What follows belongs to an exercise in optimizing a design on an open flow for small area, a short achievable clock period and few clock cycles; a production flow would make more cautious choices. The RTL was checked by simulation tests, not by an equivalence proof against the original design. The series may have gaps, and a smaller design here may also do less where the tests do not look.

`run.sh`:
```
#!/bin/bash
# synth_recipe.tcl (not shown) runs the flow's synth.tcl, then flattens the netlist and writes it again
# the make line also repeats each setting of config.mk as NAME=value (left out here)
make -C /OpenROAD-flow-scripts/flow DESIGN_CONFIG=/design/flow/config.mk WORK_HOME=/design/flow/orfs CLKGATE_MAP_FILE= SYNTH_SCRIPT=/design/flow/synth_recipe.tcl finish
```
`config.mk`:
```
export PLATFORM = sky130hd
export DESIGN_NAME = mycpu_top
export DESIGN_NICKNAME = mycpu_top
export VERILOG_FILES = /design/flow/design.v
export SDC_FILE = /design/flow/constraint.sdc
export NUM_CORES = 4
export LEC_CHECK = 0
export CAP_MARGIN = 40
export CORE_MARGIN = 2
export CORE_UTILIZATION = 40
export SLEW_MARGIN = 30
```
`constraint.sdc`:
```
create_clock -name core_clock -period 15.0 [get_ports {aclk}]
set_input_delay 3.0000 -clock core_clock [delete_from_list [all_inputs] [get_ports {aclk}]]
set_output_delay 3.0000 -clock core_clock [all_outputs]
set_load 0.01 [all_outputs]
```
`design.v`:
```
`timescale 1ns / 1ps
module mycpu_top(
       input [5:0] ext_int,   
       input aclk,
       input aresetn,    
       output  [3:0] arid,
       output  [31:0] araddr,
       output  [ 7:0] arlen,       
       output  [ 2:0] arsize,
       output  [ 1:0] arburst,     
       output  [ 1:0] arlock,      
       output  [ 3:0] arcache,     
       output  [ 2:0] arprot,      
       output         arvalid,     
       input          arready,     
       input   [ 3:0] rid,         
       input   [31:0] rdata,
       input   [ 1:0] rresp,       
       input          rlast,       
       input          rvalid,      
       output         rready,      
       output  [ 3:0] awid,        
       output  [31:0] awaddr,
       output  [ 7:0] awlen,       
       output  [ 2:0] awsize,
       output  [ 1:0] awburst,     
       output  [ 1:0] awlock,      
       output  [ 3:0] awcache,     
       output  [ 2:0] awprot,      
       output         awvalid,     
       input          awready,     
       output  [ 3:0] wid,         
       output  [31:0] wdata,
       output  [ 3:0] wstrb,
       output         wlast,       
       output         wvalid,      
       input          wready,      
       input   [ 3:0] bid,         
       input   [ 1:0] bresp,       
       input          bvalid,      
       output         bready,      
       output [31:0] debug_wb_pc,
       output [3:0] debug_wb_rf_wen,
       output [4:0] debug_wb_rf_wnum,
       output [31:0] debug_wb_rf_wdata
);    
wire clk, resetn;
assign clk = aclk;
assign resetn = aresetn;
wire inst_req;
wire inst_wr;
wire [1:0]inst_size;
wire [31:0]inst_addr;
wire [31:0]inst_wdata;
wire [31:0] inst_rdata;
wire inst_addr_ok;
wire inst_data_ok;
wire          data_req;
wire          data_wr;
wire   [ 1:0] data_size;
wire   [31:0] data_addr;
wire   [31:0] data_wdata;
wire  [31:0] data_rdata;
wire         data_addr_ok;
wire         data_data_ok;
wire [31:0] Read_data;
wire exception;
wire syscall, reserved_inst_exception, overflow_exception, break_exc, save_addr_error, load_addr_error, inst_addr_error;
wire [7:0]hardware_int;
reg inst_addr_error_mem, inst_addr_error_wb;
wire lw_sw;
wire lh_sh;
reg [31:0]cp0_count;
reg [31:0]cp0_compare;
reg [7:0] cp0_status_im;
reg cp0_status_exl;
reg cp0_status_ie;
wire Delay_fi;
reg [5:0]cp0_cause_ip_72;
reg [1:0]cp0_cause_ip_10;
wire [1:0] RegDst, RegDst_ex, RegDst_mem, RegDst_wb;
wire Branch, Branch_ex, Branch_mem, Branch_wb;
wire MemRead, MemRead_ex, MemRead_mem, MemRead_wb;
wire [2:0] MemtoReg, MemtoReg_ex, MemtoReg_mem, MemtoReg_wb;
wire [2:0] ALUOp, ALUOp_ex, ALUOp_mem, ALUOp_wb;
wire MemWrite, MemWrite_ex, MemWrite_mem, MemWrite_wb;
wire [1:0] ALUSrc, ALUSrc_ex, ALUSrc_mem, ALUSrc_wb;
wire regWrite, regWrite_ex, regWrite_mem, regWrite_wb;
wire Overflow;
reg [31:0] LO, HI;        
wire [31:0] LO_forward, HI_forward;  
wire [63:0]mul_result;    
wire [63:0]div_result;    
wire [31:0] ALU_result;   
wire [31:0] ALUOut_ex;    
reg [1:0] align;          
wire [31:0] read_data10, read_data20;
wire [31:0] read_data1, read_data2;
wire[31:0]               cp0_data_id;
wire CarryOut;
wire [4:0] write_register_id;
wire is_mul_id,  is_div_id, is_mfc0_id, is_mtc0_id;
wire is_eret_id;
wire RegWrite_id;
wire div_done;
reg mul_done;
wire fetch_HILO;
wire [31:0]IR_ID;
reg [1:0]FI_state, MEM_state;
reg [1:0]write_state;
wire write_done;
wire [5:0]i_mem;
reg Delay_fi_reg;
wire Delay_fi_wire;
wire [31:0] PC_exc_fi;
wire [13:0]                 control_id;  
reg [13:0]                                    control_ex,          control_mem,          control_wb;
reg [31:0]  PC_reg,         PC_ID,            PC_EX,               PC_MEM,               PC_WB;
wire        FI_done,        ID_done,          EX_done,             MEM_done,             WB_done;
wire        FI_ready_go,    ID_ready_go,      EX_ready_go,         MEM_ready_go,         WB_ready_go;
reg                         Delay_id,         Delay_ex,            Delay_mem,            Delay_wb;
wire                        ID_allow_in,      EX_allow_in,         MEM_allow_in,         WB_allow_in;
reg                         ID_valid,         EX_valid,            MEM_valid,            WB_valid;
wire [5:0]                  i1,               i1_ex,               i1_mem,               i1_wb;
wire                        cancel_id,        cancel_ex,           cancel_mem,           cancel_wb;
wire                        cancel_id_self,   cancel_ex_self,      cancel_mem_self,      cancel_wb_self;
reg                         cancel_id_reg,    cancel_ex_reg,       cancel_mem_reg,       cancel_wb_reg;
reg                         cancel_id_self_r, cancel_ex_self_r,    cancel_mem_self_r,    cancel_wb_self_r;
wire                        cancel_id_wire,   cancel_ex_wire,      cancel_mem_wire,      cancel_wb_wire;
wire                        cancel_id_self_w, cancel_ex_self_w,    cancel_mem_self_w,    cancel_wb_self_w;
reg                                           exc_block_ex,        exc_block_mem,        exc_block_wb;
reg[31:0]                                     cp0_data_ex,         cp0_data_mem,         cp0_data_wb;
wire[31:0]                                    write_data_ex,       write_data_mem,       write_data_wb;
reg                                           RegWrite_ex,         RegWrite_mem,         RegWrite_wb;
reg                                           is_eret_ex,          is_eret_mem,          is_eret_wb;
reg                                           is_mfc0_ex,          is_mfc0_mem,          is_mfc0_wb;
reg                                           is_mtc0_ex,          is_mtc0_mem,          is_mtc0_wb;
reg                                           is_div_ex,           is_div_mem,           is_div_wb;
reg                                           is_mul_ex,           is_mul_mem,           is_mul_wb;
reg [4:0]                                     write_register_ex,   write_register_mem,   write_register_wb;
reg [31:0]                                    IR_EX,               IR_MEM,               IR_WB;
reg [31:0]                                    read_data1_ex,       read_data1_mem,       read_data1_wb;
reg [31:0]                                    read_data2_ex,       read_data2_mem,       read_data2_wb;
reg [63:0]                                                         div_result_mem,       div_result_wb;
reg                                                                CarryOut_mem,         CarryOut_wb;
reg [31:0]                                                         ALUOut_mem,           ALUOut_wb;
reg [63:0]                                                                               mul_result_wb;
reg [31:0]                                                                              Read_data_wb;
assign WB_done = 1'b1;
assign MEM_done = (~MemRead_mem  | (data_data_ok & (MEM_state == 2'd2))) &
                  (~MemWrite_mem | (write_state==2'd2 && data_data_ok));
assign EX_done = (is_div_ex)? div_done:
                 (is_mul_ex)? mul_done:1'b1;
assign ID_done = ~((EX_valid & MemRead_ex) & (write_register_ex==IR_ID[25:21]||write_register_ex==IR_ID[20:16])) &
                 ~((MEM_valid & MemRead_mem) & (write_register_mem==IR_ID[25:21]||write_register_mem==IR_ID[20:16])) &
                 ~((EX_valid & is_mul_ex) & fetch_HILO);
assign FI_done = (FI_state==2'd3 || (FI_state==2'd2 && inst_data_ok));
assign WB_ready_go = WB_valid & WB_done;
assign WB_allow_in = WB_ready_go | ~WB_valid;
assign MEM_ready_go = MEM_valid & MEM_done & WB_allow_in;
assign MEM_allow_in = ~MEM_valid | MEM_ready_go;
assign EX_ready_go = EX_valid & EX_done & MEM_allow_in;
assign EX_allow_in = ~EX_valid | EX_ready_go;
assign ID_ready_go = ID_valid & ID_done & EX_allow_in;
assign ID_allow_in = ~ID_valid | ID_ready_go;
assign FI_ready_go = FI_done & ID_allow_in;
always @ (posedge clk or negedge resetn)
begin
    if(~resetn)
    begin
        ID_valid<=1'b0;
        EX_valid<=1'b0;
        MEM_valid<=1'b0;
        WB_valid<=1'b0;
    end
    else
    begin
        ID_valid <= (~cancel_id_self_w & cancel_id_wire)? 1'b0:
                    (FI_ready_go)? ~cancel_id_wire:
                    (ID_ready_go)? 1'b0:ID_valid;
        EX_valid <= (~cancel_ex_self_w & cancel_ex_wire)? 1'b0:
                    ((cancel_ex_self_w & ~EX_ready_go & EX_valid))? 1'b1:   
                    (ID_ready_go)? ~cancel_ex_wire:
                    (EX_ready_go)? 1'b0:EX_valid;
        MEM_valid <= (~cancel_mem_self_w & cancel_mem_wire)? 1'b0:
                     ((cancel_mem_self_w & ~MEM_ready_go) | exc_block_mem)? 1'b1:
                     (EX_ready_go)? ~cancel_mem_wire:
                     (MEM_ready_go)? 1'b0:MEM_valid;
        WB_valid <= (~cancel_wb_self_w & cancel_wb_wire)? 1'b0:
                    ((cancel_wb_self_w & ~WB_ready_go) | exc_block_wb)? 1'b1:
                    (MEM_ready_go)? ~cancel_wb_wire:
                    (WB_ready_go)? 1'b0:WB_valid;
    end
end    
reg [31:0] PC_exc_fi_reg;
always @(posedge clk)
begin
    if(FI_ready_go)
    begin
        PC_ID <= PC_reg;
        Delay_id <= Delay_fi;
    end
end
always @(posedge clk)
begin
    if(ID_ready_go)
	begin
        PC_EX <= PC_ID;
        Delay_ex <= Delay_id;
        IR_EX <= IR_ID;
        control_ex <= control_id;
        read_data1_ex <= read_data1;
        read_data2_ex <= read_data2;
		write_register_ex <= write_register_id;
		is_mul_ex <= is_mul_id;
		is_div_ex <= is_div_id;
		is_mfc0_ex <= is_mfc0_id;
		is_mtc0_ex <= is_mtc0_id;
		is_eret_ex <= is_eret_id;
		cp0_data_ex <= cp0_data_id;
		RegWrite_ex <= RegWrite_id;
	end
end
always @(posedge clk)
begin
    if(EX_ready_go)
	begin
        PC_MEM <= PC_EX;
        Delay_mem <= Delay_ex;
        inst_addr_error_mem <= (PC_reg[1:0] != 2'b00);   
        IR_MEM <= IR_EX;
        control_mem <= control_ex;
        read_data1_mem <= read_data1_ex;
        read_data2_mem <= read_data2_ex;
        ALUOut_mem <= ALUOut_ex;
        div_result_mem <= div_result;
        CarryOut_mem <= CarryOut;
		write_register_mem <= write_register_ex;
		is_mul_mem <= is_mul_ex;
        is_div_mem <= is_div_ex;
        is_mfc0_mem <= is_mfc0_ex;
        is_mtc0_mem <= is_mtc0_ex;
        is_eret_mem <= is_eret_ex;
        cp0_data_mem <= cp0_data_ex;
		RegWrite_mem <= RegWrite_ex;
	end
end
always @(posedge clk)
begin
    if(MEM_ready_go)
	begin
        PC_WB <= PC_MEM;
        Delay_wb <= Delay_mem;
        inst_addr_error_wb <= inst_addr_error_mem;
        IR_WB <= IR_MEM;
        control_wb <= control_mem;
        read_data1_wb <= read_data1_mem;
        read_data2_wb <= read_data2_mem;
        align <= ALUOut_mem[1:0];
        ALUOut_wb <= ALUOut_mem;
        div_result_wb <= div_result_mem;
        mul_result_wb <= mul_result;
        CarryOut_wb <= CarryOut_mem;
		write_register_wb <= write_register_mem;
		is_mul_wb <= is_mul_mem;
		is_div_wb <= is_div_mem;
        is_mfc0_wb <= is_mfc0_mem;
        is_mtc0_wb <= is_mtc0_mem;
        is_eret_wb <= is_eret_mem;
        cp0_data_wb <= cp0_data_mem;
		RegWrite_wb <= RegWrite_mem;
		Read_data_wb <= Read_data;
	end
end
wire [3:0]Write_strb;
wire [3:0]true_wstrb;
wire [3:0]false_wstrb;
assign true_wstrb = Write_strb;
assign wstrb = true_wstrb;
wire [31:0] Write_data;
assign inst_req  = resetn & ((FI_state == 2'd0) && ~(MemRead_mem & MEM_valid) && ~(MemWrite_mem & MEM_valid));   
assign inst_wr   = 1'b0;
assign inst_size = 2'd0;
assign inst_addr = PC_reg;
assign data_req = resetn & (((MemRead_mem & MEM_valid) && (FI_state == 2'd0 || FI_state == 2'd3)) | 
                            ((MemWrite_mem & MEM_valid) && (write_state==2'd0)));
assign data_wr = MemWrite_mem;
assign data_size = (Write_strb==4'd1||Write_strb==4'd2||Write_strb==4'd4||Write_strb==4'd8)? 2'b00:
                   (Write_strb==4'b1100||Write_strb==4'b0011)? 2'b01:
                   (Write_strb==4'b1110||Write_strb==4'b0111)? 2'b10:
                   2'b10;
assign data_addr = ALUOut_mem;
assign Read_data = data_rdata;
assign data_wdata = Write_data;
cpu_axi_interface u_axi_ifc(
    .clk           ( clk          ),
    .resetn        ( resetn       ),
    .inst_req      ( inst_req     ),
    .inst_wr       ( inst_wr      ),
    .inst_size     ( inst_size    ),
    .inst_addr     ( inst_addr    ),
    .inst_wdata    ( inst_wdata   ),
    .inst_rdata    ( inst_rdata   ),
    .inst_addr_ok  ( inst_addr_ok ),
    .inst_data_ok  ( inst_data_ok ),
    .data_req      ( data_req     ),
    .data_wr       ( data_wr      ),
    .data_size     ( data_size    ),
    .data_addr     ( data_addr    ),
    .data_wdata    ( data_wdata   ),
    .data_rdata    ( data_rdata   ),
    .data_addr_ok  ( data_addr_ok ),
    .data_data_ok  ( data_data_ok ),
    .arid      ( arid         ),
    .araddr    ( araddr       ),
    .arlen     ( arlen        ),
    .arsize    ( arsize       ),
    .arburst   ( arburst      ),
    .arlock    ( arlock       ),
    .arcache   ( arcache      ),
    .arprot    ( arprot       ),
    .arvalid   ( arvalid      ),
    .arready   ( arready      ),
    .rid       ( rid          ),
    .rdata     ( rdata        ),
    .rresp     ( rresp        ),
    .rlast     ( rlast        ),
    .rvalid    ( rvalid       ),
    .rready    ( rready       ),
    .awid      ( awid         ),
    .awaddr    ( awaddr       ),
    .awlen     ( awlen        ),
    .awsize    ( awsize       ),
    .awburst   ( awburst      ),
    .awlock    ( awlock       ),
    .awcache   ( awcache      ),
    .awprot    ( awprot       ),
    .awvalid   ( awvalid      ),
    .awready   ( awready      ),
    .wid       ( wid          ),
    .wdata     ( wdata        ),
    .wstrb     ( false_wstrb        ),
    .wlast     ( wlast        ),
    .wvalid    ( wvalid       ),
    .wready    ( wready       ),
    .bid       ( bid          ),
    .bresp     ( bresp        ),
    .bvalid    ( bvalid       ),
    .bready    ( bready       )
);
    always @(posedge clk or negedge resetn)
    begin
        if(~resetn)
            MEM_state <= 2'd0;
        else if(MEM_state == 2'd0 && (MemRead_mem & MEM_valid & (FI_state == 2'd0 || FI_state == 2'd3)))
            MEM_state <= (data_addr_ok)? 2'd2 : 2'd1;
        else if(MEM_state == 2'd1 && data_addr_ok)
            MEM_state <= 2'd2;
        else if(MEM_state == 2'd1 && data_data_ok)
            MEM_state <= 2'd0;
    end
    always @(posedge clk or negedge resetn)
    begin
        if(~resetn)
            write_state <= 2'd0;
        else if(MemWrite_mem && MEM_valid && awready && wready)
            write_state <= write_state + 2;
        else if(MemWrite_mem && MEM_valid && awready)
            write_state <= write_state + 1;
        else if(MemWrite_mem && MEM_valid && wready)
            write_state <= write_state + 1;
        else if(data_data_ok)
            write_state <= 2'd0;
    end
	assign i_mem=IR_MEM[31:26];
	assign i1_mem=IR_MEM[5:0];
	wire [3:0] write_strb_sb;   
	assign write_strb_sb=(ALUOut_mem[1:0]==2'b00)? 4'b0001:
		                 (ALUOut_mem[1:0]==2'b01)? 4'b0010:
						 (ALUOut_mem[1:0]==2'b10)? 4'b0100:
						 (ALUOut_mem[1:0]==2'b11)? 4'b1000:
						 4'b1111;
	wire [3:0] write_strb_sh;   
	assign write_strb_sh=(ALUOut_mem[1]==1'b0)? 4'b0011:
		                 (ALUOut_mem[1]==1'b1)? 4'b1100:
						 4'b1111;
	wire [3:0] write_strb_swl;  
	assign write_strb_swl=(ALUOut_mem[1:0]==2'b00)? 4'b0001:     
		                  (ALUOut_mem[1:0]==2'b01)? 4'b0011:     
						  (ALUOut_mem[1:0]==2'b10)? 4'b0111:     
						  (ALUOut_mem[1:0]==2'b11)? 4'b1111:     
						  4'b1111;
	wire [3:0] write_strb_swr;  
	assign write_strb_swr=(ALUOut_mem[1:0]==2'b00)? 4'b1111:     
		                  (ALUOut_mem[1:0]==2'b01)? 4'b1110:     
						  (ALUOut_mem[1:0]==2'b10)? 4'b1100:     
						  (ALUOut_mem[1:0]==2'b11)? 4'b1000:     
						  4'b1111;
    assign Write_strb=(i_mem==6'b101000)? write_strb_sb:   
                    (i_mem==6'b101001)? write_strb_sh:   
                    (i_mem==6'b101010)? write_strb_swl:  
                    (i_mem==6'b101110)? write_strb_swr:  
                    4'b1111;
	wire [31:0] write_data_swl;  
	assign write_data_swl=(ALUOut_mem[1:0]==2'b00)? {24'b0,read_data2_mem[31:24]}:
		                  (ALUOut_mem[1:0]==2'b01)? {16'b0,read_data2_mem[31:16]}:
						  (ALUOut_mem[1:0]==2'b10)? {8'b0,read_data2_mem[31:8]}:
						  (ALUOut_mem[1:0]==2'b11)? read_data2_mem:
						  read_data2_mem;
	wire [31:0] write_data_swr;  
	assign write_data_swr=(ALUOut_mem[1:0]==2'b00)? read_data2_mem:
		                  (ALUOut_mem[1:0]==2'b01)? {read_data2_mem[23:0],8'b0}:
						  (ALUOut_mem[1:0]==2'b10)? {read_data2_mem[15:0],16'b0}:
						  (ALUOut_mem[1:0]==2'b11)? {read_data2_mem[7:0],24'b0}:
						  read_data2_mem;
	wire [31:0] write_data_sb;  
	assign write_data_sb={4{read_data2_mem[7:0]}};
	wire [31:0] write_data_sh;  
	assign write_data_sh={2{read_data2_mem[15:0]}};
	assign Write_data=(i_mem==6'b101010)? write_data_swl:   
		              (i_mem==6'b101110)? write_data_swr:   
		              (i_mem==6'b101000)? write_data_sb:    
					  (i_mem==6'b101001)? write_data_sh:    
					  read_data2_mem;                       
	wire [4:0]i_20_16;
    wire [5:0]i, i_ex;
    assign i=IR_ID[31:26];
    assign i_ex = IR_EX[31:26];
    assign i1=IR_ID[5:0];
    assign i_20_16=IR_ID[20:16];
    assign lw_sw = (i_ex==6'b101011 | i_ex==6'b100011);
    assign lh_sh = (i_ex==6'b100001 | i_ex==6'b100101 | i_ex==6'b101001);
    assign syscall = ID_valid & (i == 6'b000000 && i1 == 6'b001100);
    assign reserved_inst_exception = ID_valid & (&control_id);
    assign overflow_exception = EX_valid & Overflow & ((i_ex==6'b001000) |                         
                                                       (RegDst_ex==2'b01 & (i1_ex==6'b100000 |     
                                                                            i1_ex==6'b100010 )));  
    assign break_exc = ID_valid & (i == 6'b000000 && i1 == 6'b001101);
    assign save_addr_error = MemWrite_ex & ((lw_sw & (ALUOut_ex[1:0] != 2'b00)) | (lh_sh & (ALUOut_ex[0] != 1'b0)));   
    assign load_addr_error = MemRead_ex & ((lw_sw & (ALUOut_ex[1:0] != 2'b00)) | (lh_sh & (ALUOut_ex[0] != 1'b0)));   
    assign inst_addr_error = (FI_ready_go & (PC_reg[1:0] != 2'b00));
    assign hardware_int = {8{cp0_status_ie & ~cp0_status_exl}} & |{cp0_status_im & {cp0_cause_ip_72, cp0_cause_ip_10}};
    assign exception = (~cp0_status_exl) &
                       (syscall |                   
                        break_exc   |                   
                        (|hardware_int) |           
                        save_addr_error |           
                        load_addr_error |           
                        inst_addr_error |           
                        reserved_inst_exception |   
                        overflow_exception          
                       );
    assign cancel_id =  exception | is_eret_id;
    assign cancel_ex  = save_addr_error | load_addr_error | overflow_exception | reserved_inst_exception | syscall | break_exc;
    assign cancel_mem = save_addr_error | load_addr_error | overflow_exception; 
    assign cancel_wb =  1'b0;
    assign cancel_id_self  = is_eret_id | (|hardware_int);
    assign cancel_ex_self  = inst_addr_error | reserved_inst_exception | syscall | break_exc;
    assign cancel_mem_self = 1'b0; 
    assign cancel_wb_self  = 1'b0;
    always @(posedge clk or negedge resetn)
    begin
        if(~resetn)
            cancel_id_reg <= 1'b0;
        else if (cancel_id & ~is_eret_id & ~FI_ready_go)
            cancel_id_reg <= 1'b1;
        else if (FI_ready_go)
            cancel_id_reg <= 1'b0;
    end
    always @(posedge clk or negedge resetn)
    begin
        if(~resetn)
            cancel_ex_reg <= 1'b0;
        else if (cancel_ex & ~ID_ready_go)
            cancel_ex_reg <= 1'b1;
        else if (ID_ready_go)
            cancel_ex_reg <= 1'b0;
    end
    always @(posedge clk or negedge resetn)
    begin
        if(~resetn)
            cancel_mem_reg <= 1'b0;
        else if (cancel_mem & ~EX_ready_go)
            cancel_mem_reg <= 1'b1;
        else if (EX_ready_go)
            cancel_mem_reg <= 1'b0;
    end
    always @(posedge clk or negedge resetn)
    begin
        if(~resetn)
            cancel_id_self_r <= 1'b0;
        else if (cancel_id_self & ~FI_ready_go)
            cancel_id_self_r <= 1'b1;
        else if (FI_ready_go)
            cancel_id_self_r <= 1'b0;
    end
    always @(posedge clk or negedge resetn)
    begin
        if(~resetn)
            cancel_ex_self_r <= 1'b0;
        else if (cancel_ex_self & ~ID_ready_go)
            cancel_ex_self_r <= 1'b1;
        else if (ID_ready_go)
            cancel_ex_self_r <= 1'b0;
    end
    always @(posedge clk or negedge resetn)
    begin
        if(~resetn)
            cancel_mem_self_r <= 1'b0;
        else if (cancel_mem_self & ~EX_ready_go)
            cancel_mem_self_r <= 1'b1;
        else if (EX_ready_go)
            cancel_mem_self_r <= 1'b0;
    end
    assign cancel_id_wire = cancel_id | cancel_id_reg;
    assign cancel_ex_wire = cancel_ex | cancel_ex_reg;
    assign cancel_mem_wire = cancel_mem | cancel_mem_reg;
    assign cancel_wb_wire = 1'b0;
    assign cancel_id_self_w = cancel_id_self | cancel_id_self_r;
    assign cancel_ex_self_w = cancel_ex_self | cancel_ex_self_r;
    assign cancel_mem_self_w = cancel_mem_self | cancel_mem_self_r;
    assign cancel_wb_self_w = 1'b0;
    wire write_cp0;
    assign write_cp0 = ((save_addr_error | load_addr_error | overflow_exception) & inst_addr_error_mem);
    always @(posedge clk or negedge resetn)
    begin
        if(~resetn)
            exc_block_ex <= 1'b0;
        else if(cancel_ex_self & ~EX_ready_go)
            exc_block_ex <= 1'b1;
        else if(EX_ready_go)
            exc_block_ex <= 1'b0;
    end
    always @(posedge clk or negedge resetn)
    begin
        if(~resetn)
            exc_block_mem <= 1'b0;
        else if(cancel_mem_self & ~MEM_ready_go)
            exc_block_mem <= 1'b1;
        else if(MEM_ready_go)
            exc_block_mem <= 1'b0;
    end
    always @(posedge clk or negedge resetn)
    begin
        if(~resetn)
            exc_block_wb <= 1'b0;
        else if(cancel_wb_self & ~WB_ready_go)
            exc_block_wb <= 1'b1;
        else if(WB_ready_go)
            exc_block_wb <= 1'b0;
    end
	assign control_id=  
                       (i==6'b001001)? 14'b00_______0_______0_______000_______000_______0_______01________1:  
                       (i==6'b000101)? 14'b00_______1_______0_______000_______001_______0_______00________0:  
                       (i==6'b100011)? 14'b00_______0_______1_______001_______000_______0_______01________1:  
                       (i==6'b101011)? 14'b00_______0_______0_______000_______000_______1_______01________0:  
                       (i==6'b000000)? 14'b01_______0_______0_______000_______010_______0_______00________1:  
                       (i==6'b000100)? 14'b00_______1_______0_______000_______001_______0_______00________0:  
                       (i==6'b000010)? 14'b00_______0_______0_______000_______000_______0_______00________0:  
                       (i==6'b000011)? 14'b10_______0_______0_______010_______000_______0_______00________1:  
                       (i==6'b001111)? 14'b00_______0_______0_______011_______000_______0_______00________1:  
                       (i==6'b001010)? 14'b00_______0_______0_______000_______011_______0_______01________1:  
                       (i==6'b001011)? 14'b00_______0_______0_______100_______100_______0_______01________1:  
                       (i==6'b001100)? 14'b00_______0_______0_______000_______101_______0_______10________1:  
                       (i==6'b000001)? 14'b00_______1_______0_______000_______000_______0_______11________0:  
                       (i==6'b000111)? 14'b00_______1_______0_______000_______000_______0_______11________0:  
                       (i==6'b000110)? 14'b00_______1_______0_______000_______000_______0_______11________0:  
                       (i==6'b100000)? 14'b00_______0_______1_______101_______000_______0_______01________1:  
                       (i==6'b100100)? 14'b00_______0_______1_______101_______000_______0_______01________1:  
                       (i==6'b100001)? 14'b00_______0_______1_______110_______000_______0_______01________1:  
                       (i==6'b100101)? 14'b00_______0_______1_______110_______000_______0_______01________1:  
                       (i==6'b100010)? 14'b00_______0_______1_______111_______000_______0_______01________1:  
                       (i==6'b100110)? 14'b00_______0_______1_______111_______000_______0_______01________1:  
                       (i==6'b001101)? 14'b00_______0_______0_______000_______110_______0_______10________1:  
                       (i==6'b101000)? 14'b00_______0_______0_______000_______000_______1_______01________0:  
                       (i==6'b101001)? 14'b00_______0_______0_______000_______000_______1_______01________0:  
                       (i==6'b101010)? 14'b00_______0_______0_______000_______000_______1_______01________0:  
                       (i==6'b101110)? 14'b00_______0_______0_______000_______000_______1_______01________0:  
                       (i==6'b001110)? 14'b00_______0_______0_______000_______111_______0_______10________1:  
                       (i==6'b001000)? 14'b00________0______0_______000_______000_______0_______01________1:  
                       (i==6'b010000)? 14'b00________0______0_______000_______000_______0_______00________0:  
                       14'b11_111_111_111_111;
	assign {RegDst,Branch,MemRead,MemtoReg,ALUOp,MemWrite,ALUSrc,regWrite} =                                 control_id  & {14{ID_valid}};
	assign {RegDst_ex,Branch_ex,MemRead_ex,MemtoReg_ex,ALUOp_ex,MemWrite_ex,ALUSrc_ex,regWrite_ex} =         control_ex  & {14{EX_valid}};
	assign {RegDst_mem,Branch_mem,MemRead_mem,MemtoReg_mem,ALUOp_mem,MemWrite_mem,ALUSrc_mem,regWrite_mem} = control_mem & {14{MEM_valid}};
	assign {RegDst_wb,Branch_wb,MemRead_wb,MemtoReg_wb,ALUOp_wb,MemWrite_wb,ALUSrc_wb,regWrite_wb} =         control_wb  & {14{WB_valid}};
	assign write_register_id=(i==6'b000001&&i_20_16==5'b10001)? 5'b11111:     
                             (i==6'b000001&&i_20_16==5'b10000)? 5'b11111:     
	                         (RegDst==2'b01)? {IR_ID[15:11]}:   
	                         (RegDst==2'b00)? {IR_ID[20:16]}:   
					         (RegDst==2'b10)? 5'b11111:         
						     5'b00000;
	assign is_mul_id = (i==6'b000000&&(i1==6'b011000||i1==6'b011001));  
	assign is_div_id = (i==6'b000000&&(i1==6'b011010||i1==6'b011011));  
	assign is_mfc0_id = (i==6'b010000&&IR_ID[25:21]==5'b00000);  
	assign is_mtc0_id = (i==6'b010000&&IR_ID[25:21]==5'b00100);  
	assign is_eret_id = (i==6'b010000&&IR_ID[25]==1'b1&&IR_ID[5:0]==6'b011000);   
    wire reg_write_condition;
    assign reg_write_condition=(is_mul_id)? 1'b0:   
                               (is_div_id)? 1'b0:   
                               (RegDst==2'b01&&i1==6'b001011&&read_data2==0)? 1'b0:   
                               (RegDst==2'b01&&i1==6'b001010&&read_data2!=0)? 1'b0:   
                               (RegDst==2'b01&&i1==6'b010001)? 1'b0:   
                               (RegDst==2'b01&&i1==6'b010011)? 1'b0:   
                               (RegDst==2'b01&&i1==6'b001000)? 1'b0:   
                               (write_register_id==5'b00000)?  1'b0:   
                               1'b1;
    assign RegWrite_id=((regWrite & reg_write_condition & (|IR_ID))
                       |(MemtoReg==3'b010)  
                       |(i==6'b000001&&i_20_16==5'b10001)  
                       |(i==6'b000001&&i_20_16==5'b10000)  
                       |(is_mfc0_id))   
                       ;
    reg [31:0]IR_ID_reg;
    reg [31:0]IR_ID_block;
    reg ID_block;
    reg [31:0]inst_rdata_reg;
    always @(posedge clk or negedge resetn)
    begin
        if(~resetn)
            inst_rdata_reg <= 32'd0;
        else if(inst_data_ok)
            inst_rdata_reg <= inst_rdata;
    end
    always @(posedge clk or negedge resetn)
    begin
        if(~resetn)
            IR_ID_reg <= 32'd0;
        else if(FI_ready_go)
            IR_ID_reg <= (inst_data_ok)? inst_rdata : inst_rdata_reg;
    end
    assign IR_ID =  
                                   IR_ID_reg;
    always @(posedge clk)
    begin
        ID_block <= ~ID_done;
    end
    always @(posedge clk)
    begin
        if(ID_done==1'b0&&ID_block==1'b0)
        begin
            IR_ID_block <= inst_rdata;
        end
    end
    assign fetch_HILO=(RegDst==2'b01&&(i1==6'b010000||i1==6'b010010));                   
    assign HI_forward=(is_div_ex)? div_result[63:32]:
                      (RegDst_ex==2'b01&&i1_ex==6'b010001)? read_data1_ex:   
                      (RegDst_mem==2'b01&&i1_mem==6'b010001)? read_data1_mem:   
                      (is_div_mem)? div_result_mem[63:32]:
                      (is_mul_mem)? mul_result[63:32]:
                      (RegDst_wb==2'b01&&i1_wb==6'b010001)? read_data1_wb:   
                      (is_div_wb)? div_result_wb[63:32]:
                      (is_mul_wb)? mul_result_wb[63:32]:
                      HI;
    assign LO_forward=(is_div_ex)? div_result[31:0]:
                      (RegDst_ex==2'b01&&i1_ex==6'b010011)? read_data1_ex:   
                      (RegDst_mem==2'b01&&i1_mem==6'b010011)? read_data1_mem:   
                      (is_div_mem)? div_result_mem[31:0]:
                      (is_mul_mem)? mul_result[31:0]:
                      (RegDst_wb==2'b01&&i1_wb==6'b010011)? read_data1_wb:   
                      (is_div_wb)? div_result_wb[31:0]:
                      (is_mul_wb)? mul_result_wb[31:0]:
                      LO;
    assign write_data_ex=(RegDst_ex==2'b01&&i1_ex==6'b001001)? PC_EX+8:               
                         (RegDst_ex==2'b01&&i1_ex==6'b001011)? read_data1_ex:         
                         (RegDst_ex==2'b01&&i1_ex==6'b101011)? {31'b0,CarryOut}:      
                         (RegDst_ex==2'b01&&i1_ex==6'b010000)? HI_forward:            
                         (RegDst_ex==2'b01&&i1_ex==6'b010010)? LO_forward:            
                         (is_mfc0_ex)? cp0_data_ex:                                   
                         (IR_EX[31:26]==6'b000001&&IR_EX[20:16]==5'b10001)? PC_EX+8:  
                         (IR_EX[31:26]==6'b000001&&IR_EX[20:16]==5'b10000)? PC_EX+8:  
                         (MemtoReg_ex==3'b000)? ALUOut_ex:                            
                         (MemtoReg_ex==3'b010)? PC_EX+8:                              
                         (MemtoReg_ex==3'b100)? {31'b0,CarryOut}:                     
                         (MemtoReg_ex==3'b011)? {IR_EX[15:0],16'b0}:                  
                          0;
    assign write_data_mem=(RegDst_mem==2'b01&&i1_mem==6'b001001)? PC_MEM+8:              
                          (RegDst_mem==2'b01&&i1_mem==6'b001011)? read_data1_mem:        
                          (RegDst_mem==2'b01&&i1_mem==6'b101011)? {31'b0,CarryOut_mem}:  
                          (RegDst_mem==2'b01&&i1_mem==6'b010000)? HI_forward:            
                          (RegDst_mem==2'b01&&i1_mem==6'b010010)? LO_forward:            
                          (is_mfc0_mem)? cp0_data_mem:                                   
                          (IR_MEM[31:26]==6'b000001&&IR_MEM[20:16]==5'b10001)? PC_MEM+8: 
                          (IR_MEM[31:26]==6'b000001&&IR_MEM[20:16]==5'b10000)? PC_MEM+8: 
                          (MemtoReg_mem==3'b000)? ALUOut_mem:                            
                          (MemtoReg_mem==3'b010)? PC_MEM+8:                              
                          (MemtoReg_mem==3'b100)? {31'b0,CarryOut_mem}:                  
                          (MemtoReg_mem==3'b011)? {IR_MEM[15:0],16'b0}:                  
                           0;
   assign read_data1 = (EX_valid & RegWrite_ex & (write_register_ex==IR_ID[25:21]))? write_data_ex:
                       (MEM_valid & RegWrite_mem & (write_register_mem==IR_ID[25:21]))? write_data_mem:
                       (WB_valid & RegWrite_wb & (write_register_wb==IR_ID[25:21]))? write_data_wb:
                       read_data10;
   assign read_data2 = (EX_valid & RegWrite_ex & (write_register_ex==IR_ID[20:16]))? write_data_ex:
                       (MEM_valid & RegWrite_mem & (write_register_mem==IR_ID[20:16]))? write_data_mem:
                       (WB_valid & RegWrite_wb & (write_register_wb==IR_ID[20:16]))? write_data_wb:
                       read_data20;
wire[31:0] cp0_status;
wire cp0_status_bev;
assign cp0_status_bev = 1'b1;
assign cp0_status = {9'd0, cp0_status_bev, 6'd0, cp0_status_im, 6'd0, cp0_status_exl, cp0_status_ie};
always @(posedge clk or negedge resetn)
begin
    if(~resetn)
        cp0_status_im <= 8'd0;
    else if(is_mtc0_id && IR_ID[15:11]==5'd12)
        cp0_status_im <= read_data2[15:8];
end
always @(posedge clk or negedge resetn)
begin
    if(~resetn)
        cp0_status_ie <= 1'b1;
    else if(is_mtc0_id && IR_ID[15:11]==5'd12)
        cp0_status_ie <= read_data2[0];
end
always @(posedge clk or negedge resetn)
begin
    if(~resetn)
        cp0_status_exl <= 1'b0;
    else if(is_mtc0_id && IR_ID[15:11]==5'd12)
        cp0_status_exl <= read_data2[1];
    else if(exception)
        cp0_status_exl <= 1'b1;
    else if(is_eret_id)
        cp0_status_exl <= 1'b0;
end
wire[31:0] cp0_cause;
reg cp0_cause_bd;
reg cp0_cause_ti;
reg [1:0]cp0_cause_ce;
reg [4:0]cp0_cause_exccode;
wire clk_int_cond;
assign cp0_cause = {cp0_cause_bd, cp0_cause_ti, cp0_cause_ce, 12'b0, cp0_cause_ip_72, cp0_cause_ip_10, 1'b0, cp0_cause_exccode, 2'b0};
always @(posedge clk or negedge resetn)
begin
    if(~resetn)
    begin
        cp0_cause_ti <= 1'b0;
        cp0_cause_ce <= 2'd0;
    end
end
always @(posedge clk or negedge resetn)
begin
    if(~resetn)
        cp0_cause_bd <= 1'b0;
    else if(exception | write_cp0)
    begin
        cp0_cause_bd <= (inst_addr_error & (syscall | break_exc))? Delay_id:
                        (inst_addr_error)? Delay_fi:    
                        (cancel_wb)? Delay_mem:
                        (cancel_mem)? Delay_ex:
                        (cancel_ex)? Delay_id:
                        (cancel_id)? Delay_fi:
                        1'b0;
    end
end
always @(posedge clk or negedge resetn)
begin
    if(~resetn)
        cp0_cause_ip_72 <= 6'd0;
    else if(ID_valid && is_mtc0_id && IR_ID[15:11]==5'd11)   
        cp0_cause_ip_72[5] <= 1'b0;
    else if(clk_int_cond & cp0_status_im[7] & ~cp0_status_exl & cp0_status_ie)   
        cp0_cause_ip_72[5] <= 1'b1;
end
always @(posedge clk or negedge resetn)
begin
    if(~resetn)
        cp0_cause_ip_10 <= 2'd0;
    else if(ID_valid && is_mtc0_id && IR_ID[15:11]==5'd13)   
        cp0_cause_ip_10 <= read_data2[9:8];
end
always @(posedge clk)
begin
    if(syscall)                        
        cp0_cause_exccode <= 5'd8;
    else if(break_exc)                     
        cp0_cause_exccode <= 5'd9;
    else if(reserved_inst_exception)   
        cp0_cause_exccode <= 5'd10;
    else if(overflow_exception)        
        cp0_cause_exccode <= 5'd12;
    else if(save_addr_error)           
        cp0_cause_exccode <= 5'd5;
    else if(load_addr_error | inst_addr_error)   
        cp0_cause_exccode <= 5'd4;
    else if(|cp0_cause_ip_72)          
        cp0_cause_exccode <= 5'd0; 
end
reg[31:0] cp0_epc;
wire [31:0]exception_pc;
wire id_exc;
assign id_exc = (syscall | break_exc | reserved_inst_exception);
assign exception_pc = (inst_addr_error & id_exc)? PC_ID:
                      (inst_addr_error)? PC_exc_fi:    
                      (cancel_wb)? (Delay_mem)? PC_MEM - 4 : PC_MEM:
                      (cancel_mem)? (Delay_ex)? PC_EX - 4 : PC_EX:
                      (cancel_ex)? (Delay_id)? PC_ID - 4 : PC_ID:
                      (cancel_id)? (Delay_fi_reg)? PC_reg - 4 : PC_reg:  
                      PC_ID;
always @(posedge clk)
begin
    if(exception | write_cp0)
        cp0_epc <= exception_pc;
    else if(ID_valid && is_mtc0_id && IR_ID[15:11]==5'd14)
        cp0_epc <= read_data2;
end
 reg [31:0] cp0_badvaddr;
 always @(posedge clk)
 begin
    if(save_addr_error | load_addr_error)
        cp0_badvaddr <= ALUOut_ex;
    else if(inst_addr_error)
        cp0_badvaddr <= inst_addr;
 end
 reg count_step;
 assign clk_int_cond = (cp0_count == cp0_compare);
 always @(posedge clk or negedge resetn)
 begin
    if(~resetn)
        count_step <= 1'b0;
    else if(ID_valid && is_mtc0_id && IR_ID[15:11]==5'd9)   
        count_step <= 1'b0;
    else
        count_step <= ~count_step;
 end
 always @(posedge clk or negedge resetn)
 begin
    if(~resetn)
        cp0_count <= 32'd0;
    else if(ID_valid && is_mtc0_id && IR_ID[15:11]==5'd9)   
        cp0_count <= read_data2;
    else if(count_step)
        cp0_count <= cp0_count + 1;
 end
 always @(posedge clk or negedge resetn)
 begin
    if(~resetn)
        cp0_compare <= 32'hffffffff;  
    else if(ID_valid && is_mtc0_id && IR_ID[15:11]==5'd11)   
        cp0_compare <= read_data2;
 end
assign cp0_data_id = (IR_ID[15:11]== 5'd8)? cp0_badvaddr:
                     (IR_ID[15:11]== 5'd9)? cp0_count:
                     (IR_ID[15:11]==5'd11)? cp0_compare:
                     (IR_ID[15:11]==5'd12)? cp0_status:
                     (IR_ID[15:11]==5'd13)? cp0_cause:
                     (IR_ID[15:11]==5'd14)? cp0_epc:
                     32'd0;
	always @(posedge clk or negedge resetn)
	begin
	   if(~resetn)
	       FI_state <= 2'd0;
	   else
	   begin
	       case(FI_state)
	           2'd0:
	           begin
                   if(~(MemRead_mem & MEM_valid) && ~(MemWrite_mem & MEM_valid))
                       FI_state <= (inst_addr_ok)? 2'd2 : 2'd1;
	           end
	           2'd1:
	           begin
                   if(inst_addr_ok)
                       FI_state <= 2'd2;
	           end
	           2'd2:
	           begin
                   if(FI_ready_go | (data_data_ok & MemRead_mem))  
                       FI_state <= 2'd0;     
                   else if(FI_done & ~ID_allow_in)
                       FI_state <= 2'd3;
	           end
	           2'd3:
	           begin
                   if(FI_ready_go)
                       FI_state <= 2'd0;
	           end
	       endcase
	   end
	end
    wire [31:0] PC;
    assign PC=PC_reg;
	wire [31:0] PC_next;         
	wire [31:0] PC_j_condition;  
	wire [31:0] PC_j;            
	wire [31:0] PC_no_j;         
	wire [31:0] PC_jr;           
	wire [31:0] offset;
	wire jump_condition;   
	wire jump;             
	wire jump_reg;         
	assign jump_reg=(RegDst==2'b01&&(i1==6'b001000||i1==6'b001001));   
	assign jump=(i==6'b000010)? 1'b1:   
	            (i==6'b000011)? 1'b1:   
				1'b0;
	assign jump_condition=(i==6'b000100&&(read_data1==read_data2))? 1'b1:             
		                  (i==6'b000101&&(read_data1!=read_data2))? 1'b1:             
						  (i==6'b000001&&i_20_16==5'b00001&&read_data1[31]==1'b0)? 1'b1:     
						  (i==6'b000001&&i_20_16==5'b10001&&read_data1[31]==1'b0)? 1'b1:     
						  (i==6'b000001&&i_20_16==5'b00000&&read_data1[31]==1'b1)? 1'b1:     
						  (i==6'b000001&&i_20_16==5'b10000&&read_data1[31]==1'b1)? 1'b1:     
						  (i==6'b000110&&(read_data1[31]==1'b1||read_data1==32'b0))? 1'b1:   
						  (i==6'b000111&&read_data1[31]==1'b0&&(|read_data1))? 1'b1:         
						  1'b0;
	assign offset={{14{IR_ID[15]}},IR_ID[15:0],2'b00};
	assign PC_j_condition=PC_ID+4+offset;
	assign PC_j={PC_no_j[31:28],IR_ID[25:0],2'b00};
	assign PC_no_j=PC+4;
	assign PC_jr=read_data1;
	wire PC_invalid;
	assign PC_invalid = PC_reg[31:20] != 12'hbfc || PC_reg[1:0]!=2'd0;
	assign PC_next= 
                   (exception)? 32'hbfc00380:                             
	               (~ID_valid)? PC_no_j:                                  
	               (is_eret_id)? cp0_epc:                                 
	               (jump)? PC_j:                                          
		           (Branch==1'b1&&jump_condition==1'b1)? PC_j_condition:  
				   (jump_reg)? PC_jr:                                     
				   PC_no_j;                                               
    reg [31:0] PC_next_reg;
    always @(posedge clk or negedge resetn)
    begin
        if(~resetn)
            PC_next_reg<=32'hbfc00004;
        else if(ID_valid | cancel_id)
            PC_next_reg<=PC_next;
    end
	always @(posedge clk or negedge resetn)
	begin
		if(~resetn)
		    PC_reg<=32'hbfc00000;
		else if(FI_ready_go | cancel_id)
			PC_reg<=(cancel_id  & ~is_eret_id)?  32'hbfc00380:
			        (PC_invalid & is_eret_id)?  32'hbfc00380:
			        (is_eret_id)? cp0_epc:
			        (ID_valid)? PC_next : 
			        PC_next_reg;
    end
    always @(posedge clk or negedge resetn)
    begin
        if(~resetn)
            PC_exc_fi_reg <= 32'hbfc00000;
        else if(inst_data_ok)
            PC_exc_fi_reg <= (Delay_fi)? PC_exc_fi-4 : PC_exc_fi;
    end
    always @(posedge clk or negedge resetn)
    begin
        if(~resetn)
            Delay_fi_reg <= 1'b0;
        else if(Delay_fi_wire)
            Delay_fi_reg <= 1'b1;
        else if(FI_ready_go)
            Delay_fi_reg <= 1'b0;
    end
	assign PC_exc_fi = (jump | (Branch==1'b1) | jump_reg)? PC_ID : PC_reg;
	assign Delay_fi_wire = (jump | (Branch==1'b1) | jump_reg);
	assign Delay_fi = Delay_fi_reg | Delay_fi_wire;
    assign i1_wb = IR_WB[5:0];
	wire [5:0]i_wb;
	assign i_wb = IR_WB[31:26];
	wire [7:0] Read_data_bit;
	wire [15:0] Read_data_half;
	assign Read_data_bit=(align==2'b00)? Read_data_wb[7:0]:     
		                 (align==2'b01)? Read_data_wb[15:8]:
						 (align==2'b10)? Read_data_wb[23:16]:
						 (align==2'b11)? Read_data_wb[31:24]:
						 0;
	assign Read_data_half=(align[1]==1'b0)? Read_data_wb[15:0]:      
		                  (align[1]==1'b1)? Read_data_wb[31:16]:
						  0;
	wire [31:0] RB_extend;
	assign RB_extend[31:0]=(i_wb==6'b100000)? {{24{Read_data_bit[7]}},Read_data_bit[7:0]}:  
		                   (i_wb==6'b100100)? {24'b0,Read_data_bit[7:0]}:                 
						   0;
	wire [31:0] RH_extend;
	assign RH_extend[31:0]=(i_wb==6'b100001)? {{16{Read_data_half[15]}},Read_data_half[15:0]}:  
		                   (i_wb==6'b100101)? {16'b0,Read_data_half[15:0]}:                   
						   0;
	wire [31:0] word_left;                                                       
	assign word_left=(align==2'b00)? {Read_data_wb[7:0],read_data2_wb[23:0]}:       
		             (align==2'b01)? {Read_data_wb[15:0],read_data2_wb[15:0]}:      
					 (align==2'b10)? {Read_data_wb[23:0],read_data2_wb[7:0]}:       
					 (align==2'b11)? Read_data_wb:                               
					 0;
	wire [31:0] word_right;                                                         
	assign word_right=(align==2'b00)? Read_data_wb:                                 
		              (align==2'b01)? {read_data2_wb[31:24],Read_data_wb[31:8]}:    
					  (align==2'b10)? {read_data2_wb[31:16],Read_data_wb[31:16]}:   
					  (align==2'b11)? {read_data2_wb[31:8],Read_data_wb[31:24]}:    
					  0;
	wire [31:0] LW_lr;
	assign LW_lr=(i_wb==6'b100010)? word_left:
		         (i_wb==6'b100110)? word_right:
				 0;
	wire [31:0] not_ALUOut_wb; assign not_ALUOut_wb=~ALUOut_wb;
	assign write_data_wb=(MemtoReg_wb==3'b001)? Read_data_wb:                         
   					     (RegDst_wb==2'b01&&i1_wb==6'b001001)? PC_WB+8:               
					     (RegDst_wb==2'b01&&i1_wb==6'b001011)? read_data1_wb:         
					     (RegDst_wb==2'b01&&i1_wb==6'b101011)? {31'b0,CarryOut_wb}:   
					     (RegDst_wb==2'b01&&i1_wb==6'b010000)? HI:                    
					     (RegDst_wb==2'b01&&i1_wb==6'b010010)? LO:                    
                         (is_mfc0_wb)? cp0_data_wb:                                   
					     (IR_WB[31:26]==6'b000001&&IR_WB[20:16]==5'b10001)? PC_WB+8:  
                         (IR_WB[31:26]==6'b000001&&IR_WB[20:16]==5'b10000)? PC_WB+8:  
		                 (MemtoReg_wb==3'b000)? ALUOut_wb:                            
					     (MemtoReg_wb==3'b010)? PC_WB+8:                              
					     (MemtoReg_wb==3'b100)? {31'b0,CarryOut_wb}:                  
					     (MemtoReg_wb==3'b011)? {IR_WB[15:0],16'b0}:                  
					     (MemtoReg_wb==3'b101)? RB_extend:                            
					     (MemtoReg_wb==3'b110)? RH_extend:                            
					     (MemtoReg_wb==3'b111)? LW_lr:                                
					     0;
	reg_file Registers(.clk(clk),.rst(~resetn),
		               .waddr(write_register_wb),
					   .raddr1(IR_ID[25:21]),
		               .raddr2(IR_ID[20:16]),
		               .wen(RegWrite_wb & WB_valid),
					   .wdata(write_data_wb),
					   .rdata1(read_data10),
					   .rdata2(read_data20));
   wire write_HI;
   wire write_LO;
   assign write_HI = (RegDst_wb==2'b01&&i1_wb==6'b010001);
   assign write_LO = (RegDst_wb==2'b01&&i1_wb==6'b010011);
   always @(posedge clk)
   begin
    if(is_mul_wb)
        HI <= mul_result_wb[63:32];
    else if(is_div_wb)
        HI <= div_result_wb[63:32];
    else if(write_HI)
        HI <= read_data1_wb;
   end
   always @(posedge clk)
   begin
    if(is_mul_wb)
        LO <= mul_result_wb[31:0];
    else if(is_div_wb)
        LO <= div_result_wb[31:0];
    else if(write_LO)
        LO <= read_data1_wb;
   end
    wire [31:0] alu_op1;
    assign i1_ex=IR_EX[5:0];
	wire [3:0]alf;
	assign alf=(i1_ex==6'b100001)? 4'b0010:   
	           (i1_ex==6'b100000)? 4'b0010:   
		       (i1_ex==6'b100101)? 4'b0001:   
			   (i1_ex==6'b101010)? 4'b0111:   
			   (i1_ex==6'b100011)? 4'b0110:   
			   (i1_ex==6'b100010)? 4'b0110:   
			   (i1_ex==6'b001000)? 4'b0001:   
			   (i1_ex==6'b000000)? 4'b0011:   
			   (i1_ex==6'b100100)? 4'b0000:   
			   (i1_ex==6'b001001)? 4'b0001:   
			   (i1_ex==6'b001010)? 4'b0001:   
			   (i1_ex==6'b100111)? 4'b0001:   
			   (i1_ex==6'b000100)? 4'b0011:   
			   (i1_ex==6'b101011)? 4'b0110:   
			   (i1_ex==6'b000011)? 4'b0100:   
			   (i1_ex==6'b000111)? 4'b0100:   
			   (i1_ex==6'b000010)? 4'b0101:   
			   (i1_ex==6'b000110)? 4'b0101:   
			   (i1_ex==6'b100110)? 4'b1000:   
		       4'b0000;                     
	wire [3:0] ALU_control;
	assign ALU_control=(ALUOp_ex==3'b000)? 4'b0010:   
		               (ALUOp_ex==3'b011)? 4'b0111:   
					   (ALUOp_ex==3'b100)? 4'b0110:   
					   (ALUOp_ex==3'b101)? 4'b0000:   
					   (ALUOp_ex==3'b110)? 4'b0001:   
					   (ALUOp_ex==3'b111)? 4'b1000:   
		               (ALUOp_ex==3'b001)? 4'b0110:   
					   (ALUOp_ex==3'b010)? alf:       
					   3'b010;
	assign alu_op1=(RegDst_ex==2'b01&&i1_ex==6'b000000)? {27'b0,IR_EX[10:6]}:   
		           (RegDst_ex==2'b01&&i1_ex==6'b000011)? {27'b0,IR_EX[10:6]}:   
				   (RegDst_ex==2'b01&&i1_ex==6'b000010)? {27'b0,IR_EX[10:6]}:   
		           read_data1_ex;      
	wire [31:0] alu_op2;
	wire [31:0] sign_extend;
	wire [15:0] sign;
	wire [31:0] zero_extend;
	assign sign={16{IR_EX[15]}};
	assign sign_extend={sign,IR_EX[15:0]};   
	assign zero_extend={16'b0,IR_EX[15:0]};  
	assign alu_op2=(ALUSrc_ex==2'b01)? sign_extend:
		           (ALUSrc_ex==2'b10)? zero_extend:
				   read_data2_ex;   
   assign ALUOut_ex=(RegDst_ex==2'b01&&i1_ex==6'b100111)? ~ALU_result:   
                     ALU_result;
	wire Zero;
	alu alu0(.A(alu_op1),
		     .B(alu_op2),
			 .ALUop(ALU_control),
             .Overflow(Overflow),
			 .CarryOut(CarryOut),
			 .Zero(Zero),
			 .Result(ALU_result));
	wire mul_signed = is_mul_ex & ~IR_EX[0];
	multiplier mul(.mul_clk(clk),
				   .resetn(resetn),
				   .mul_signed(mul_signed),
				   .x(read_data1_ex),
				   .y(read_data2_ex),
				   .result(mul_result));
    wire div_signed = is_div_ex & ~IR_EX[0];
    divider div(.div_clk(clk),
                .resetn(resetn),
                .div(is_div_ex),
                .div_signed(div_signed),
                .x(read_data1_ex),
                .y(read_data2_ex),
                .s(div_result[31:0]),
                .r(div_result[63:32]),
                .complete(div_done));
    always @(posedge clk or negedge resetn)
    begin
        if(~resetn)
            mul_done <= 1'b0;
        else if(is_mul_ex & ~mul_done)
            mul_done <= 1'b1;
        else if(ID_ready_go)
            mul_done <= 1'b0;
    end
    reg [31:0]old_debug_pc;
    always @(posedge clk or negedge resetn)
    begin
    	if(~resetn)
            old_debug_pc<=32'hbfc00000;
        else if(MEM_ready_go)
            old_debug_pc <= debug_wb_pc;
    end
    wire same;
    assign same = (old_debug_pc == debug_wb_pc) && (debug_wb_pc != 32'hbfc00000);
    assign debug_wb_pc = PC_WB;
    assign debug_wb_rf_wen ={4{RegWrite_wb & WB_valid & ~same}};
    assign debug_wb_rf_wnum = write_register_wb;
    assign debug_wb_rf_wdata = write_data_wb;
endmodule
`timescale 1ns / 1ps
module cpu_axi_interface(
    input          clk,
    input          resetn,
    input          inst_req,
    input          inst_wr,
    input   [ 1:0] inst_size,
    input   [31:0] inst_addr,
    input   [31:0] inst_wdata,
    output  [31:0] inst_rdata,
    output         inst_addr_ok,
    output         inst_data_ok,
    input          data_req,
    input          data_wr,
    input   [ 1:0] data_size,
    input   [31:0] data_addr,
    input   [31:0] data_wdata,
    output  [31:0] data_rdata,
    output         data_addr_ok,
    output         data_data_ok,
    output  [ 3:0] arid,        
    output  [31:0] araddr,
    output  [ 7:0] arlen,       
    output  [ 2:0] arsize,
    output  [ 1:0] arburst,     
    output  [ 1:0] arlock,      
    output  [ 3:0] arcache,     
    output  [ 2:0] arprot,      
    output         arvalid,     
    input          arready,     
    input   [ 3:0] rid,         
    input   [31:0] rdata,
    input   [ 1:0] rresp,       
    input          rlast,       
    input          rvalid,      
    output         rready,      
    output  [ 3:0] awid,        
    output  [31:0] awaddr,
    output  [ 7:0] awlen,       
    output  [ 2:0] awsize,
    output  [ 1:0] awburst,     
    output  [ 1:0] awlock,      
    output  [ 3:0] awcache,     
    output  [ 2:0] awprot,      
    output         awvalid,     
    input          awready,     
    output  [ 3:0] wid,         
    output  [31:0] wdata,
    output  [ 3:0] wstrb,
    output         wlast,       
    output         wvalid,      
    input          wready,      
    input   [ 3:0] bid,         
    input   [ 1:0] bresp,       
    input          bvalid,      
    output         bready       
);    
    assign arid    = 4'd0;
    assign arlen   = 8'd0;
    assign arburst = 2'b01;
    assign arlock  = 2'd0;
    assign arcache = 4'd0;
    assign arprot  = 3'd0;
    assign awid  = 4'd1;
    assign awlen = 8'd0;
    assign awburst = 2'b01;
    assign awlock  = 2'd0;
    assign awcache = 4'd0;
    assign awprot  = 3'd0;
    assign wid    = 4'd0;
    assign wlast  = 1'b1;
reg reading,    writing;
reg reading_data, writing_data;
reg [ 1:0] rsize_reg, wsize_reg;
reg [31:0] raddr_reg, waddr_reg;
reg [31:0] wdata_reg;
wire rdata_handshake, wdata_handshake;
assign inst_addr_ok = ~reading;
assign data_addr_ok = ~reading & ~writing;
always @(posedge clk or negedge resetn)
begin
    if(~resetn)
        reading <= 1'b0;
    else if(~reading & (inst_req & ~inst_wr | data_req & ~data_wr))  
        reading <= 1'b1;
    else if(rdata_handshake)
        reading <= 1'b0;
end
always @(posedge clk or negedge resetn)
begin
    if(~resetn)
        reading_data <= 1'b0;
    else if(~reading)
        reading_data <= data_req & ~data_wr;
end
always @(posedge clk)
begin
    if(data_req & ~data_wr & data_addr_ok)
    begin
        rsize_reg <= data_size;
        raddr_reg <= data_addr;
    end
    else if(inst_req & ~inst_wr & inst_addr_ok)
    begin
        rsize_reg <= inst_size;
        raddr_reg <= inst_addr;
    end
end
always @(posedge clk or negedge resetn)
begin
    if(~resetn)
        writing <= 1'b0;
    else if(~writing & (inst_req & inst_wr | data_req & data_wr))  
        writing <= 1'b1;
    else if(wdata_handshake)
        writing <= 1'b0;
end
always @(posedge clk or negedge resetn)
begin
    if(~resetn)
        writing_data <= 1'b0;
    else if(~writing) 
        writing_data <= data_req & data_wr;
end
always @(posedge clk)
begin
    if(data_req & data_wr)
    begin
        wsize_reg <= data_size;
        waddr_reg <= data_addr;
        wdata_reg <= data_wdata;
    end
    else if(inst_req & inst_wr)
    begin
        wsize_reg <= inst_size;
        waddr_reg <= inst_addr;
        wdata_reg <= inst_wdata;
    end
end
assign inst_data_ok = (reading & ~reading_data & rdata_handshake) | (writing & ~writing_data & wdata_handshake); 
assign data_data_ok = (reading &  reading_data & rdata_handshake) | (writing &  writing_data & wdata_handshake); 
assign inst_rdata   = rdata;
assign data_rdata   = rdata;
reg araddr_handshake, awdata_handshake;
reg written_handshake;
assign rdata_handshake = rvalid & rready;
assign wdata_handshake = bvalid & bready;
always @ (posedge clk or negedge resetn)
begin
    if(~resetn)
        araddr_handshake <= 1'b0;
    else if(arvalid & arready)
        araddr_handshake <= 1'b1;
    else if(rdata_handshake)
        araddr_handshake <= 1'b0;
end
always @(posedge clk or negedge resetn)
begin
    if(~resetn)
        awdata_handshake <= 1'b0;
    else if(awvalid & awready)
        awdata_handshake <= 1'b1;
    else if(wdata_handshake)
        awdata_handshake <= 1'b0;
end
always @(posedge clk or negedge resetn)
begin
    if(~resetn)
        written_handshake <= 1'b0;
    else if(wvalid & wready)
        written_handshake <= 1'b1;
    else if(wdata_handshake)
        written_handshake <= 1'b0;
end
assign araddr  = raddr_reg;
assign arsize  = rsize_reg;
assign arvalid = reading & ~araddr_handshake;
assign rready  = reading & araddr_handshake;
assign awaddr  = waddr_reg;
assign awsize  = wsize_reg;
assign awvalid = writing & ~awdata_handshake;
assign wdata  = wdata_reg;
assign wstrb  = (wsize_reg==2'd0) ? 4'b0001<<waddr_reg[1:0] :
                (wsize_reg==2'd1) ? 4'b0011<<waddr_reg[1:0] :
                 4'b1111;
assign wvalid = writing & ~written_handshake;
assign bready = writing & awdata_handshake;
endmodule
`timescale 1ns / 1ps
module alu(
	input [32 - 1:0] A,
	input [32 - 1:0] B,
	input [3:0] ALUop,
	output Overflow,
	output CarryOut,
	output Zero,
	output [32 - 1:0] Result
);
	wire choice[8:0];
	assign choice[0]=(ALUop==4'b0000);   
	assign choice[1]=(ALUop==4'b0001);   
	assign choice[2]=(ALUop==4'b0010);   
	assign choice[3]=(ALUop==4'b0110);   
    assign choice[4]=(ALUop==4'b0111);   
	assign choice[5]=(ALUop==4'b0011);   
	assign choice[6]=(ALUop==4'b0100);   
	assign choice[7]=(ALUop==4'b0101);   
	assign choice[8]=(ALUop==4'b1000);   
	wire [31:0]minus_B; assign minus_B=~B+1'b1;
	wire compare;		 
	wire [32:0]comp;	 
	assign comp=({1'b0,~A[31],A[30:0]}+(~{1'b0,~B[31],B[30:0]})+1);
	assign compare=comp[32];	 
	wire [31:0] shift_l;
	assign shift_l=B<<(A[4:0]);
	wire [31:0] shift_r;
	wire [31:0] ones;
	assign ones=32'b11111111_11111111_11111111_11111111>>(A[4:0]);
	wire [31:0] n_ones;
	assign n_ones=~ones;
	wire [31:0] n_shift_right;
	assign n_shift_right=(shift_r_logical)|n_ones;
	assign shift_r=(B[31]==0)? shift_r_logical:
		                       n_shift_right;
	wire [31:0] shift_r_logical;
	assign shift_r_logical=B>>(A[4:0]);
	wire [31:0] A_xor_B;
	assign A_xor_B=A^B;
	assign Result=({32{choice[0]}}&(A&B))|
		({32{choice[1]}}&(A|B))|
		({32{choice[2]}}&(A+B))|
		({32{choice[3]}}&(A+minus_B))|
		({32{choice[4]}}&{31'b0,compare})|
		({32{choice[5]}}&shift_l)|
		({32{choice[6]}}&shift_r)|
		({32{choice[7]}}&shift_r_logical)|
		({32{choice[8]}}&A_xor_B);
	wire [32:0]sum;	assign sum=({1'b0,A}+{1'b0,B});	
	wire [32:0]sub;	assign sub=({1'b0,A}+(~{1'b0,B})+1);
	assign CarryOut=(choice[2]&sum[32])|(choice[3]&sub[32]);
	wire [32:0]h1;	assign h1=({1'b0,A[31:0]}+{1'b0,B[31:0]});
	wire [31:0]h2;	assign h2=({1'b0,A[30:0]}+{1'b0,B[30:0]});
	wire [32:0]h3;	assign h3=({1'b0,A[31:0]}+(~{1'b0,B[31:0]})+1);
	wire [31:0]h4;	assign h4=({1'b0,A[30:0]}+(~{1'b0,B[30:0]})+1);
	wire Overflow_add; assign Overflow_add=h1[32]^h2[31];
	wire Overflow_sub; assign Overflow_sub=h3[32]^h4[31];
	assign Overflow=(choice[2]&Overflow_add)|(choice[3]&Overflow_sub);
	assign Zero= (Result==0);
endmodule
`timescale 1ns / 1ps
module reg_file(
	input clk,
	input rst,
	input [5 - 1:0] waddr,
	input [5 - 1:0] raddr1,
	input [5 - 1:0] raddr2,
	input wen,
	input [32 - 1:0] wdata,
	output [32 - 1:0] rdata1,
	output [32 - 1:0] rdata2
);
	reg [31:0]register[31:0]; 
	always @(posedge clk)
	begin
		if(wen && waddr!=5'b0)	 register[waddr]<=wdata; 
	end
	assign rdata1=(raddr1==5'b0)? 32'b0 : register[raddr1]; 
	assign rdata2=(raddr2==5'b0)? 32'b0 : register[raddr2];
endmodule
`timescale 1ns / 1ps
module multiplier(
    input mul_clk,
    input resetn,
    input mul_signed,
    input [31:0]x,
    input [31:0]y,
    output [63:0]result
    );
    wire x_sign;
    wire y_sign;
    assign x_sign = mul_signed & x[31];
    assign y_sign = mul_signed & y[31];
    wire [65:0]x_extend;
    wire [33:0]y_extend;
    assign x_extend = {{34{x_sign}}, x};
    assign y_extend = {{2{y_sign}}, y};
    wire [1121:0] sum;    
    wire [1121:0] mid_sum;
    wire [16:0] c;
    booth booth_module_0(x_extend, {y_extend[1:0], 1'b0}, sum[65:0], c[0]);
    genvar i;
    generate
        for (i = 1;i < 17; i = i + 1)
        begin: label1
            booth booth_module(x_extend, y_extend[2*i+1:2*i-1], mid_sum[66*i+65:66*i], c[i]);
            assign sum[66*i+65:66*i] = {mid_sum[64*i+65:66*i], {2*i{c[i]}}};
        end
    endgenerate
    wire [1121:0] swi;
    genvar index_i, index_j;
    generate
        for (index_i = 0; index_i < 66; index_i = index_i + 1)
        begin: label2
            for (index_j = 0; index_j < 17; index_j = index_j + 1)
                begin: label3
                    assign swi[17 * index_i + index_j] = sum[66 * index_j + index_i];
                end
        end
    endgenerate
    wire [923:0]hand_in_hand;
    wire [66:0] C;   
    wire [65:0] S;
    wallace tree0(swi[16:0], c[13:0], hand_in_hand[13:0], C[1], S[0]);
    generate
        for(i = 1; i < 66; i = i + 1)
        begin: label4
            wallace tree(swi[17*i+16:17*i], hand_in_hand[14*i-1:14*i-14], hand_in_hand[14*i+13:14*i], C[i+1], S[i]);
        end
    endgenerate
    assign C[0] = c[14];
reg [65:0] C_mem;
reg [65:0] S_mem;
reg cin_mem;
always @ (posedge mul_clk or negedge resetn)
begin
    if(~resetn)
    begin
        C_mem <= 66'd0;
        S_mem <= 66'd0;
        cin_mem <= 1'b0;
    end
    else
    begin
        C_mem <= C[65:0];
        S_mem <= S;
        cin_mem <= c[15];
    end
end
wire [65:0]add_result_l;
wire [63:0] add_result;
assign add_result_l = C_mem + S_mem + cin_mem;
assign result = add_result_l[63:0];
wire [63:0]result_reference;
assign result_reference = C[65:0] + S + c[15];
endmodule
module booth(
    input [65:0]x,
    input [2:0]y,
    output [65:0]p,
    output c
);
    wire [65:0]twice_x;
    assign twice_x = x << 1;
    assign {c, p} = (y == 3'b000)? {1'b0, 66'b0}:
                         (y == 3'b001)? {1'b0, x}:
                         (y == 3'b010)? {1'b0, x}:
                         (y == 3'b011)? {1'b0, twice_x}:
                         (y == 3'b100)? {1'b1, ~twice_x}:
                         (y == 3'b101)? {1'b1, ~x}:
                         (y == 3'b110)? {1'b1, ~x}:
                         (y == 3'b111)? {1'b0, 66'b0}:
                         66'b0;
endmodule
module wallace(
    input [16:0] op,
    input [13:0] cin,
    output [13:0]cout,
    output C,
    output S
);
    wire [13:0]s;
    one_bit_wallace w00(op[16], op[15], op[14], cout[0], s[0]);
    one_bit_wallace w01(op[13], op[12], op[11], cout[1], s[1]);
    one_bit_wallace w02(op[10], op[9], op[8], cout[2], s[2]);
    one_bit_wallace w03(op[7], op[6], op[5], cout[3], s[3]);
    one_bit_wallace w04(op[4], op[3], op[2], cout[4], s[4]);
    one_bit_wallace w10(s[0], s[1], s[2], cout[5], s[5]);
    one_bit_wallace w11(s[3], s[4], op[1], cout[6], s[6]);
    one_bit_wallace w12(op[0], cin[0], cin[1], cout[7], s[7]);
    one_bit_wallace w13(cin[2], cin[3], cin[4], cout[8], s[8]);
    one_bit_wallace w20(s[5], s[6], s[7], cout[9], s[9]);
    one_bit_wallace w21(s[8], cin[5], cin[6], cout[10], s[10]);
    one_bit_wallace w30(s[9], s[10], cin[7], cout[11], s[11]);
    one_bit_wallace w31(cin[8], cin[9], cin[10], cout[12], s[12]);
    one_bit_wallace w40(s[11], s[12], cin[11], cout[13], s[13]);
    one_bit_wallace w50(s[13], cin[12], cin[13], C, S);
endmodule
module one_bit_wallace(
    input A,
    input B,
    input cin,
    output C,
    output S
);
assign S = A ^ B ^ cin;
assign C = A & cin | B & (A ^ cin);
endmodule
`timescale 1ns / 1ps
module divider(
    input div_clk,
    input resetn,
    input div,
    input div_signed,
    input [31:0]x,
    input [31:0]y,
    output [31:0]s,
    output [31:0]r,
    output complete
    );
    reg [5:0]count;
    always @(posedge div_clk or negedge resetn)
    begin
        if(~resetn)
            count <= 6'd0;
        else if(~div)
            count <= 6'd0;
        else if(count  == 6'd33)
            count <= 6'd0;
        else
            count <= count + 1;
    end
    wire s_is_minus;
    assign s_is_minus = (div_signed & (x[31] ^ y[31]));
    wire r_is_minus;
    assign r_is_minus = div_signed & x[31];
    wire [31:0] dividend_pos;
    wire [63:0] first_next;
    wire [32:0] divider;
    wire [32:0] first_sum;
    assign dividend_pos = (div_signed & x[31])? ~x+1'b1 : x;
    assign divider[32] = 1'b0;
    assign divider[31:0] = (div_signed & y[31])? ~y+1'b1 : y;
    assign first_sum = {31'd0, dividend_pos[31]} + ~divider + 1'b1;
    assign first_next = (first_sum[32])? {31'd0, dividend_pos, 1'b0}:
                                         {first_sum[31:0], dividend_pos[30:0], 1'b1};
    wire [32:0] sum;
    wire [63:0] dividend_next;
    reg [63:0] dividend;
    assign sum = dividend[63:31] + ~divider + 1'b1;
    assign dividend_next = (sum[32])? {dividend[62:0], 1'b0}:
                                      {sum[31:0], dividend[30:0], 1'b1};
    always @(posedge div_clk)
    begin
        if(count == 6'd0)
            dividend <= first_next;
        else
           dividend <= dividend_next;
    end
    reg [63:0]result;
    always @(posedge div_clk or negedge resetn)
    begin
        if(~resetn)
            result <= 64'd0;
        else if(count == 6'd32)
        begin
            result[31:0] <= (s_is_minus)? ~dividend[31:0] + 1'b1 : dividend[31:0];
            result[63:32] <= (r_is_minus)? ~dividend[63:32] + 1'b1 : dividend[63:32];
        end
    end
    assign complete = (count == 6'd33);
    assign r = result[63:32];
    assign s = result[31:0];
endmodule
```
==> results.yml, run 1 <==
synth:
  synth_top_family_by_area: "compound AO/OA/AOI/OAI gates"
  async_reset_ff_share_pct: 17.63
  synth_top_cell_by_area: "edfxtp_1"
  synth.area.top_cells: "edfxtp_1, fa_1, mux4_2"
  synth_edf_count: 2090
  synth_top_cell_area_share_pct: 33.85
  ys_ff_latch: 2620
  synthAdderAreaFrac_pct: 10.32
  synth_flop_cell: "edfxtp_1"
  ys_seq_area_share_pct: 40.86
  yosysWarnings: 6
  synth_mux_area_share_pct: 11.15
  yosys.area_share.simple_pct: 11.56
  synthTopCellsByCount: "edfxtp_1, nor2_1, nand2_1"
  synthMostInstantiatedCell: "edfxtp_1"
  synthXorXnorAreaFrac_pct: 5.187
  synthesis.area_per_instance_um2: 10.49
  syn-cell-area_um2: 185400
layout:
  seq_cells: 2620
  antenna_cells: 88
  final_nets: 18770
  fin_area_um2: 208300
  dominant_cells: "multi-input gates"
  largest_reg_flops: 1024
  final_cell_mix: "edfxtp_1, nor2_1, nand2_1"
  mostFrequentLayoutCell: "edfxtp_1"
  drive_above_1_share_pct: 14.34
  multi_input_area_share_pct: 48.76
  multi_input_area_um2: 101600
  clk_share_pct: 4.739
  syn2layout_area_growth_pct: 12.33
  nClkBuffers: 378
  nonClkBufAreaFrac_pct: 4.413
  inverters: 1037
  fillers: 43270
  max_flop_register: "Registers.register"
timing:
  timing.final.crit_share_pct: 76.92
  rsz0062_at_grt: "false"
  hold_violations: 0
  finalClockSkew_ps: 98.14
  max_slew_margin_pct: 20.79
  fmax_mhz: 86.67
  tightest_slew_ps: 1188
  hold_ws_ps: 425.5
place:
  io_buffers: 220
  hpwl_mm: 708.5
  place_ws_ps: 3805
  placedCellCount: 23470
  gp_congestion: 1.062
setup_path:
  cp.required_ps: 15900
  cp-startpoint: "EX_valid"
  arrival_ps: 12430
  critPathCaptureType: "flop"
  crit_path_start_kind: "flop"
  cp_slowest_stage_delay_ps: 710
  timing_worst_setup_path_type: "reg2reg"
  crit_path_top_delay_cell: "a221oi_2"
  r2r-end: "PC_next_reg[26]"
  worstPathMaxFanout: 36
  r2r_start: "EX_valid"
  crit_family: "compound AO/OA/AOI/OAI gates"
  cp_num_buf_inv: 6
  timing.critical_path.mode_cell: "buf_4"
  reg2regPathDepth: 33
  endpoint: "PC_next_reg[26]"
  worstSetupPathDepth: 33
routing:
  routed_wl_mm: 956.5
  vias_per_cell: 6.678
  drt-met1-wl_mm: 358.8
  wl_met2_mm: 389.8
  wl_met3_mm: 125.5
  drt_first_pass_iters: 7
  drc: 0
  drt_iter0_markers: 27050
  top_layer_used: "met5"
  routedWlPerCell_um: 39.58
  vias: 161400
floorplan:
  fp.dieH_um: 684.8
  io_pins: 293
  die_width_um: 684.8
  initial_core_util_pct: 40.08
grt:
  grt_util_all_layers_pct: 39.67
  grt_util_met1_pct: 52.30
  grt_pass1_vias: 149100
  grt_pass1_wl_mm: 1290
  busiest_layer: "met2"
  antenna_found_initial: 134
  grt-ovfl-total: 0
min_path:
  hold_path_class: "reg2reg"
  hold-path-endpoint: "div_result_wb[18]"
  whs_path_depth: 0
cts:
  cts_tree: "yes"
  hold_buffers: 0
  clockRootBuffer: "clkbuf_16"
  ctsLongestPathBuffers: 4
run_status:
  status: "complete, no violations"
flow_run:
  cap_violations: 0
Testbench counts for the RTL of run 1, summed over its fixed seeds: cycles 213,787.
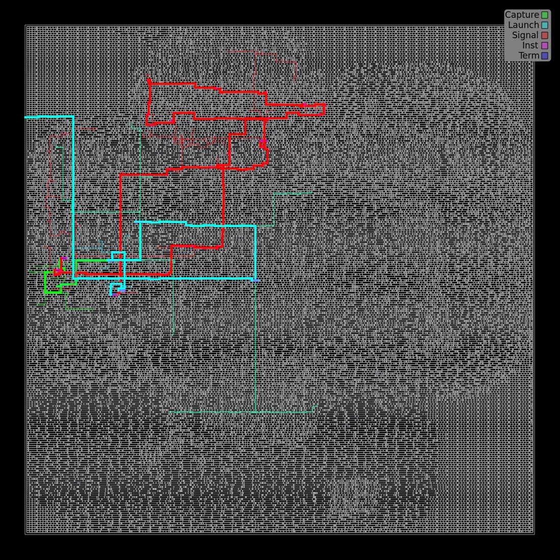
Figure 1: run 1, critical path on the layout.
Setup Total Neg Slack: 0 ps
Final min period: 11540 ps
fin cells: 24170
setup ws final: 3462 ps

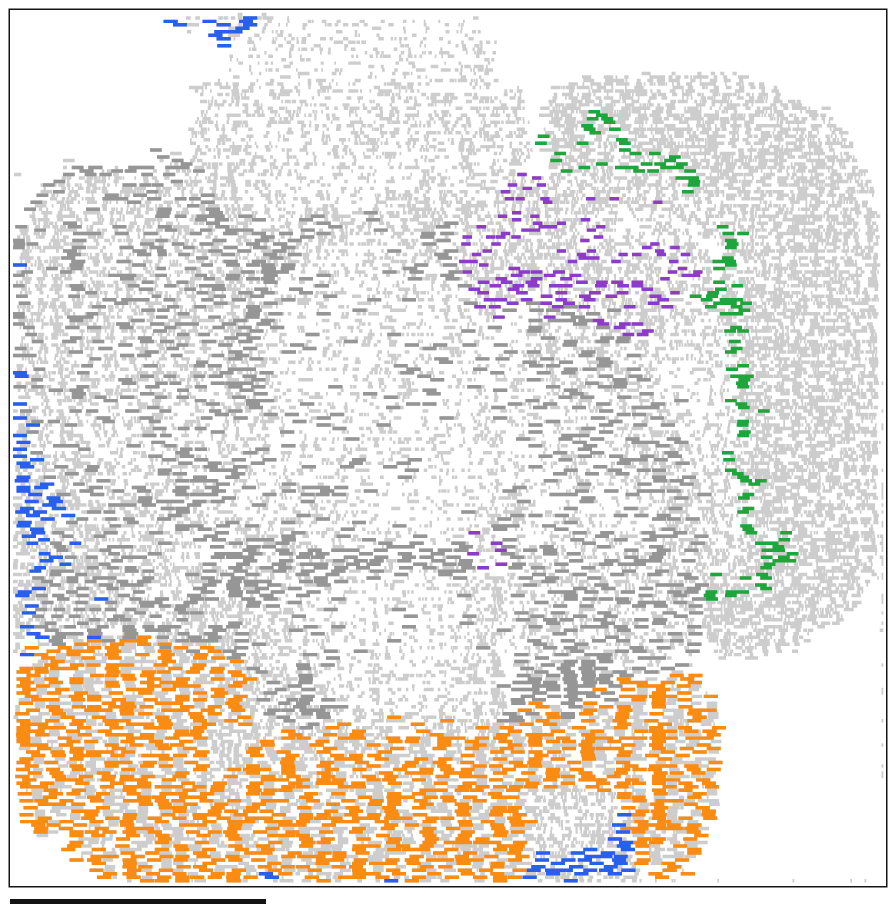
Figure 2: run 1, hierarchy map of the flops.
Scale bar: 200 um.
legend:
  blue:
    scope: u_axi_ifc
    placed_flops: 107
    where: widely spread
  green:
    scope: mul
    placed_flops: 129
  orange:
    scope: Registers
    placed_flops: 1024
    where: a horizontal strip, bottom
  purple:
    scope: div
    placed_flops: 134
not coloured: 1226
die area: 469000 um^2
Final Core Density: 45.02%

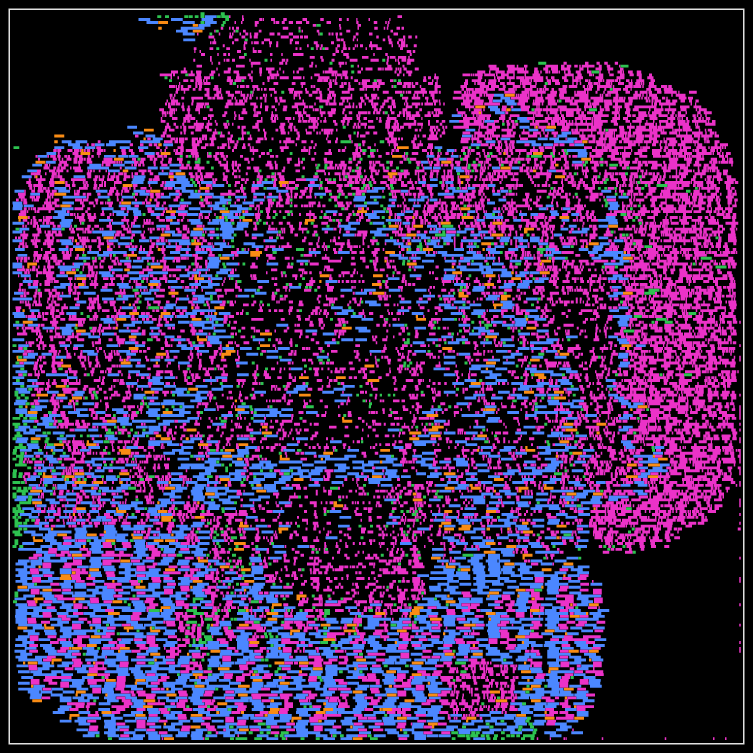
Figure 3: run 1, placement by cell class.
legend:
  green:
    class: remaining buffers and delay cells
    cells: 1050
    share_of_their_area: 4.6%
  magenta:
    class: combinational and other logic
    cells: 13683
    share_of_their_area: 53%
  orange:
    class: clock drivers and dummy loads
    cells: 551
    share_of_their_area: 4.9%
  blue:
    class: sequential cells
    cells: 2620
    share_of_their_area: 38%
row count: 250
core area: 462600 um^2

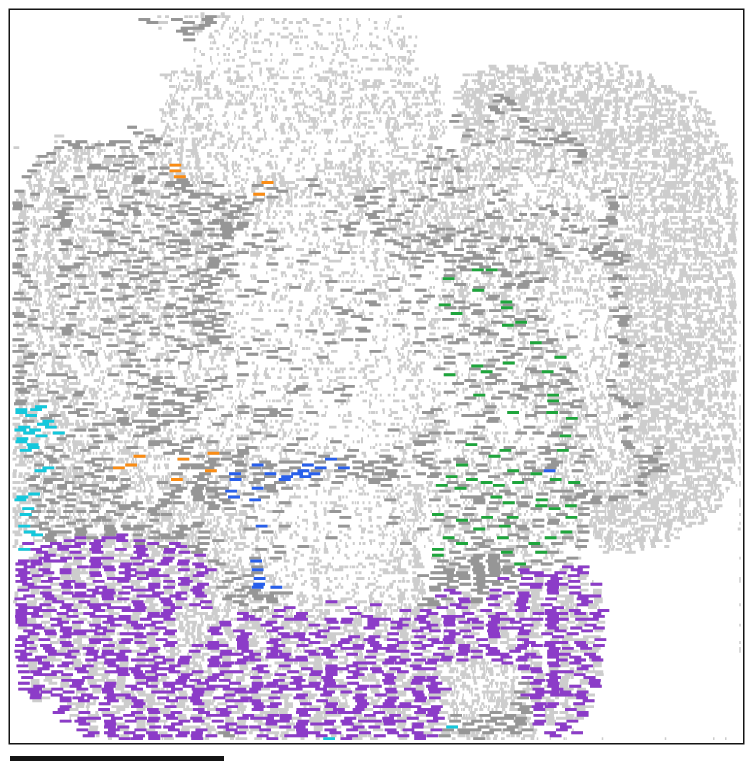
Figure 4: run 1, register map, names as in the netlist.
Scale bar: 200 um.
legend:
  cyan:
    name_in_the_netlist: u_axi_ifc.waddr_reg
    placed_flops: 32
    where: left middle
  orange:
    name_in_the_netlist: control_ex
    placed_flops: 12
  blue:
    name_in_the_netlist: IR_WB
    placed_flops: 26
  green:
    name_in_the_netlist: div_result_wb
    placed_flops: 64
  purple:
    name_in_the_netlist: Registers.register
    placed_flops: 1024
    where: a horizontal strip, bottom
register area: 75800 um^2
register fraction of the total cell area: 36.40%

Figure 5. Nets reached from selected ports (run 1).
Scale bar: 200 um.
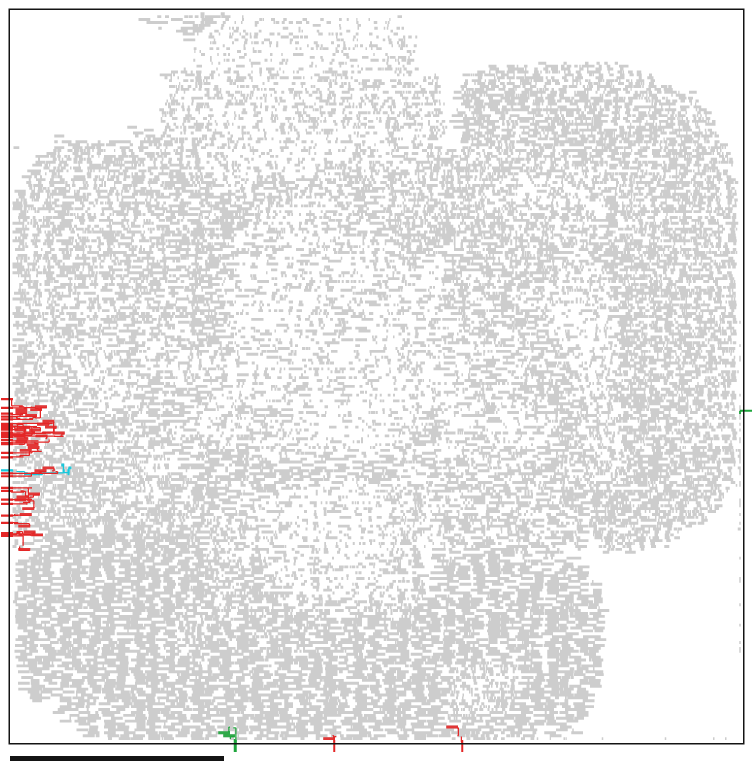

==> run 1 -> run 2 <==
--- a/design.v
+++ b/design.v
@@ -130,5 +130,5 @@
 wire                        cancel_id_self_w, cancel_ex_self_w,    cancel_mem_self_w,    cancel_wb_self_w;
 reg                                           exc_block_ex,        exc_block_mem,        exc_block_wb;
-reg[31:0]                                     cp0_data_ex,         cp0_data_mem,         cp0_data_wb;
+reg[31:0]                                     cp0_data_ex;
 wire[31:0]                                    write_data_ex,       write_data_mem,       write_data_wb;
 reg                                           RegWrite_ex,         RegWrite_mem,         RegWrite_wb;
@@ -142,5 +142,4 @@
 reg [31:0]                                    read_data1_ex,       read_data1_mem,       read_data1_wb;
 reg [31:0]                                    read_data2_ex,       read_data2_mem,       read_data2_wb;
-reg [63:0]                                                         div_result_mem,       div_result_wb;
 reg                                                                CarryOut_mem,         CarryOut_wb;
 reg [31:0]                                                         ALUOut_mem,           ALUOut_wb;
@@ -233,6 +232,5 @@
         read_data1_mem <= read_data1_ex;
         read_data2_mem <= read_data2_ex;
-        ALUOut_mem <= ALUOut_ex;
-        div_result_mem <= div_result;
+        ALUOut_mem <= (is_mfc0_ex)? cp0_data_ex : ALUOut_ex;   
         CarryOut_mem <= CarryOut;
 		write_register_mem <= write_register_ex;
@@ -242,5 +240,4 @@
         is_mtc0_mem <= is_mtc0_ex;
         is_eret_mem <= is_eret_ex;
-        cp0_data_mem <= cp0_data_ex;
 		RegWrite_mem <= RegWrite_ex;
 	end
@@ -259,5 +256,4 @@
         align <= ALUOut_mem[1:0];
         ALUOut_wb <= ALUOut_mem;
-        div_result_wb <= div_result_mem;
         mul_result_wb <= mul_result;
         CarryOut_wb <= CarryOut_mem;
@@ -268,5 +264,4 @@
         is_mtc0_wb <= is_mtc0_mem;
         is_eret_wb <= is_eret_mem;
-        cp0_data_wb <= cp0_data_mem;
 		RegWrite_wb <= RegWrite_mem;
 		Read_data_wb <= Read_data;
@@ -647,8 +642,8 @@
                       (RegDst_ex==2'b01&&i1_ex==6'b010001)? read_data1_ex:   
                       (RegDst_mem==2'b01&&i1_mem==6'b010001)? read_data1_mem:   
-                      (is_div_mem)? div_result_mem[63:32]:
+                      (is_div_mem)? div_result[63:32]:
                       (is_mul_mem)? mul_result[63:32]:
                       (RegDst_wb==2'b01&&i1_wb==6'b010001)? read_data1_wb:   
-                      (is_div_wb)? div_result_wb[63:32]:
+                      (is_div_wb)? div_result[63:32]:
                       (is_mul_wb)? mul_result_wb[63:32]:
                       HI;
@@ -656,8 +651,8 @@
                       (RegDst_ex==2'b01&&i1_ex==6'b010011)? read_data1_ex:   
                       (RegDst_mem==2'b01&&i1_mem==6'b010011)? read_data1_mem:   
-                      (is_div_mem)? div_result_mem[31:0]:
+                      (is_div_mem)? div_result[31:0]:
                       (is_mul_mem)? mul_result[31:0]:
                       (RegDst_wb==2'b01&&i1_wb==6'b010011)? read_data1_wb:   
-                      (is_div_wb)? div_result_wb[31:0]:
+                      (is_div_wb)? div_result[31:0]:
                       (is_mul_wb)? mul_result_wb[31:0]:
                       LO;
@@ -680,5 +675,5 @@
                           (RegDst_mem==2'b01&&i1_mem==6'b010000)? HI_forward:            
                           (RegDst_mem==2'b01&&i1_mem==6'b010010)? LO_forward:            
-                          (is_mfc0_mem)? cp0_data_mem:                                   
+                          (is_mfc0_mem)? ALUOut_mem:                                     
                           (IR_MEM[31:26]==6'b000001&&IR_MEM[20:16]==5'b10001)? PC_MEM+8: 
                           (IR_MEM[31:26]==6'b000001&&IR_MEM[20:16]==5'b10000)? PC_MEM+8: 
@@ -1001,5 +996,5 @@
 					     (RegDst_wb==2'b01&&i1_wb==6'b010000)? HI:                    
 					     (RegDst_wb==2'b01&&i1_wb==6'b010010)? LO:                    
-                         (is_mfc0_wb)? cp0_data_wb:                                   
+                         (is_mfc0_wb)? ALUOut_wb:                                     
 					     (IR_WB[31:26]==6'b000001&&IR_WB[20:16]==5'b10001)? PC_WB+8:  
                          (IR_WB[31:26]==6'b000001&&IR_WB[20:16]==5'b10000)? PC_WB+8:  
@@ -1029,5 +1024,5 @@
         HI <= mul_result_wb[63:32];
     else if(is_div_wb)
-        HI <= div_result_wb[63:32];
+        HI <= div_result[63:32];
     else if(write_HI)
         HI <= read_data1_wb;
@@ -1038,5 +1033,5 @@
         LO <= mul_result_wb[31:0];
     else if(is_div_wb)
-        LO <= div_result_wb[31:0];
+        LO <= div_result[31:0];
     else if(write_LO)
         LO <= read_data1_wb;
@@ -1103,4 +1098,6 @@
 				   .resetn(resetn),
 				   .mul_signed(mul_signed),
+				   .first(is_mul_ex & ~mul_done),
+				   .second(is_mul_ex & mul_done),
 				   .x(read_data1_ex),
 				   .y(read_data2_ex),
@@ -1338,54 +1335,31 @@
 	output [32 - 1:0] Result
 );
-	wire choice[8:0];
-	assign choice[0]=(ALUop==4'b0000);   
-	assign choice[1]=(ALUop==4'b0001);   
-	assign choice[2]=(ALUop==4'b0010);   
-	assign choice[3]=(ALUop==4'b0110);   
-    assign choice[4]=(ALUop==4'b0111);   
-	assign choice[5]=(ALUop==4'b0011);   
-	assign choice[6]=(ALUop==4'b0100);   
-	assign choice[7]=(ALUop==4'b0101);   
-	assign choice[8]=(ALUop==4'b1000);   
-	wire [31:0]minus_B; assign minus_B=~B+1'b1;
-	wire compare;		 
-	wire [32:0]comp;	 
-	assign comp=({1'b0,~A[31],A[30:0]}+(~{1'b0,~B[31],B[30:0]})+1);
-	assign compare=comp[32];	 
-	wire [31:0] shift_l;
-	assign shift_l=B<<(A[4:0]);
-	wire [31:0] shift_r;
-	wire [31:0] ones;
-	assign ones=32'b11111111_11111111_11111111_11111111>>(A[4:0]);
-	wire [31:0] n_ones;
-	assign n_ones=~ones;
-	wire [31:0] n_shift_right;
-	assign n_shift_right=(shift_r_logical)|n_ones;
-	assign shift_r=(B[31]==0)? shift_r_logical:
-		                       n_shift_right;
-	wire [31:0] shift_r_logical;
-	assign shift_r_logical=B>>(A[4:0]);
-	wire [31:0] A_xor_B;
-	assign A_xor_B=A^B;
-	assign Result=({32{choice[0]}}&(A&B))|
-		({32{choice[1]}}&(A|B))|
-		({32{choice[2]}}&(A+B))|
-		({32{choice[3]}}&(A+minus_B))|
-		({32{choice[4]}}&{31'b0,compare})|
-		({32{choice[5]}}&shift_l)|
-		({32{choice[6]}}&shift_r)|
-		({32{choice[7]}}&shift_r_logical)|
-		({32{choice[8]}}&A_xor_B);
-	wire [32:0]sum;	assign sum=({1'b0,A}+{1'b0,B});	
-	wire [32:0]sub;	assign sub=({1'b0,A}+(~{1'b0,B})+1);
-	assign CarryOut=(choice[2]&sum[32])|(choice[3]&sub[32]);
-	wire [32:0]h1;	assign h1=({1'b0,A[31:0]}+{1'b0,B[31:0]});
-	wire [31:0]h2;	assign h2=({1'b0,A[30:0]}+{1'b0,B[30:0]});
-	wire [32:0]h3;	assign h3=({1'b0,A[31:0]}+(~{1'b0,B[31:0]})+1);
-	wire [31:0]h4;	assign h4=({1'b0,A[30:0]}+(~{1'b0,B[30:0]})+1);
-	wire Overflow_add; assign Overflow_add=h1[32]^h2[31];
-	wire Overflow_sub; assign Overflow_sub=h3[32]^h4[31];
-	assign Overflow=(choice[2]&Overflow_add)|(choice[3]&Overflow_sub);
-	assign Zero= (Result==0);
+	wire c_and = (ALUop == 4'b0000);
+	wire c_or  = (ALUop == 4'b0001);
+	wire c_add = (ALUop == 4'b0010);
+	wire c_sub = (ALUop == 4'b0110);
+	wire c_slt = (ALUop == 4'b0111);
+	wire c_sll = (ALUop == 4'b0011);
+	wire c_sra = (ALUop == 4'b0100);
+	wire c_srl = (ALUop == 4'b0101);
+	wire c_xor = (ALUop == 4'b1000);
+	wire        sub = ~c_add;
+	wire [32:0] sum = {1'b0, A} + {1'b0, sub ? ~B : B} + {32'd0, sub};
+	wire        less = (A[31] ^ B[31]) ? A[31] : sum[31];
+	wire [31:0] shift_l = B << A[4:0];
+	wire [31:0] shift_r_logical = B >> A[4:0];
+	wire [31:0] shift_r = shift_r_logical | ((B[31]) ? ~(32'hffffffff >> A[4:0]) : 32'd0);
+	assign Result = ({32{c_and}} & (A & B)) |
+	                ({32{c_or}}  & (A | B)) |
+	                ({32{c_add | c_sub}} & sum[31:0]) |
+	                ({32{c_slt}} & {31'b0, less}) |
+	                ({32{c_sll}} & shift_l) |
+	                ({32{c_sra}} & shift_r) |
+	                ({32{c_srl}} & shift_r_logical) |
+	                ({32{c_xor}} & (A ^ B));
+	assign CarryOut = (c_add & sum[32]) | (c_sub & ~sum[32]);
+	wire ovf = (A[31] == (B[31] ^ sub)) & (sum[31] != A[31]);
+	assign Overflow = (c_add | c_sub) & ovf;
+	assign Zero = (Result == 0);
 endmodule
 `timescale 1ns / 1ps
@@ -1401,5 +1375,5 @@
 	output [32 - 1:0] rdata2
 );
-	reg [31:0]register[31:0]; 
+	reg [31:0]register[31:1]; 
 	always @(posedge clk)
 	begin
@@ -1414,126 +1388,22 @@
     input resetn,
     input mul_signed,
+    input first,
+    input second,
     input [31:0]x,
     input [31:0]y,
     output [63:0]result
     );
-    wire x_sign;
-    wire y_sign;
-    assign x_sign = mul_signed & x[31];
-    assign y_sign = mul_signed & y[31];
-    wire [65:0]x_extend;
-    wire [33:0]y_extend;
-    assign x_extend = {{34{x_sign}}, x};
-    assign y_extend = {{2{y_sign}}, y};
-    wire [1121:0] sum;    
-    wire [1121:0] mid_sum;
-    wire [16:0] c;
-    booth booth_module_0(x_extend, {y_extend[1:0], 1'b0}, sum[65:0], c[0]);
-    genvar i;
-    generate
-        for (i = 1;i < 17; i = i + 1)
-        begin: label1
-            booth booth_module(x_extend, y_extend[2*i+1:2*i-1], mid_sum[66*i+65:66*i], c[i]);
-            assign sum[66*i+65:66*i] = {mid_sum[64*i+65:66*i], {2*i{c[i]}}};
-        end
-    endgenerate
-    wire [1121:0] swi;
-    genvar index_i, index_j;
-    generate
-        for (index_i = 0; index_i < 66; index_i = index_i + 1)
-        begin: label2
-            for (index_j = 0; index_j < 17; index_j = index_j + 1)
-                begin: label3
-                    assign swi[17 * index_i + index_j] = sum[66 * index_j + index_i];
-                end
-        end
-    endgenerate
-    wire [923:0]hand_in_hand;
-    wire [66:0] C;   
-    wire [65:0] S;
-    wallace tree0(swi[16:0], c[13:0], hand_in_hand[13:0], C[1], S[0]);
-    generate
-        for(i = 1; i < 66; i = i + 1)
-        begin: label4
-            wallace tree(swi[17*i+16:17*i], hand_in_hand[14*i-1:14*i-14], hand_in_hand[14*i+13:14*i], C[i+1], S[i]);
-        end
-    endgenerate
-    assign C[0] = c[14];
-reg [65:0] C_mem;
-reg [65:0] S_mem;
-reg cin_mem;
-always @ (posedge mul_clk or negedge resetn)
-begin
-    if(~resetn)
-    begin
-        C_mem <= 66'd0;
-        S_mem <= 66'd0;
-        cin_mem <= 1'b0;
-    end
-    else
-    begin
-        C_mem <= C[65:0];
-        S_mem <= S;
-        cin_mem <= c[15];
+    wire signed [32:0] xs = {mul_signed & x[31], x};
+    wire signed [16:0] ys = first ? {1'b0, y[15:0]} : {mul_signed & y[31], y[31:16]};
+    wire signed [49:0] m  = xs * ys;
+    reg [49:0] p1;
+    reg [63:0] r;
+    always @(posedge mul_clk) begin
+        if (first)
+            p1 <= m;
+        if (second)
+            r <= {{{14{p1[49]}}, p1[49:16]} + m[47:0], p1[15:0]};
     end
-end
-wire [65:0]add_result_l;
-wire [63:0] add_result;
-assign add_result_l = C_mem + S_mem + cin_mem;
-assign result = add_result_l[63:0];
-wire [63:0]result_reference;
-assign result_reference = C[65:0] + S + c[15];
-endmodule
-module booth(
-    input [65:0]x,
-    input [2:0]y,
-    output [65:0]p,
-    output c
-);
-    wire [65:0]twice_x;
-    assign twice_x = x << 1;
-    assign {c, p} = (y == 3'b000)? {1'b0, 66'b0}:
-                         (y == 3'b001)? {1'b0, x}:
-                         (y == 3'b010)? {1'b0, x}:
-                         (y == 3'b011)? {1'b0, twice_x}:
-                         (y == 3'b100)? {1'b1, ~twice_x}:
-                         (y == 3'b101)? {1'b1, ~x}:
-                         (y == 3'b110)? {1'b1, ~x}:
-                         (y == 3'b111)? {1'b0, 66'b0}:
-                         66'b0;
-endmodule
-module wallace(
-    input [16:0] op,
-    input [13:0] cin,
-    output [13:0]cout,
-    output C,
-    output S
-);
-    wire [13:0]s;
-    one_bit_wallace w00(op[16], op[15], op[14], cout[0], s[0]);
-    one_bit_wallace w01(op[13], op[12], op[11], cout[1], s[1]);
-    one_bit_wallace w02(op[10], op[9], op[8], cout[2], s[2]);
-    one_bit_wallace w03(op[7], op[6], op[5], cout[3], s[3]);
-    one_bit_wallace w04(op[4], op[3], op[2], cout[4], s[4]);
-    one_bit_wallace w10(s[0], s[1], s[2], cout[5], s[5]);
-    one_bit_wallace w11(s[3], s[4], op[1], cout[6], s[6]);
-    one_bit_wallace w12(op[0], cin[0], cin[1], cout[7], s[7]);
-    one_bit_wallace w13(cin[2], cin[3], cin[4], cout[8], s[8]);
-    one_bit_wallace w20(s[5], s[6], s[7], cout[9], s[9]);
-    one_bit_wallace w21(s[8], cin[5], cin[6], cout[10], s[10]);
-    one_bit_wallace w30(s[9], s[10], cin[7], cout[11], s[11]);
-    one_bit_wallace w31(cin[8], cin[9], cin[10], cout[12], s[12]);
-    one_bit_wallace w40(s[11], s[12], cin[11], cout[13], s[13]);
-    one_bit_wallace w50(s[13], cin[12], cin[13], C, S);
-endmodule
-module one_bit_wallace(
-    input A,
-    input B,
-    input cin,
-    output C,
-    output S
-);
-assign S = A ^ B ^ cin;
-assign C = A & cin | B & (A ^ cin);
+    assign result = r;
 endmodule
 `timescale 1ns / 1ps
--- a/config.mk
+++ b/config.mk
@@ -6,6 +6,8 @@
 export NUM_CORES = 4
 export LEC_CHECK = 0
+export ABC_CLOCK_PERIOD_IN_PS = 9000
 export CAP_MARGIN = 40
 export CORE_MARGIN = 2
 export CORE_UTILIZATION = 40
+export SETUP_SLACK_MARGIN = 5
 export SLEW_MARGIN = 30
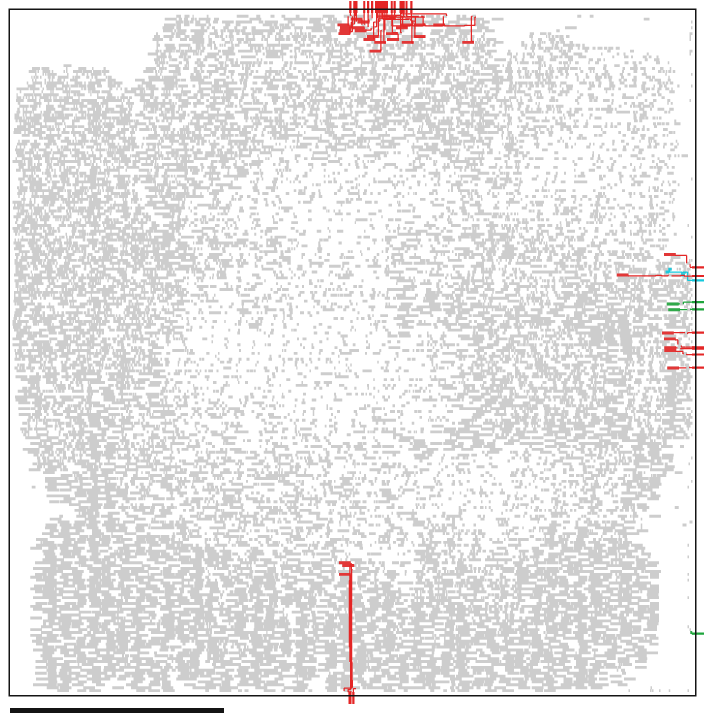
Figure 6: run 2, nets reached from selected ports.
Scale bar: 200 um.
legend:
  cyan:
    port: wready
    bits: 1
    direction: input
    end_cells: 4
    buffers: 1
    wire: 42.7 um
  green:
    port: arsize
    bits: 3
    direction: output
    end_cells: 3
    buffers: 2
    wire: 28.5 um
  red:
    port: awaddr
    bits: 32
    direction: output
    end_cells: 32
    buffers: 32
    wire: 1290 um
IO Port Bufs: 220
# IOs: 293

==> run 2 against run 1 <==
  * Cell area is 10% lower
  * Clock skew is 36 ps lower
  * Utilization is 1.5 points higher
==> results.yml, run 2 <==
layout:
  stdcell_count: 21340
  drive_above_1_share_pct: 17.35
  mostFrequentLayoutCell: "edfxtp_1"
  largest_reg_flops: 992
  nonClkBufAreaFrac_pct: 5.723
  seq_cells: 2381
  multi_input_comb_cells: 11020
  multi_input_area_share_pct: 47.06
  fillers: 37360
  multi_input_area_um2: 88220
  inverters: 746
  dominant_cells: "multi-input gates"
  final_nets: 16590
  fin_util_pct: 46.50
  nClkBuffers: 360
  final_cell_mix: "edfxtp_1, nand2_1, nor2_1"
  antenna_cells: 85
  max_flop_register: "Registers.register"
  clk_share_pct: 5.052
  fin_area_um2: 187500
  syn2layout_area_growth_pct: 15.54
grt:
  grt_util_met1_pct: 58.74
  busiest_layer: "met2"
  grt_pass1_wl_mm: 1215
  grt_pass1_vias: 132500
  antenna_found_initial: 121
  grt_util_all_layers_pct: 43.91
  grt-ovfl-total: 0
synth:
  synthesis.area_per_instance_um2: 10.66
  async_reset_ff_share_pct: 13.99
  synthAdderAreaFrac_pct: 9.551
  synth_top_cell_by_area: "edfxtp_1"
  yosys.area_share.simple_pct: 13.15
  synthTopCellsByCount: "edfxtp_1, nand2_1, nor2_1"
  ys_seq_area_share_pct: 42.66
  ys_ff_latch: 2381
  synth.area.top_cells: "edfxtp_1, mux4_2, fa_1"
  syn-cell-area_um2: 162300
  synth_edf_count: 1980
  synth_mux_area_share_pct: 11.88
  synth_top_cell_area_share_pct: 36.64
  synthXorXnorAreaFrac_pct: 3.589
  synth_top_family_by_area: "compound AO/OA/AOI/OAI gates"
  synth_flop_cell: "edfxtp_1"
  synthMostInstantiatedCell: "edfxtp_1"
  yosysWarnings: 5
timing:
  hold_violations: 0
  finalClockSkew_ps: 62.19
  setup_slack_ps: 4743
  fmax_mhz: 97.50
  drv_slew: 0
  period_needed_ps: 10260
  hold_ws_ps: 410.0
  fin_tns_setup_ps: 0
  max_slew_margin_pct: 20.46
  timing.final.crit_share_pct: 68.38
  rsz0062_at_grt: "true"
  tightest_slew_ps: 1193
cts:
  hold_buffers: 0
  clockRootBuffer: "clkbuf_16"
  cts_tree: "yes"
  ctsLongestPathBuffers: 4
  numCtsBuffers: 285
  post_cts_buffers: 45
  clkTransAtPathRegs_ps: 70
setup_path:
  crit_path_top_delay_cell: "nor4_4"
  timing_worst_setup_path_type: "reg2reg"
  cp_slowest_stage_delay_ps: 840
  cp-startpoint: "IR_EX[0]"
  worstPathMaxFanout: 14
  cp_num_buf_inv: 4
  arrival_ps: 10910
  r2r-end: "RegWrite_ex"
  worstSetupPathDepth: 28
  critPathCaptureType: "flop"
  crit_family: "simple AND/OR/NAND/NOR gates"
  r2r_start: "IR_EX[0]"
  endpoint: "RegWrite_ex"
  crit_path_start_kind: "flop"
routing:
  ant_nets: 0
  top_layer_used: "met5"
  vias: 145500
  vias_per_cell: 6.819
  drt-met1-wl_mm: 354.2
  wl_met3_mm: 136.8
  wl_met2_mm: 365.6
  drc: 0
  routedWlPerCell_um: 43.33
  drt_iter0_markers: 25320
  routed_wl_mm: 924.5
  drt_first_pass_iters: 9
place:
  place_ws_ps: 3468
  placedCellCount: 20620
  gp_congestion: 1.111
  hpwl_mm: 696.9
floorplan:
  coreArea_um2: 403200
  row_count: 233
  nWellTaps: 5405
  die_width_um: 640.9
  fp.dieH_um: 640.9
  die_area_um2: 410800
  initial_core_util_pct: 40.25
run_status:
  status: "complete, no violations"
flow_run:
  cap_violations: 0
min_path:
  hold-path-endpoint: "mul.r[5]"
  whs_path_depth: 0
  hold_path_class: "reg2reg"
Testbench counts for the RTL of run 2, summed over its fixed seeds: cycles 213,787.
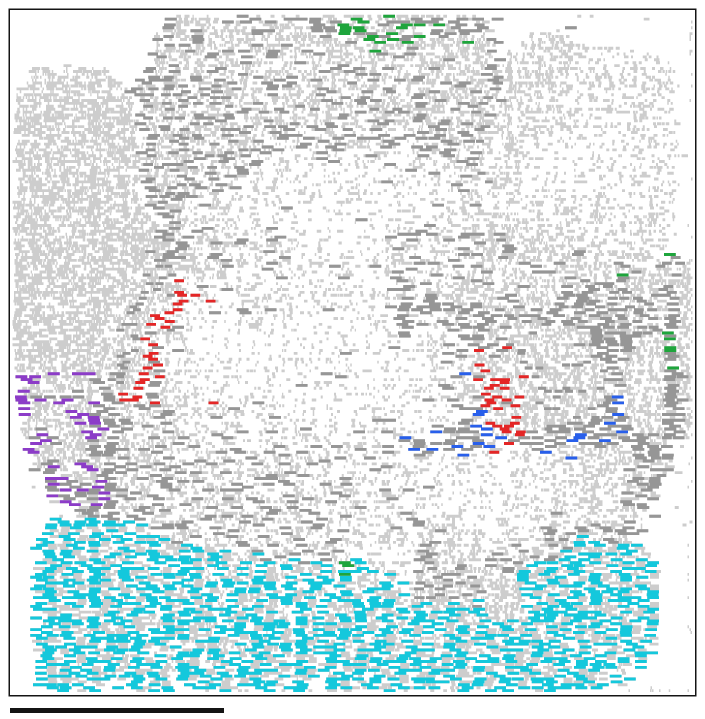
Figure 7: run 2, register map, names as in the netlist.
Scale bar: 200 um.
legend:
  red:
    name_in_the_netlist: div.result
    placed_flops: 64
  blue:
    name_in_the_netlist: IR_WB
    placed_flops: 26
  purple:
    name_in_the_netlist: mul.p1
    placed_flops: 50
    where: left middle
  cyan:
    name_in_the_netlist: Registers.register
    placed_flops: 992
    where: a horizontal strip, bottom
  green:
    name_in_the_netlist: u_axi_ifc.waddr_reg
    placed_flops: 32
register fraction of the total cell area: 36.95%
register area: 69270 um^2

Figure 8. Critical path on the layout (run 2).
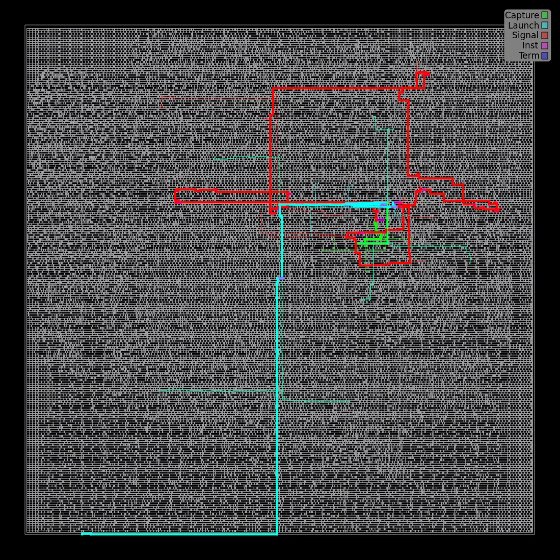

--- run 3: outline of the changes from run 2 ---
design.v: 1474 -> 1525 lines; modules unchanged: 2
  mycpu_top: edited, 1137 -> 1116 lines
  alu: edited, 37 -> 38 lines
  ks_add: new, 28 lines
  multiplier: edited, 23 -> 62 lines
  divider: edited, 65 -> 69 lines
==> module alu as of run 3 <==
module alu(
	input [32 - 1:0] A,
	input [32 - 1:0] B,
	input [3:0] ALUop,
	output Overflow,
	output CarryOut,
	output Zero,
	output [32 - 1:0] Result
);
	wire c_and = (ALUop == 4'b0000);
	wire c_or  = (ALUop == 4'b0001);
	wire c_add = (ALUop == 4'b0010);
	wire c_sub = (ALUop == 4'b0110);
	wire c_slt = (ALUop == 4'b0111);
	wire c_sll = (ALUop == 4'b0011);
	wire c_sra = (ALUop == 4'b0100);
	wire c_srl = (ALUop == 4'b0101);
	wire c_xor = (ALUop == 4'b1000);
	wire        sub = ~c_add;
	wire [32:0] sum;
	ks_add #(.W(32), .L(5)) adder(.a(A), .b(sub ? ~B : B), .cin(sub), .sum(sum[31:0]), .cout(sum[32]));
	wire        less = (A[31] ^ B[31]) ? A[31] : sum[31];
	wire [31:0] shift_l = B << A[4:0];
	wire [31:0] shift_r_logical = B >> A[4:0];
	wire [31:0] shift_r = shift_r_logical | ((B[31]) ? ~(32'hffffffff >> A[4:0]) : 32'd0);
	assign Result = ({32{c_and}} & (A & B)) |
	                ({32{c_or}}  & (A | B)) |
	                ({32{c_add | c_sub}} & sum[31:0]) |
	                ({32{c_slt}} & {31'b0, less}) |
	                ({32{c_sll}} & shift_l) |
	                ({32{c_sra}} & shift_r) |
	                ({32{c_srl}} & shift_r_logical) |
	                ({32{c_xor}} & (A ^ B));
	assign CarryOut = (c_add & sum[32]) | (c_sub & ~sum[32]);
	wire ovf = (A[31] == (B[31] ^ sub)) & (sum[31] != A[31]);
	assign Overflow = (c_add | c_sub) & ovf;
	assign Zero = (Result == 0);
endmodule
==> module ks_add as of run 3 <==
module ks_add #(parameter W = 32, parameter L = 5) (   
	input  [W-1:0] a,
	input  [W-1:0] b,
	input          cin,
	output [W-1:0] sum,
	output         cout
);
	wire [W-1:0] g [0:L];
	wire [W-1:0] p [0:L];
	assign g[0] = (a & b) | {{(W-1){1'b0}}, (a[0] ^ b[0]) & cin};
	assign p[0] = a ^ b;
	genvar l, k;
	generate
		for (l = 0; l < L; l = l + 1) begin : lvl
			for (k = 0; k < W; k = k + 1) begin : bt
				if (k >= (1 << l)) begin : cb
					assign g[l+1][k] = g[l][k] | (p[l][k] & g[l][k-(1<<l)]);
					assign p[l+1][k] = p[l][k] & p[l][k-(1<<l)];
				end else begin : ps
					assign g[l+1][k] = g[l][k];
					assign p[l+1][k] = p[l][k];
				end
			end
		end
	endgenerate
	assign sum  = p[0] ^ {g[L][W-2:0], cin};
	assign cout = g[L][W-1];
endmodule
==> module multiplier as of run 3 <==
module multiplier(
    input mul_clk,
    input resetn,
    input mul_signed,
    input first,
    input [16:0] ysel,    
    input second,
    input [31:0]x,
    input [31:0]y,
    output [63:0]result
    );
    function [99:0] csa;
        input [49:0] a, b, c;
        begin
            csa[49:0]  = a ^ b ^ c;
            csa[99:50] = {(a[48:0] & b[48:0]) | (a[48:0] & c[48:0]) | (b[48:0] & c[48:0]), 1'b0};
        end
    endfunction
    reg [49:0] p1;
    reg [63:0] r;
    wire [32:0] xs = {mul_signed & x[31], x};
    wire [16:0] ys = ysel;
    wire [49:0] row [0:18];
    genvar i;
    generate
        for (i = 0; i < 16; i = i + 1) begin : pp
            wire [32:0] w = ys[i] ? xs : 33'd0;
            assign row[i] = {17'd0, w ^ 33'h100000000} << i;
        end
    endgenerate
    wire [32:0] w16 = ys[16] ? ~xs : {33{1'b1}};
    assign row[16] = {17'd0, w16 ^ 33'h100000000} << 16;
    assign row[17] = 50'h2000100010000;
    assign row[18] = second ? {{16{p1[49]}}, p1[49:16]} : 50'd0;
    wire [99:0] a0 = csa(row[0],  row[1],  row[2]);
    wire [99:0] a1 = csa(row[3],  row[4],  row[5]);
    wire [99:0] a2 = csa(row[6],  row[7],  row[8]);
    wire [99:0] a3 = csa(row[9],  row[10], row[11]);
    wire [99:0] a4 = csa(row[12], row[13], row[14]);
    wire [99:0] a5 = csa(row[15], row[16], row[17]);
    wire [99:0] b0 = csa(a0[49:0], a0[99:50], a1[49:0]);
    wire [99:0] b1 = csa(a1[99:50], a2[49:0], a2[99:50]);
    wire [99:0] b2 = csa(a3[49:0], a3[99:50], a4[49:0]);
    wire [99:0] b3 = csa(a4[99:50], a5[49:0], a5[99:50]);
    wire [99:0] c0 = csa(b0[49:0], b0[99:50], b1[49:0]);
    wire [99:0] c1 = csa(b1[99:50], b2[49:0], b2[99:50]);
    wire [99:0] c2 = csa(b3[49:0], b3[99:50], row[18]);
    wire [99:0] d0 = csa(c0[49:0], c0[99:50], c1[49:0]);
    wire [99:0] d1 = csa(c1[99:50], c2[49:0], c2[99:50]);
    wire [99:0] e0 = csa(d0[49:0], d0[99:50], d1[49:0]);
    wire [99:0] f0 = csa(e0[49:0], e0[99:50], d1[99:50]);
    wire [49:0] m;
    wire        m_co;
    ks_add #(.W(50), .L(6)) fin(.a(f0[49:0]), .b(f0[99:50]), .cin(1'b0), .sum(m), .cout(m_co));
    always @(posedge mul_clk) begin
        if (first)
            p1 <= m;
        if (second)
            r <= {m[47:0], p1[15:0]};
    end
    assign result = r;
endmodule
--- a/config.mk
+++ b/config.mk
@@ -6,5 +6,4 @@
 export NUM_CORES = 4
 export LEC_CHECK = 0
-export ABC_CLOCK_PERIOD_IN_PS = 9000
 export CAP_MARGIN = 40
 export CORE_MARGIN = 2
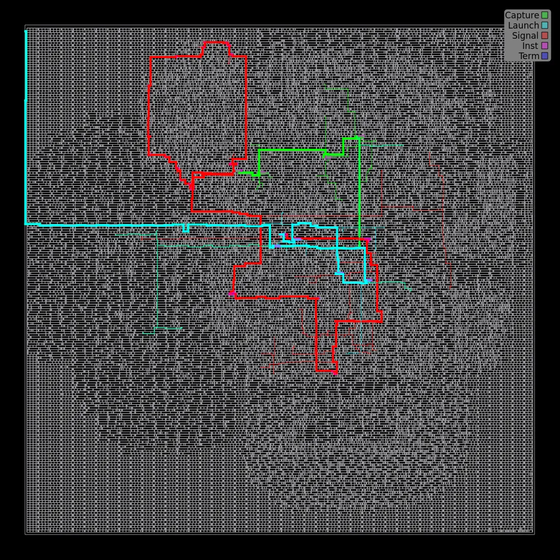
Figure 9: run 3, critical path on the layout.
Final min period: 9583 ps
Final Core Density: 44.95%
setup ws final: 5417 ps
fin cells: 18350

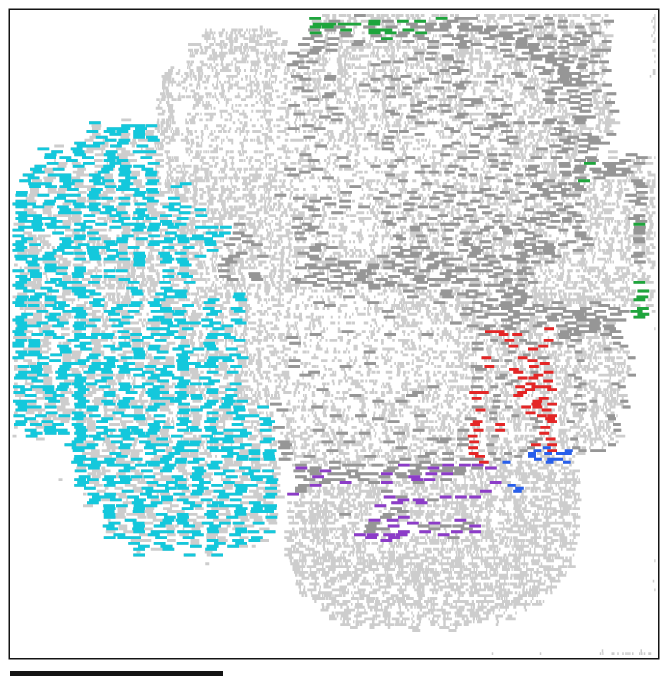
Figure 10: run 3, register map, names as in the netlist.
Scale bar: 200 um.
legend:
  blue:
    name_in_the_netlist: mul_ysel
    placed_flops: 17
  cyan:
    name_in_the_netlist: Registers.register
    placed_flops: 992
  green:
    name_in_the_netlist: u_axi_ifc.waddr_reg
    placed_flops: 32
  red:
    name_in_the_netlist: div.result
    placed_flops: 64
    where: right middle
  purple:
    name_in_the_netlist: mul.p1
    placed_flops: 50
    where: bottom middle
register area: 62030 um^2
register fraction of the total cell area: 38.06%

==> run 3 against run 2 <==
  * Still clean
  * Highest routed layer unchanged
  * Worst setup slack better by 670 ps
  * Utilization down 1.5 points
==> results.yml, run 3 <==
min_path:
  hold-path-endpoint: "mul.r[8]"
  whs_path_depth: 0
setup_path:
  r2r_start: "WB_valid"
  timing_worst_setup_path_type: "reg2reg"
  endpoint: "ALUOut_exr[0]"
  worstSetupPathDepth: 29
  critPathCaptureType: "flop"
  crit_path_top_delay_cell: "dfrtp_1"
  crit_family: "compound AO/OA/AOI/OAI gates"
  r2r-end: "ALUOut_exr[0]"
  cp_num_buf_inv: 3
  arrival_ps: 10290
  cp_slowest_stage_delay_ps: 730
  worstPathMaxFanout: 35
synth:
  yosysWarnings: 8
  synth_top_cell_by_area: "edfxtp_1"
  synth_mux_area_share_pct: 13.95
  synthAdderAreaFrac_pct: 10.08
  synth_edf_count: 1728
  synth_flop_cell: "edfxtp_1"
  synthMostInstantiatedCell: "edfxtp_1"
  synthXorXnorAreaFrac_pct: 3.432
  synthesis.area_per_instance_um2: 11.01
  ys_ff_latch: 2146
timing:
  hold_violations: 0
  timing.final.crit_share_pct: 63.89
  drv_slew: 0
  tightest_slew_ps: 1163
  rsz0062_at_grt: "false"
layout:
  drive_above_1_share_pct: 15.08
  inverters: 805
  multi_input_comb_cells: 9320
  final_cell_mix: "edfxtp_1, nand2_1, inv_1"
  antenna_cells: 69
  syn2layout_area_growth_pct: 11.83
  mostFrequentLayoutCell: "edfxtp_1"
  seq_cells: 2146
  fin_area_um2: 163000
  fillers: 33620
  max_flop_register: "Registers.register"
  largest_reg_flops: 992
  multi_input_area_share_pct: 47.22
place:
  place_ws_ps: 5101
  io_buffers: 220
  hpwl_mm: 451.6
  gp_congestion: 1.099
floorplan:
  io_pins: 293
  nWellTaps: 4794
  die_area_um2: 369200
  die_width_um: 607.6
  initial_core_util_pct: 40.20
cts:
  clockRootBuffer: "clkbuf_16"
  post_cts_buffers: 0
  numCtsBuffers: 234
  ctsLongestPathBuffers: 4
  cts_tree: "yes"
routing:
  vias_per_cell: 6.566
  drt_iter0_markers: 20050
  vias: 120500
  drc: 0
  routedWlPerCell_um: 34.67
  wl_met3_mm: 92.14
  drt-met1-wl_mm: 239.1
  top_layer_used: "met5"
run_status:
  status: "complete, no violations"
grt:
  grt_pass1_wl_mm: 879.4
  grt_util_met1_pct: 44.11
  grt_pass1_vias: 111100
  grt_util_all_layers_pct: 33.46
flow_run:
  cap_violations: 0
Testbench counts for the RTL of run 3, summed over its fixed seeds: cycles 213,787.
Figure 11. Placement by cell class (run 3).
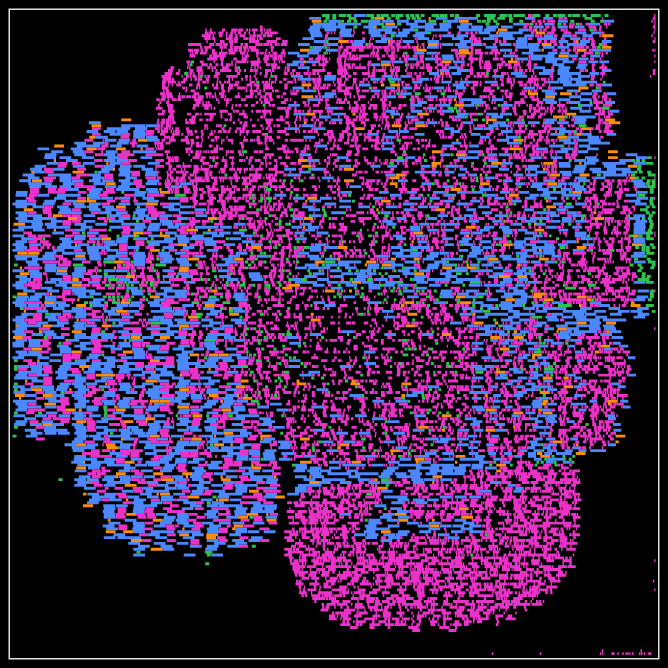

==> run 3 -> run 4 <==
==> flow/run.sh (new file) <==
#!/bin/bash
# The standard layout (standard.sh: standard synthesis, floorplan, place, CTS, route),
# with ORFS's timing repair aiming for more setup slack than config.mk may ask for. The clock,
# its period and the constraints are the standard flow's, unchanged.
set -euo pipefail
bash standard.sh SETUP_SLACK_MARGIN=9 finish > standard.log 2>&1
==> standard.sh (new file) <==
#!/bin/bash
# synth_recipe.tcl (not shown) runs the flow's synth.tcl, then flattens the netlist and writes it again
# the make line also repeats each setting of config.mk as NAME=value (left out here)
make -C /OpenROAD-flow-scripts/flow DESIGN_CONFIG=/design/flow/config.mk WORK_HOME=/design/flow/orfs CLKGATE_MAP_FILE= SYNTH_SCRIPT=/design/flow/synth_recipe.tcl "${@:-finish}"
--- a/config.mk
+++ b/config.mk
@@ -9,4 +9,3 @@
 export CORE_MARGIN = 2
 export CORE_UTILIZATION = 40
-export SETUP_SLACK_MARGIN = 5
 export SLEW_MARGIN = 30
removed: run.sh
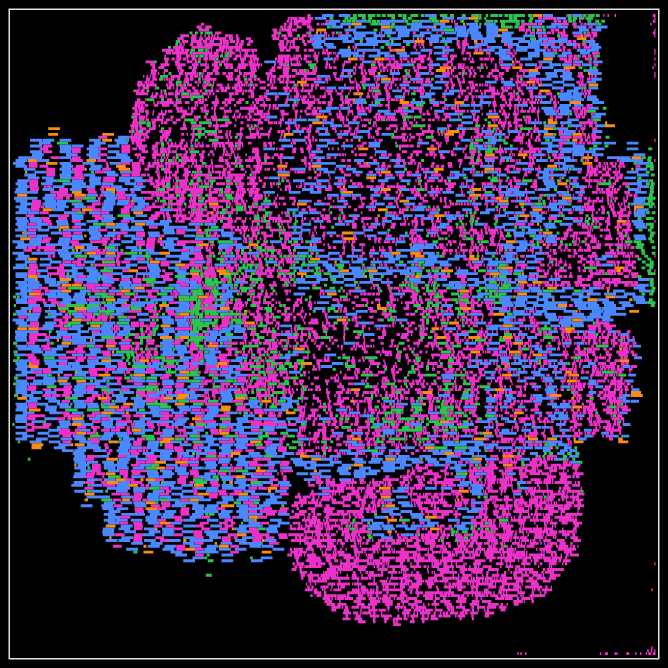
Figure 12: run 4, placement by cell class.
legend:
  green:
    class: remaining buffers and delay cells
    cells: 1470
    share_of_their_area: 10%
  orange:
    class: clock drivers and dummy loads
    cells: 426
    share_of_their_area: 4.6%
  magenta:
    class: combinational and other logic
    cells: 10143
    share_of_their_area: 49%
  blue:
    class: sequential cells
    cells: 2146
    share_of_their_area: 36%
register fraction of the total cell area: 34.71%
Final Core Density: 49.32%
row count: 221
core area: 362500 um^2
Final Instance Area: 178800 um^2

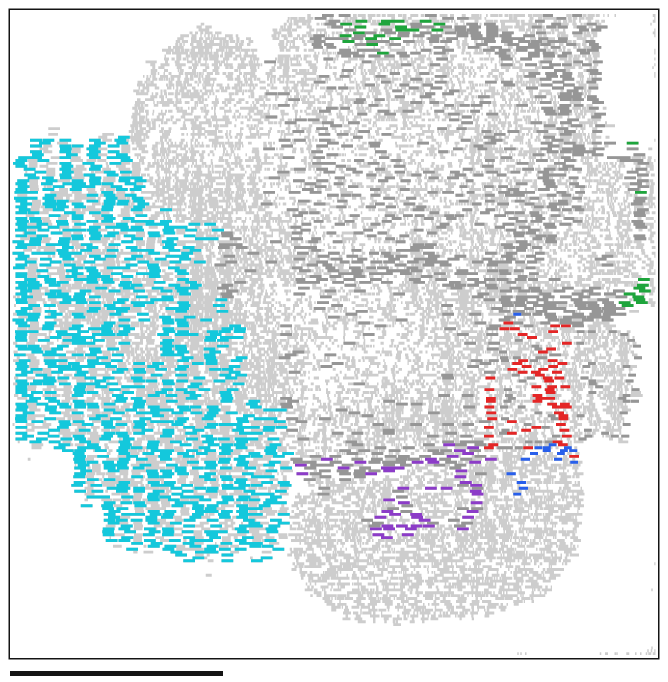
Figure 13: run 4, register map, names as in the netlist.
Scale bar: 200 um.
legend:
  green:
    name_in_the_netlist: u_axi_ifc.waddr_reg
    placed_flops: 32
  blue:
    name_in_the_netlist: mul_ysel
    placed_flops: 17
  purple:
    name_in_the_netlist: mul.p1
    placed_flops: 50
  cyan:
    name_in_the_netlist: Registers.register
    placed_flops: 992
  red:
    name_in_the_netlist: div.result
    placed_flops: 64
    where: right middle
not coloured: 991
register area: 62060 um^2

==> run 4 against run 3 <==
  * Still clean
  * Via count up 6.8%
  * Global-route usage grew 2.9 points
  * Utilization grew 4.4 points
  * Non-clock buffer count up 682
==> results.yml, run 4 <==
run_status:
  status: "complete, no violations"
synth:
  synth_top_cell_area_share_pct: 35.61
  syn-cell-area_um2: 145700
  yosys.area_share.simple_pct: 11.89
  ys_ff_latch: 2146
  synthAdderAreaFrac_pct: 10.08
  synthMostInstantiatedCell: "edfxtp_1"
  ys_seq_area_share_pct: 42.54
  synthesis.area_per_instance_um2: 11.01
  async_reset_ff_share_pct: 15.52
  synth_edf_count: 1728
  synth_top_family_by_area: "multiplexers"
  synth_top_cell_by_area: "edfxtp_1"
  synth_flop_cell: "edfxtp_1"
  yosysWarnings: 8
grt:
  grt_pass1_vias: 116200
  grt_util_met1_pct: 46.58
  busiest_layer: "met2"
  grt-ovfl-total: 0
  grt_util_all_layers_pct: 36.33
  grt_pass1_wl_mm: 944.7
  antenna_found_initial: 93
setup_path:
  reg2regPathDepth: 26
  r2r-end: "ALUOut_exr[0]"
  endpoint: "ALUOut_exr[0]"
  worstSetupPathDepth: 26
  cp_num_buf_inv: 4
  cp.required_ps: 15600
  worstPathMaxFanout: 8
  arrival_ps: 8000
  r2r_start: "WB_valid"
  crit_family: "compound AO/OA/AOI/OAI gates"
  cp_slowest_stage_delay_ps: 530
  cp-startpoint: "WB_valid"
  crit_path_top_delay_cell: "a311oi_4"
  crit_path_start_kind: "flop"
layout:
  seq_cells: 2146
  drive_above_1_share_pct: 24.04
  multi_input_area_um2: 81950
  final_cell_mix: "edfxtp_1, nand2_1, inv_1"
  max_flop_register: "Registers.register"
  inverters: 809
  final_nets: 14920
  antenna_cells: 95
  multi_input_area_share_pct: 45.84
  multi_input_comb_cells: 9334
  clk_share_pct: 4.441
  fillers: 31800
  dominant_cells: "multi-input gates"
routing:
  drt-met1-wl_mm: 250.1
  drt_iter0_markers: 23730
  drt_first_pass_iters: 10
  ant_nets: 0
  drc: 0
  wl_met2_mm: 275.0
  routed_wl_mm: 704.1
  vias: 128600
  vias_per_cell: 6.744
  wl_met3_mm: 119.8
  top_layer_used: "met5"
  routedWlPerCell_um: 36.91
floorplan:
  die_area_um2: 369200
  initial_core_util_pct: 40.20
  fp.dieH_um: 607.6
  nWellTaps: 4794
  die_width_um: 607.6
min_path:
  hold-path-endpoint: "PC_WB[29]"
  whs_path_depth: 0
timing:
  max_slew_margin_pct: 31.38
  drv_slew: 0
  period_needed_ps: 7396
  rsz0062_at_grt: "true"
  fin_tns_setup_ps: 0
  timing.final.crit_share_pct: 49.31
  fmax_mhz: 135.2
  setup_slack_ps: 7604
  hold_violations: 0
  tightest_slew_ps: 1029
place:
  hpwl_mm: 451.3
  gp_congestion: 1.069
  place_ws_ps: 5768
  io_buffers: 220
cts:
  ctsLongestPathBuffers: 4
  clkTransAtPathRegs_ps: 70
  cts_tree: "yes"
  post_cts_buffers: 371
  clockRootBuffer: "clkbuf_16"
  numCtsBuffers: 232
flow_run:
  cap_violations: 0

==> layout pictures side by side <==
Hierarchy map of the flops.
Scale bar: 200 um.
image #1
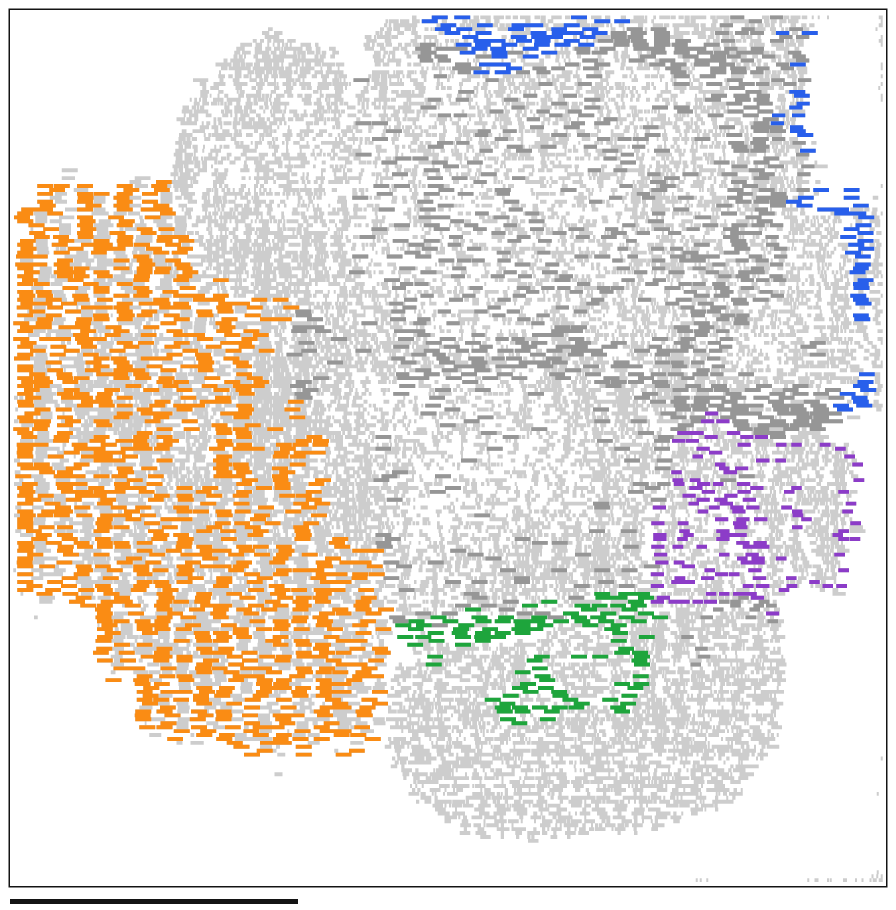
image #2
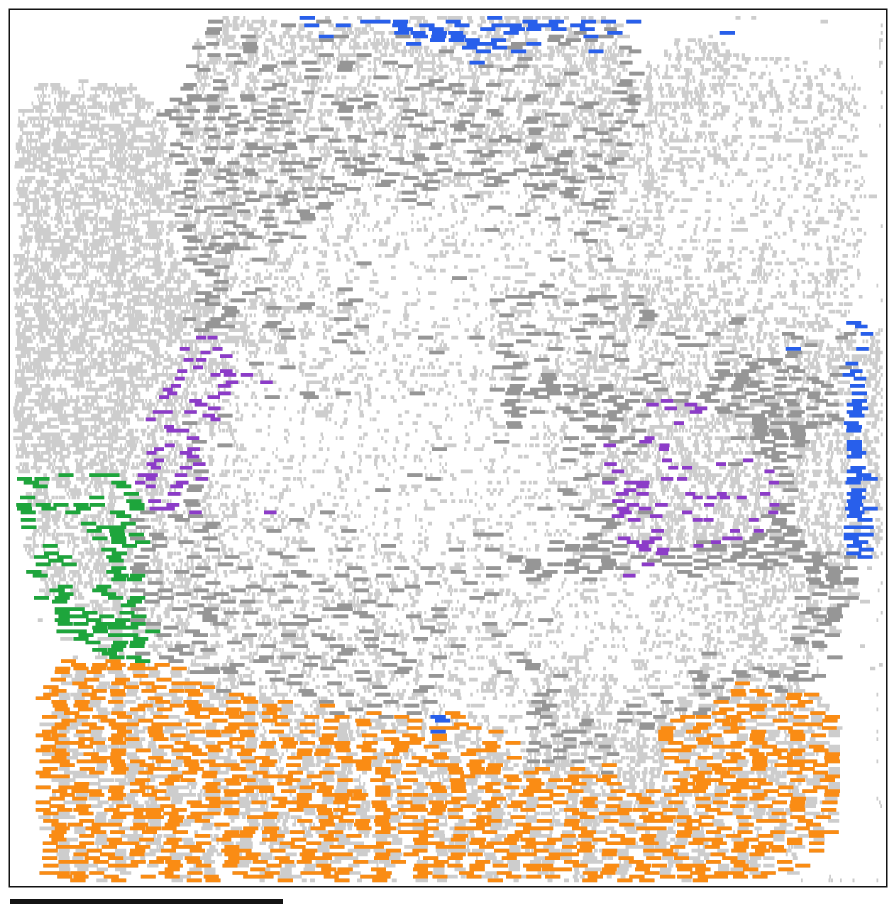
Image #1 comes from run 4.
Image #2 comes from run 2.

-- what the ideal ports hide --
The results above use ideal ports. As a check the final layouts listed here were re-extracted and re-timed, cells and wires unchanged. Step 1: set_driving_cell puts a clkbuf_16 on aclk and a buf_2 on each other input, an assumption about the parent block. Step 2 times the ports against the registers' clock, not the clock port: input delays grow and output delays shrink by t, the midpoint of the rising clock arrivals with the driver on. a / b / c = ideal / step 1 / step 2; a / b = the first two.
run	t, ns	setup slack, ns	worst setup path at the end
run 1	1.107	3.462 / 3.462 / 3.462	register to register
run 2	1.054	4.743 / 4.743 / 4.474	input to register
run 3	1.032	5.417 / 5.417 / 4.938	input to register
run 4	1.014	7.604 / 7.604 / 7.604	register to register
After both steps every run listed still meets setup and hold. For run 3, which loses most, drivers alone change the setup slack by 0.000 ns; drivers and shift together by -0.479 ns.
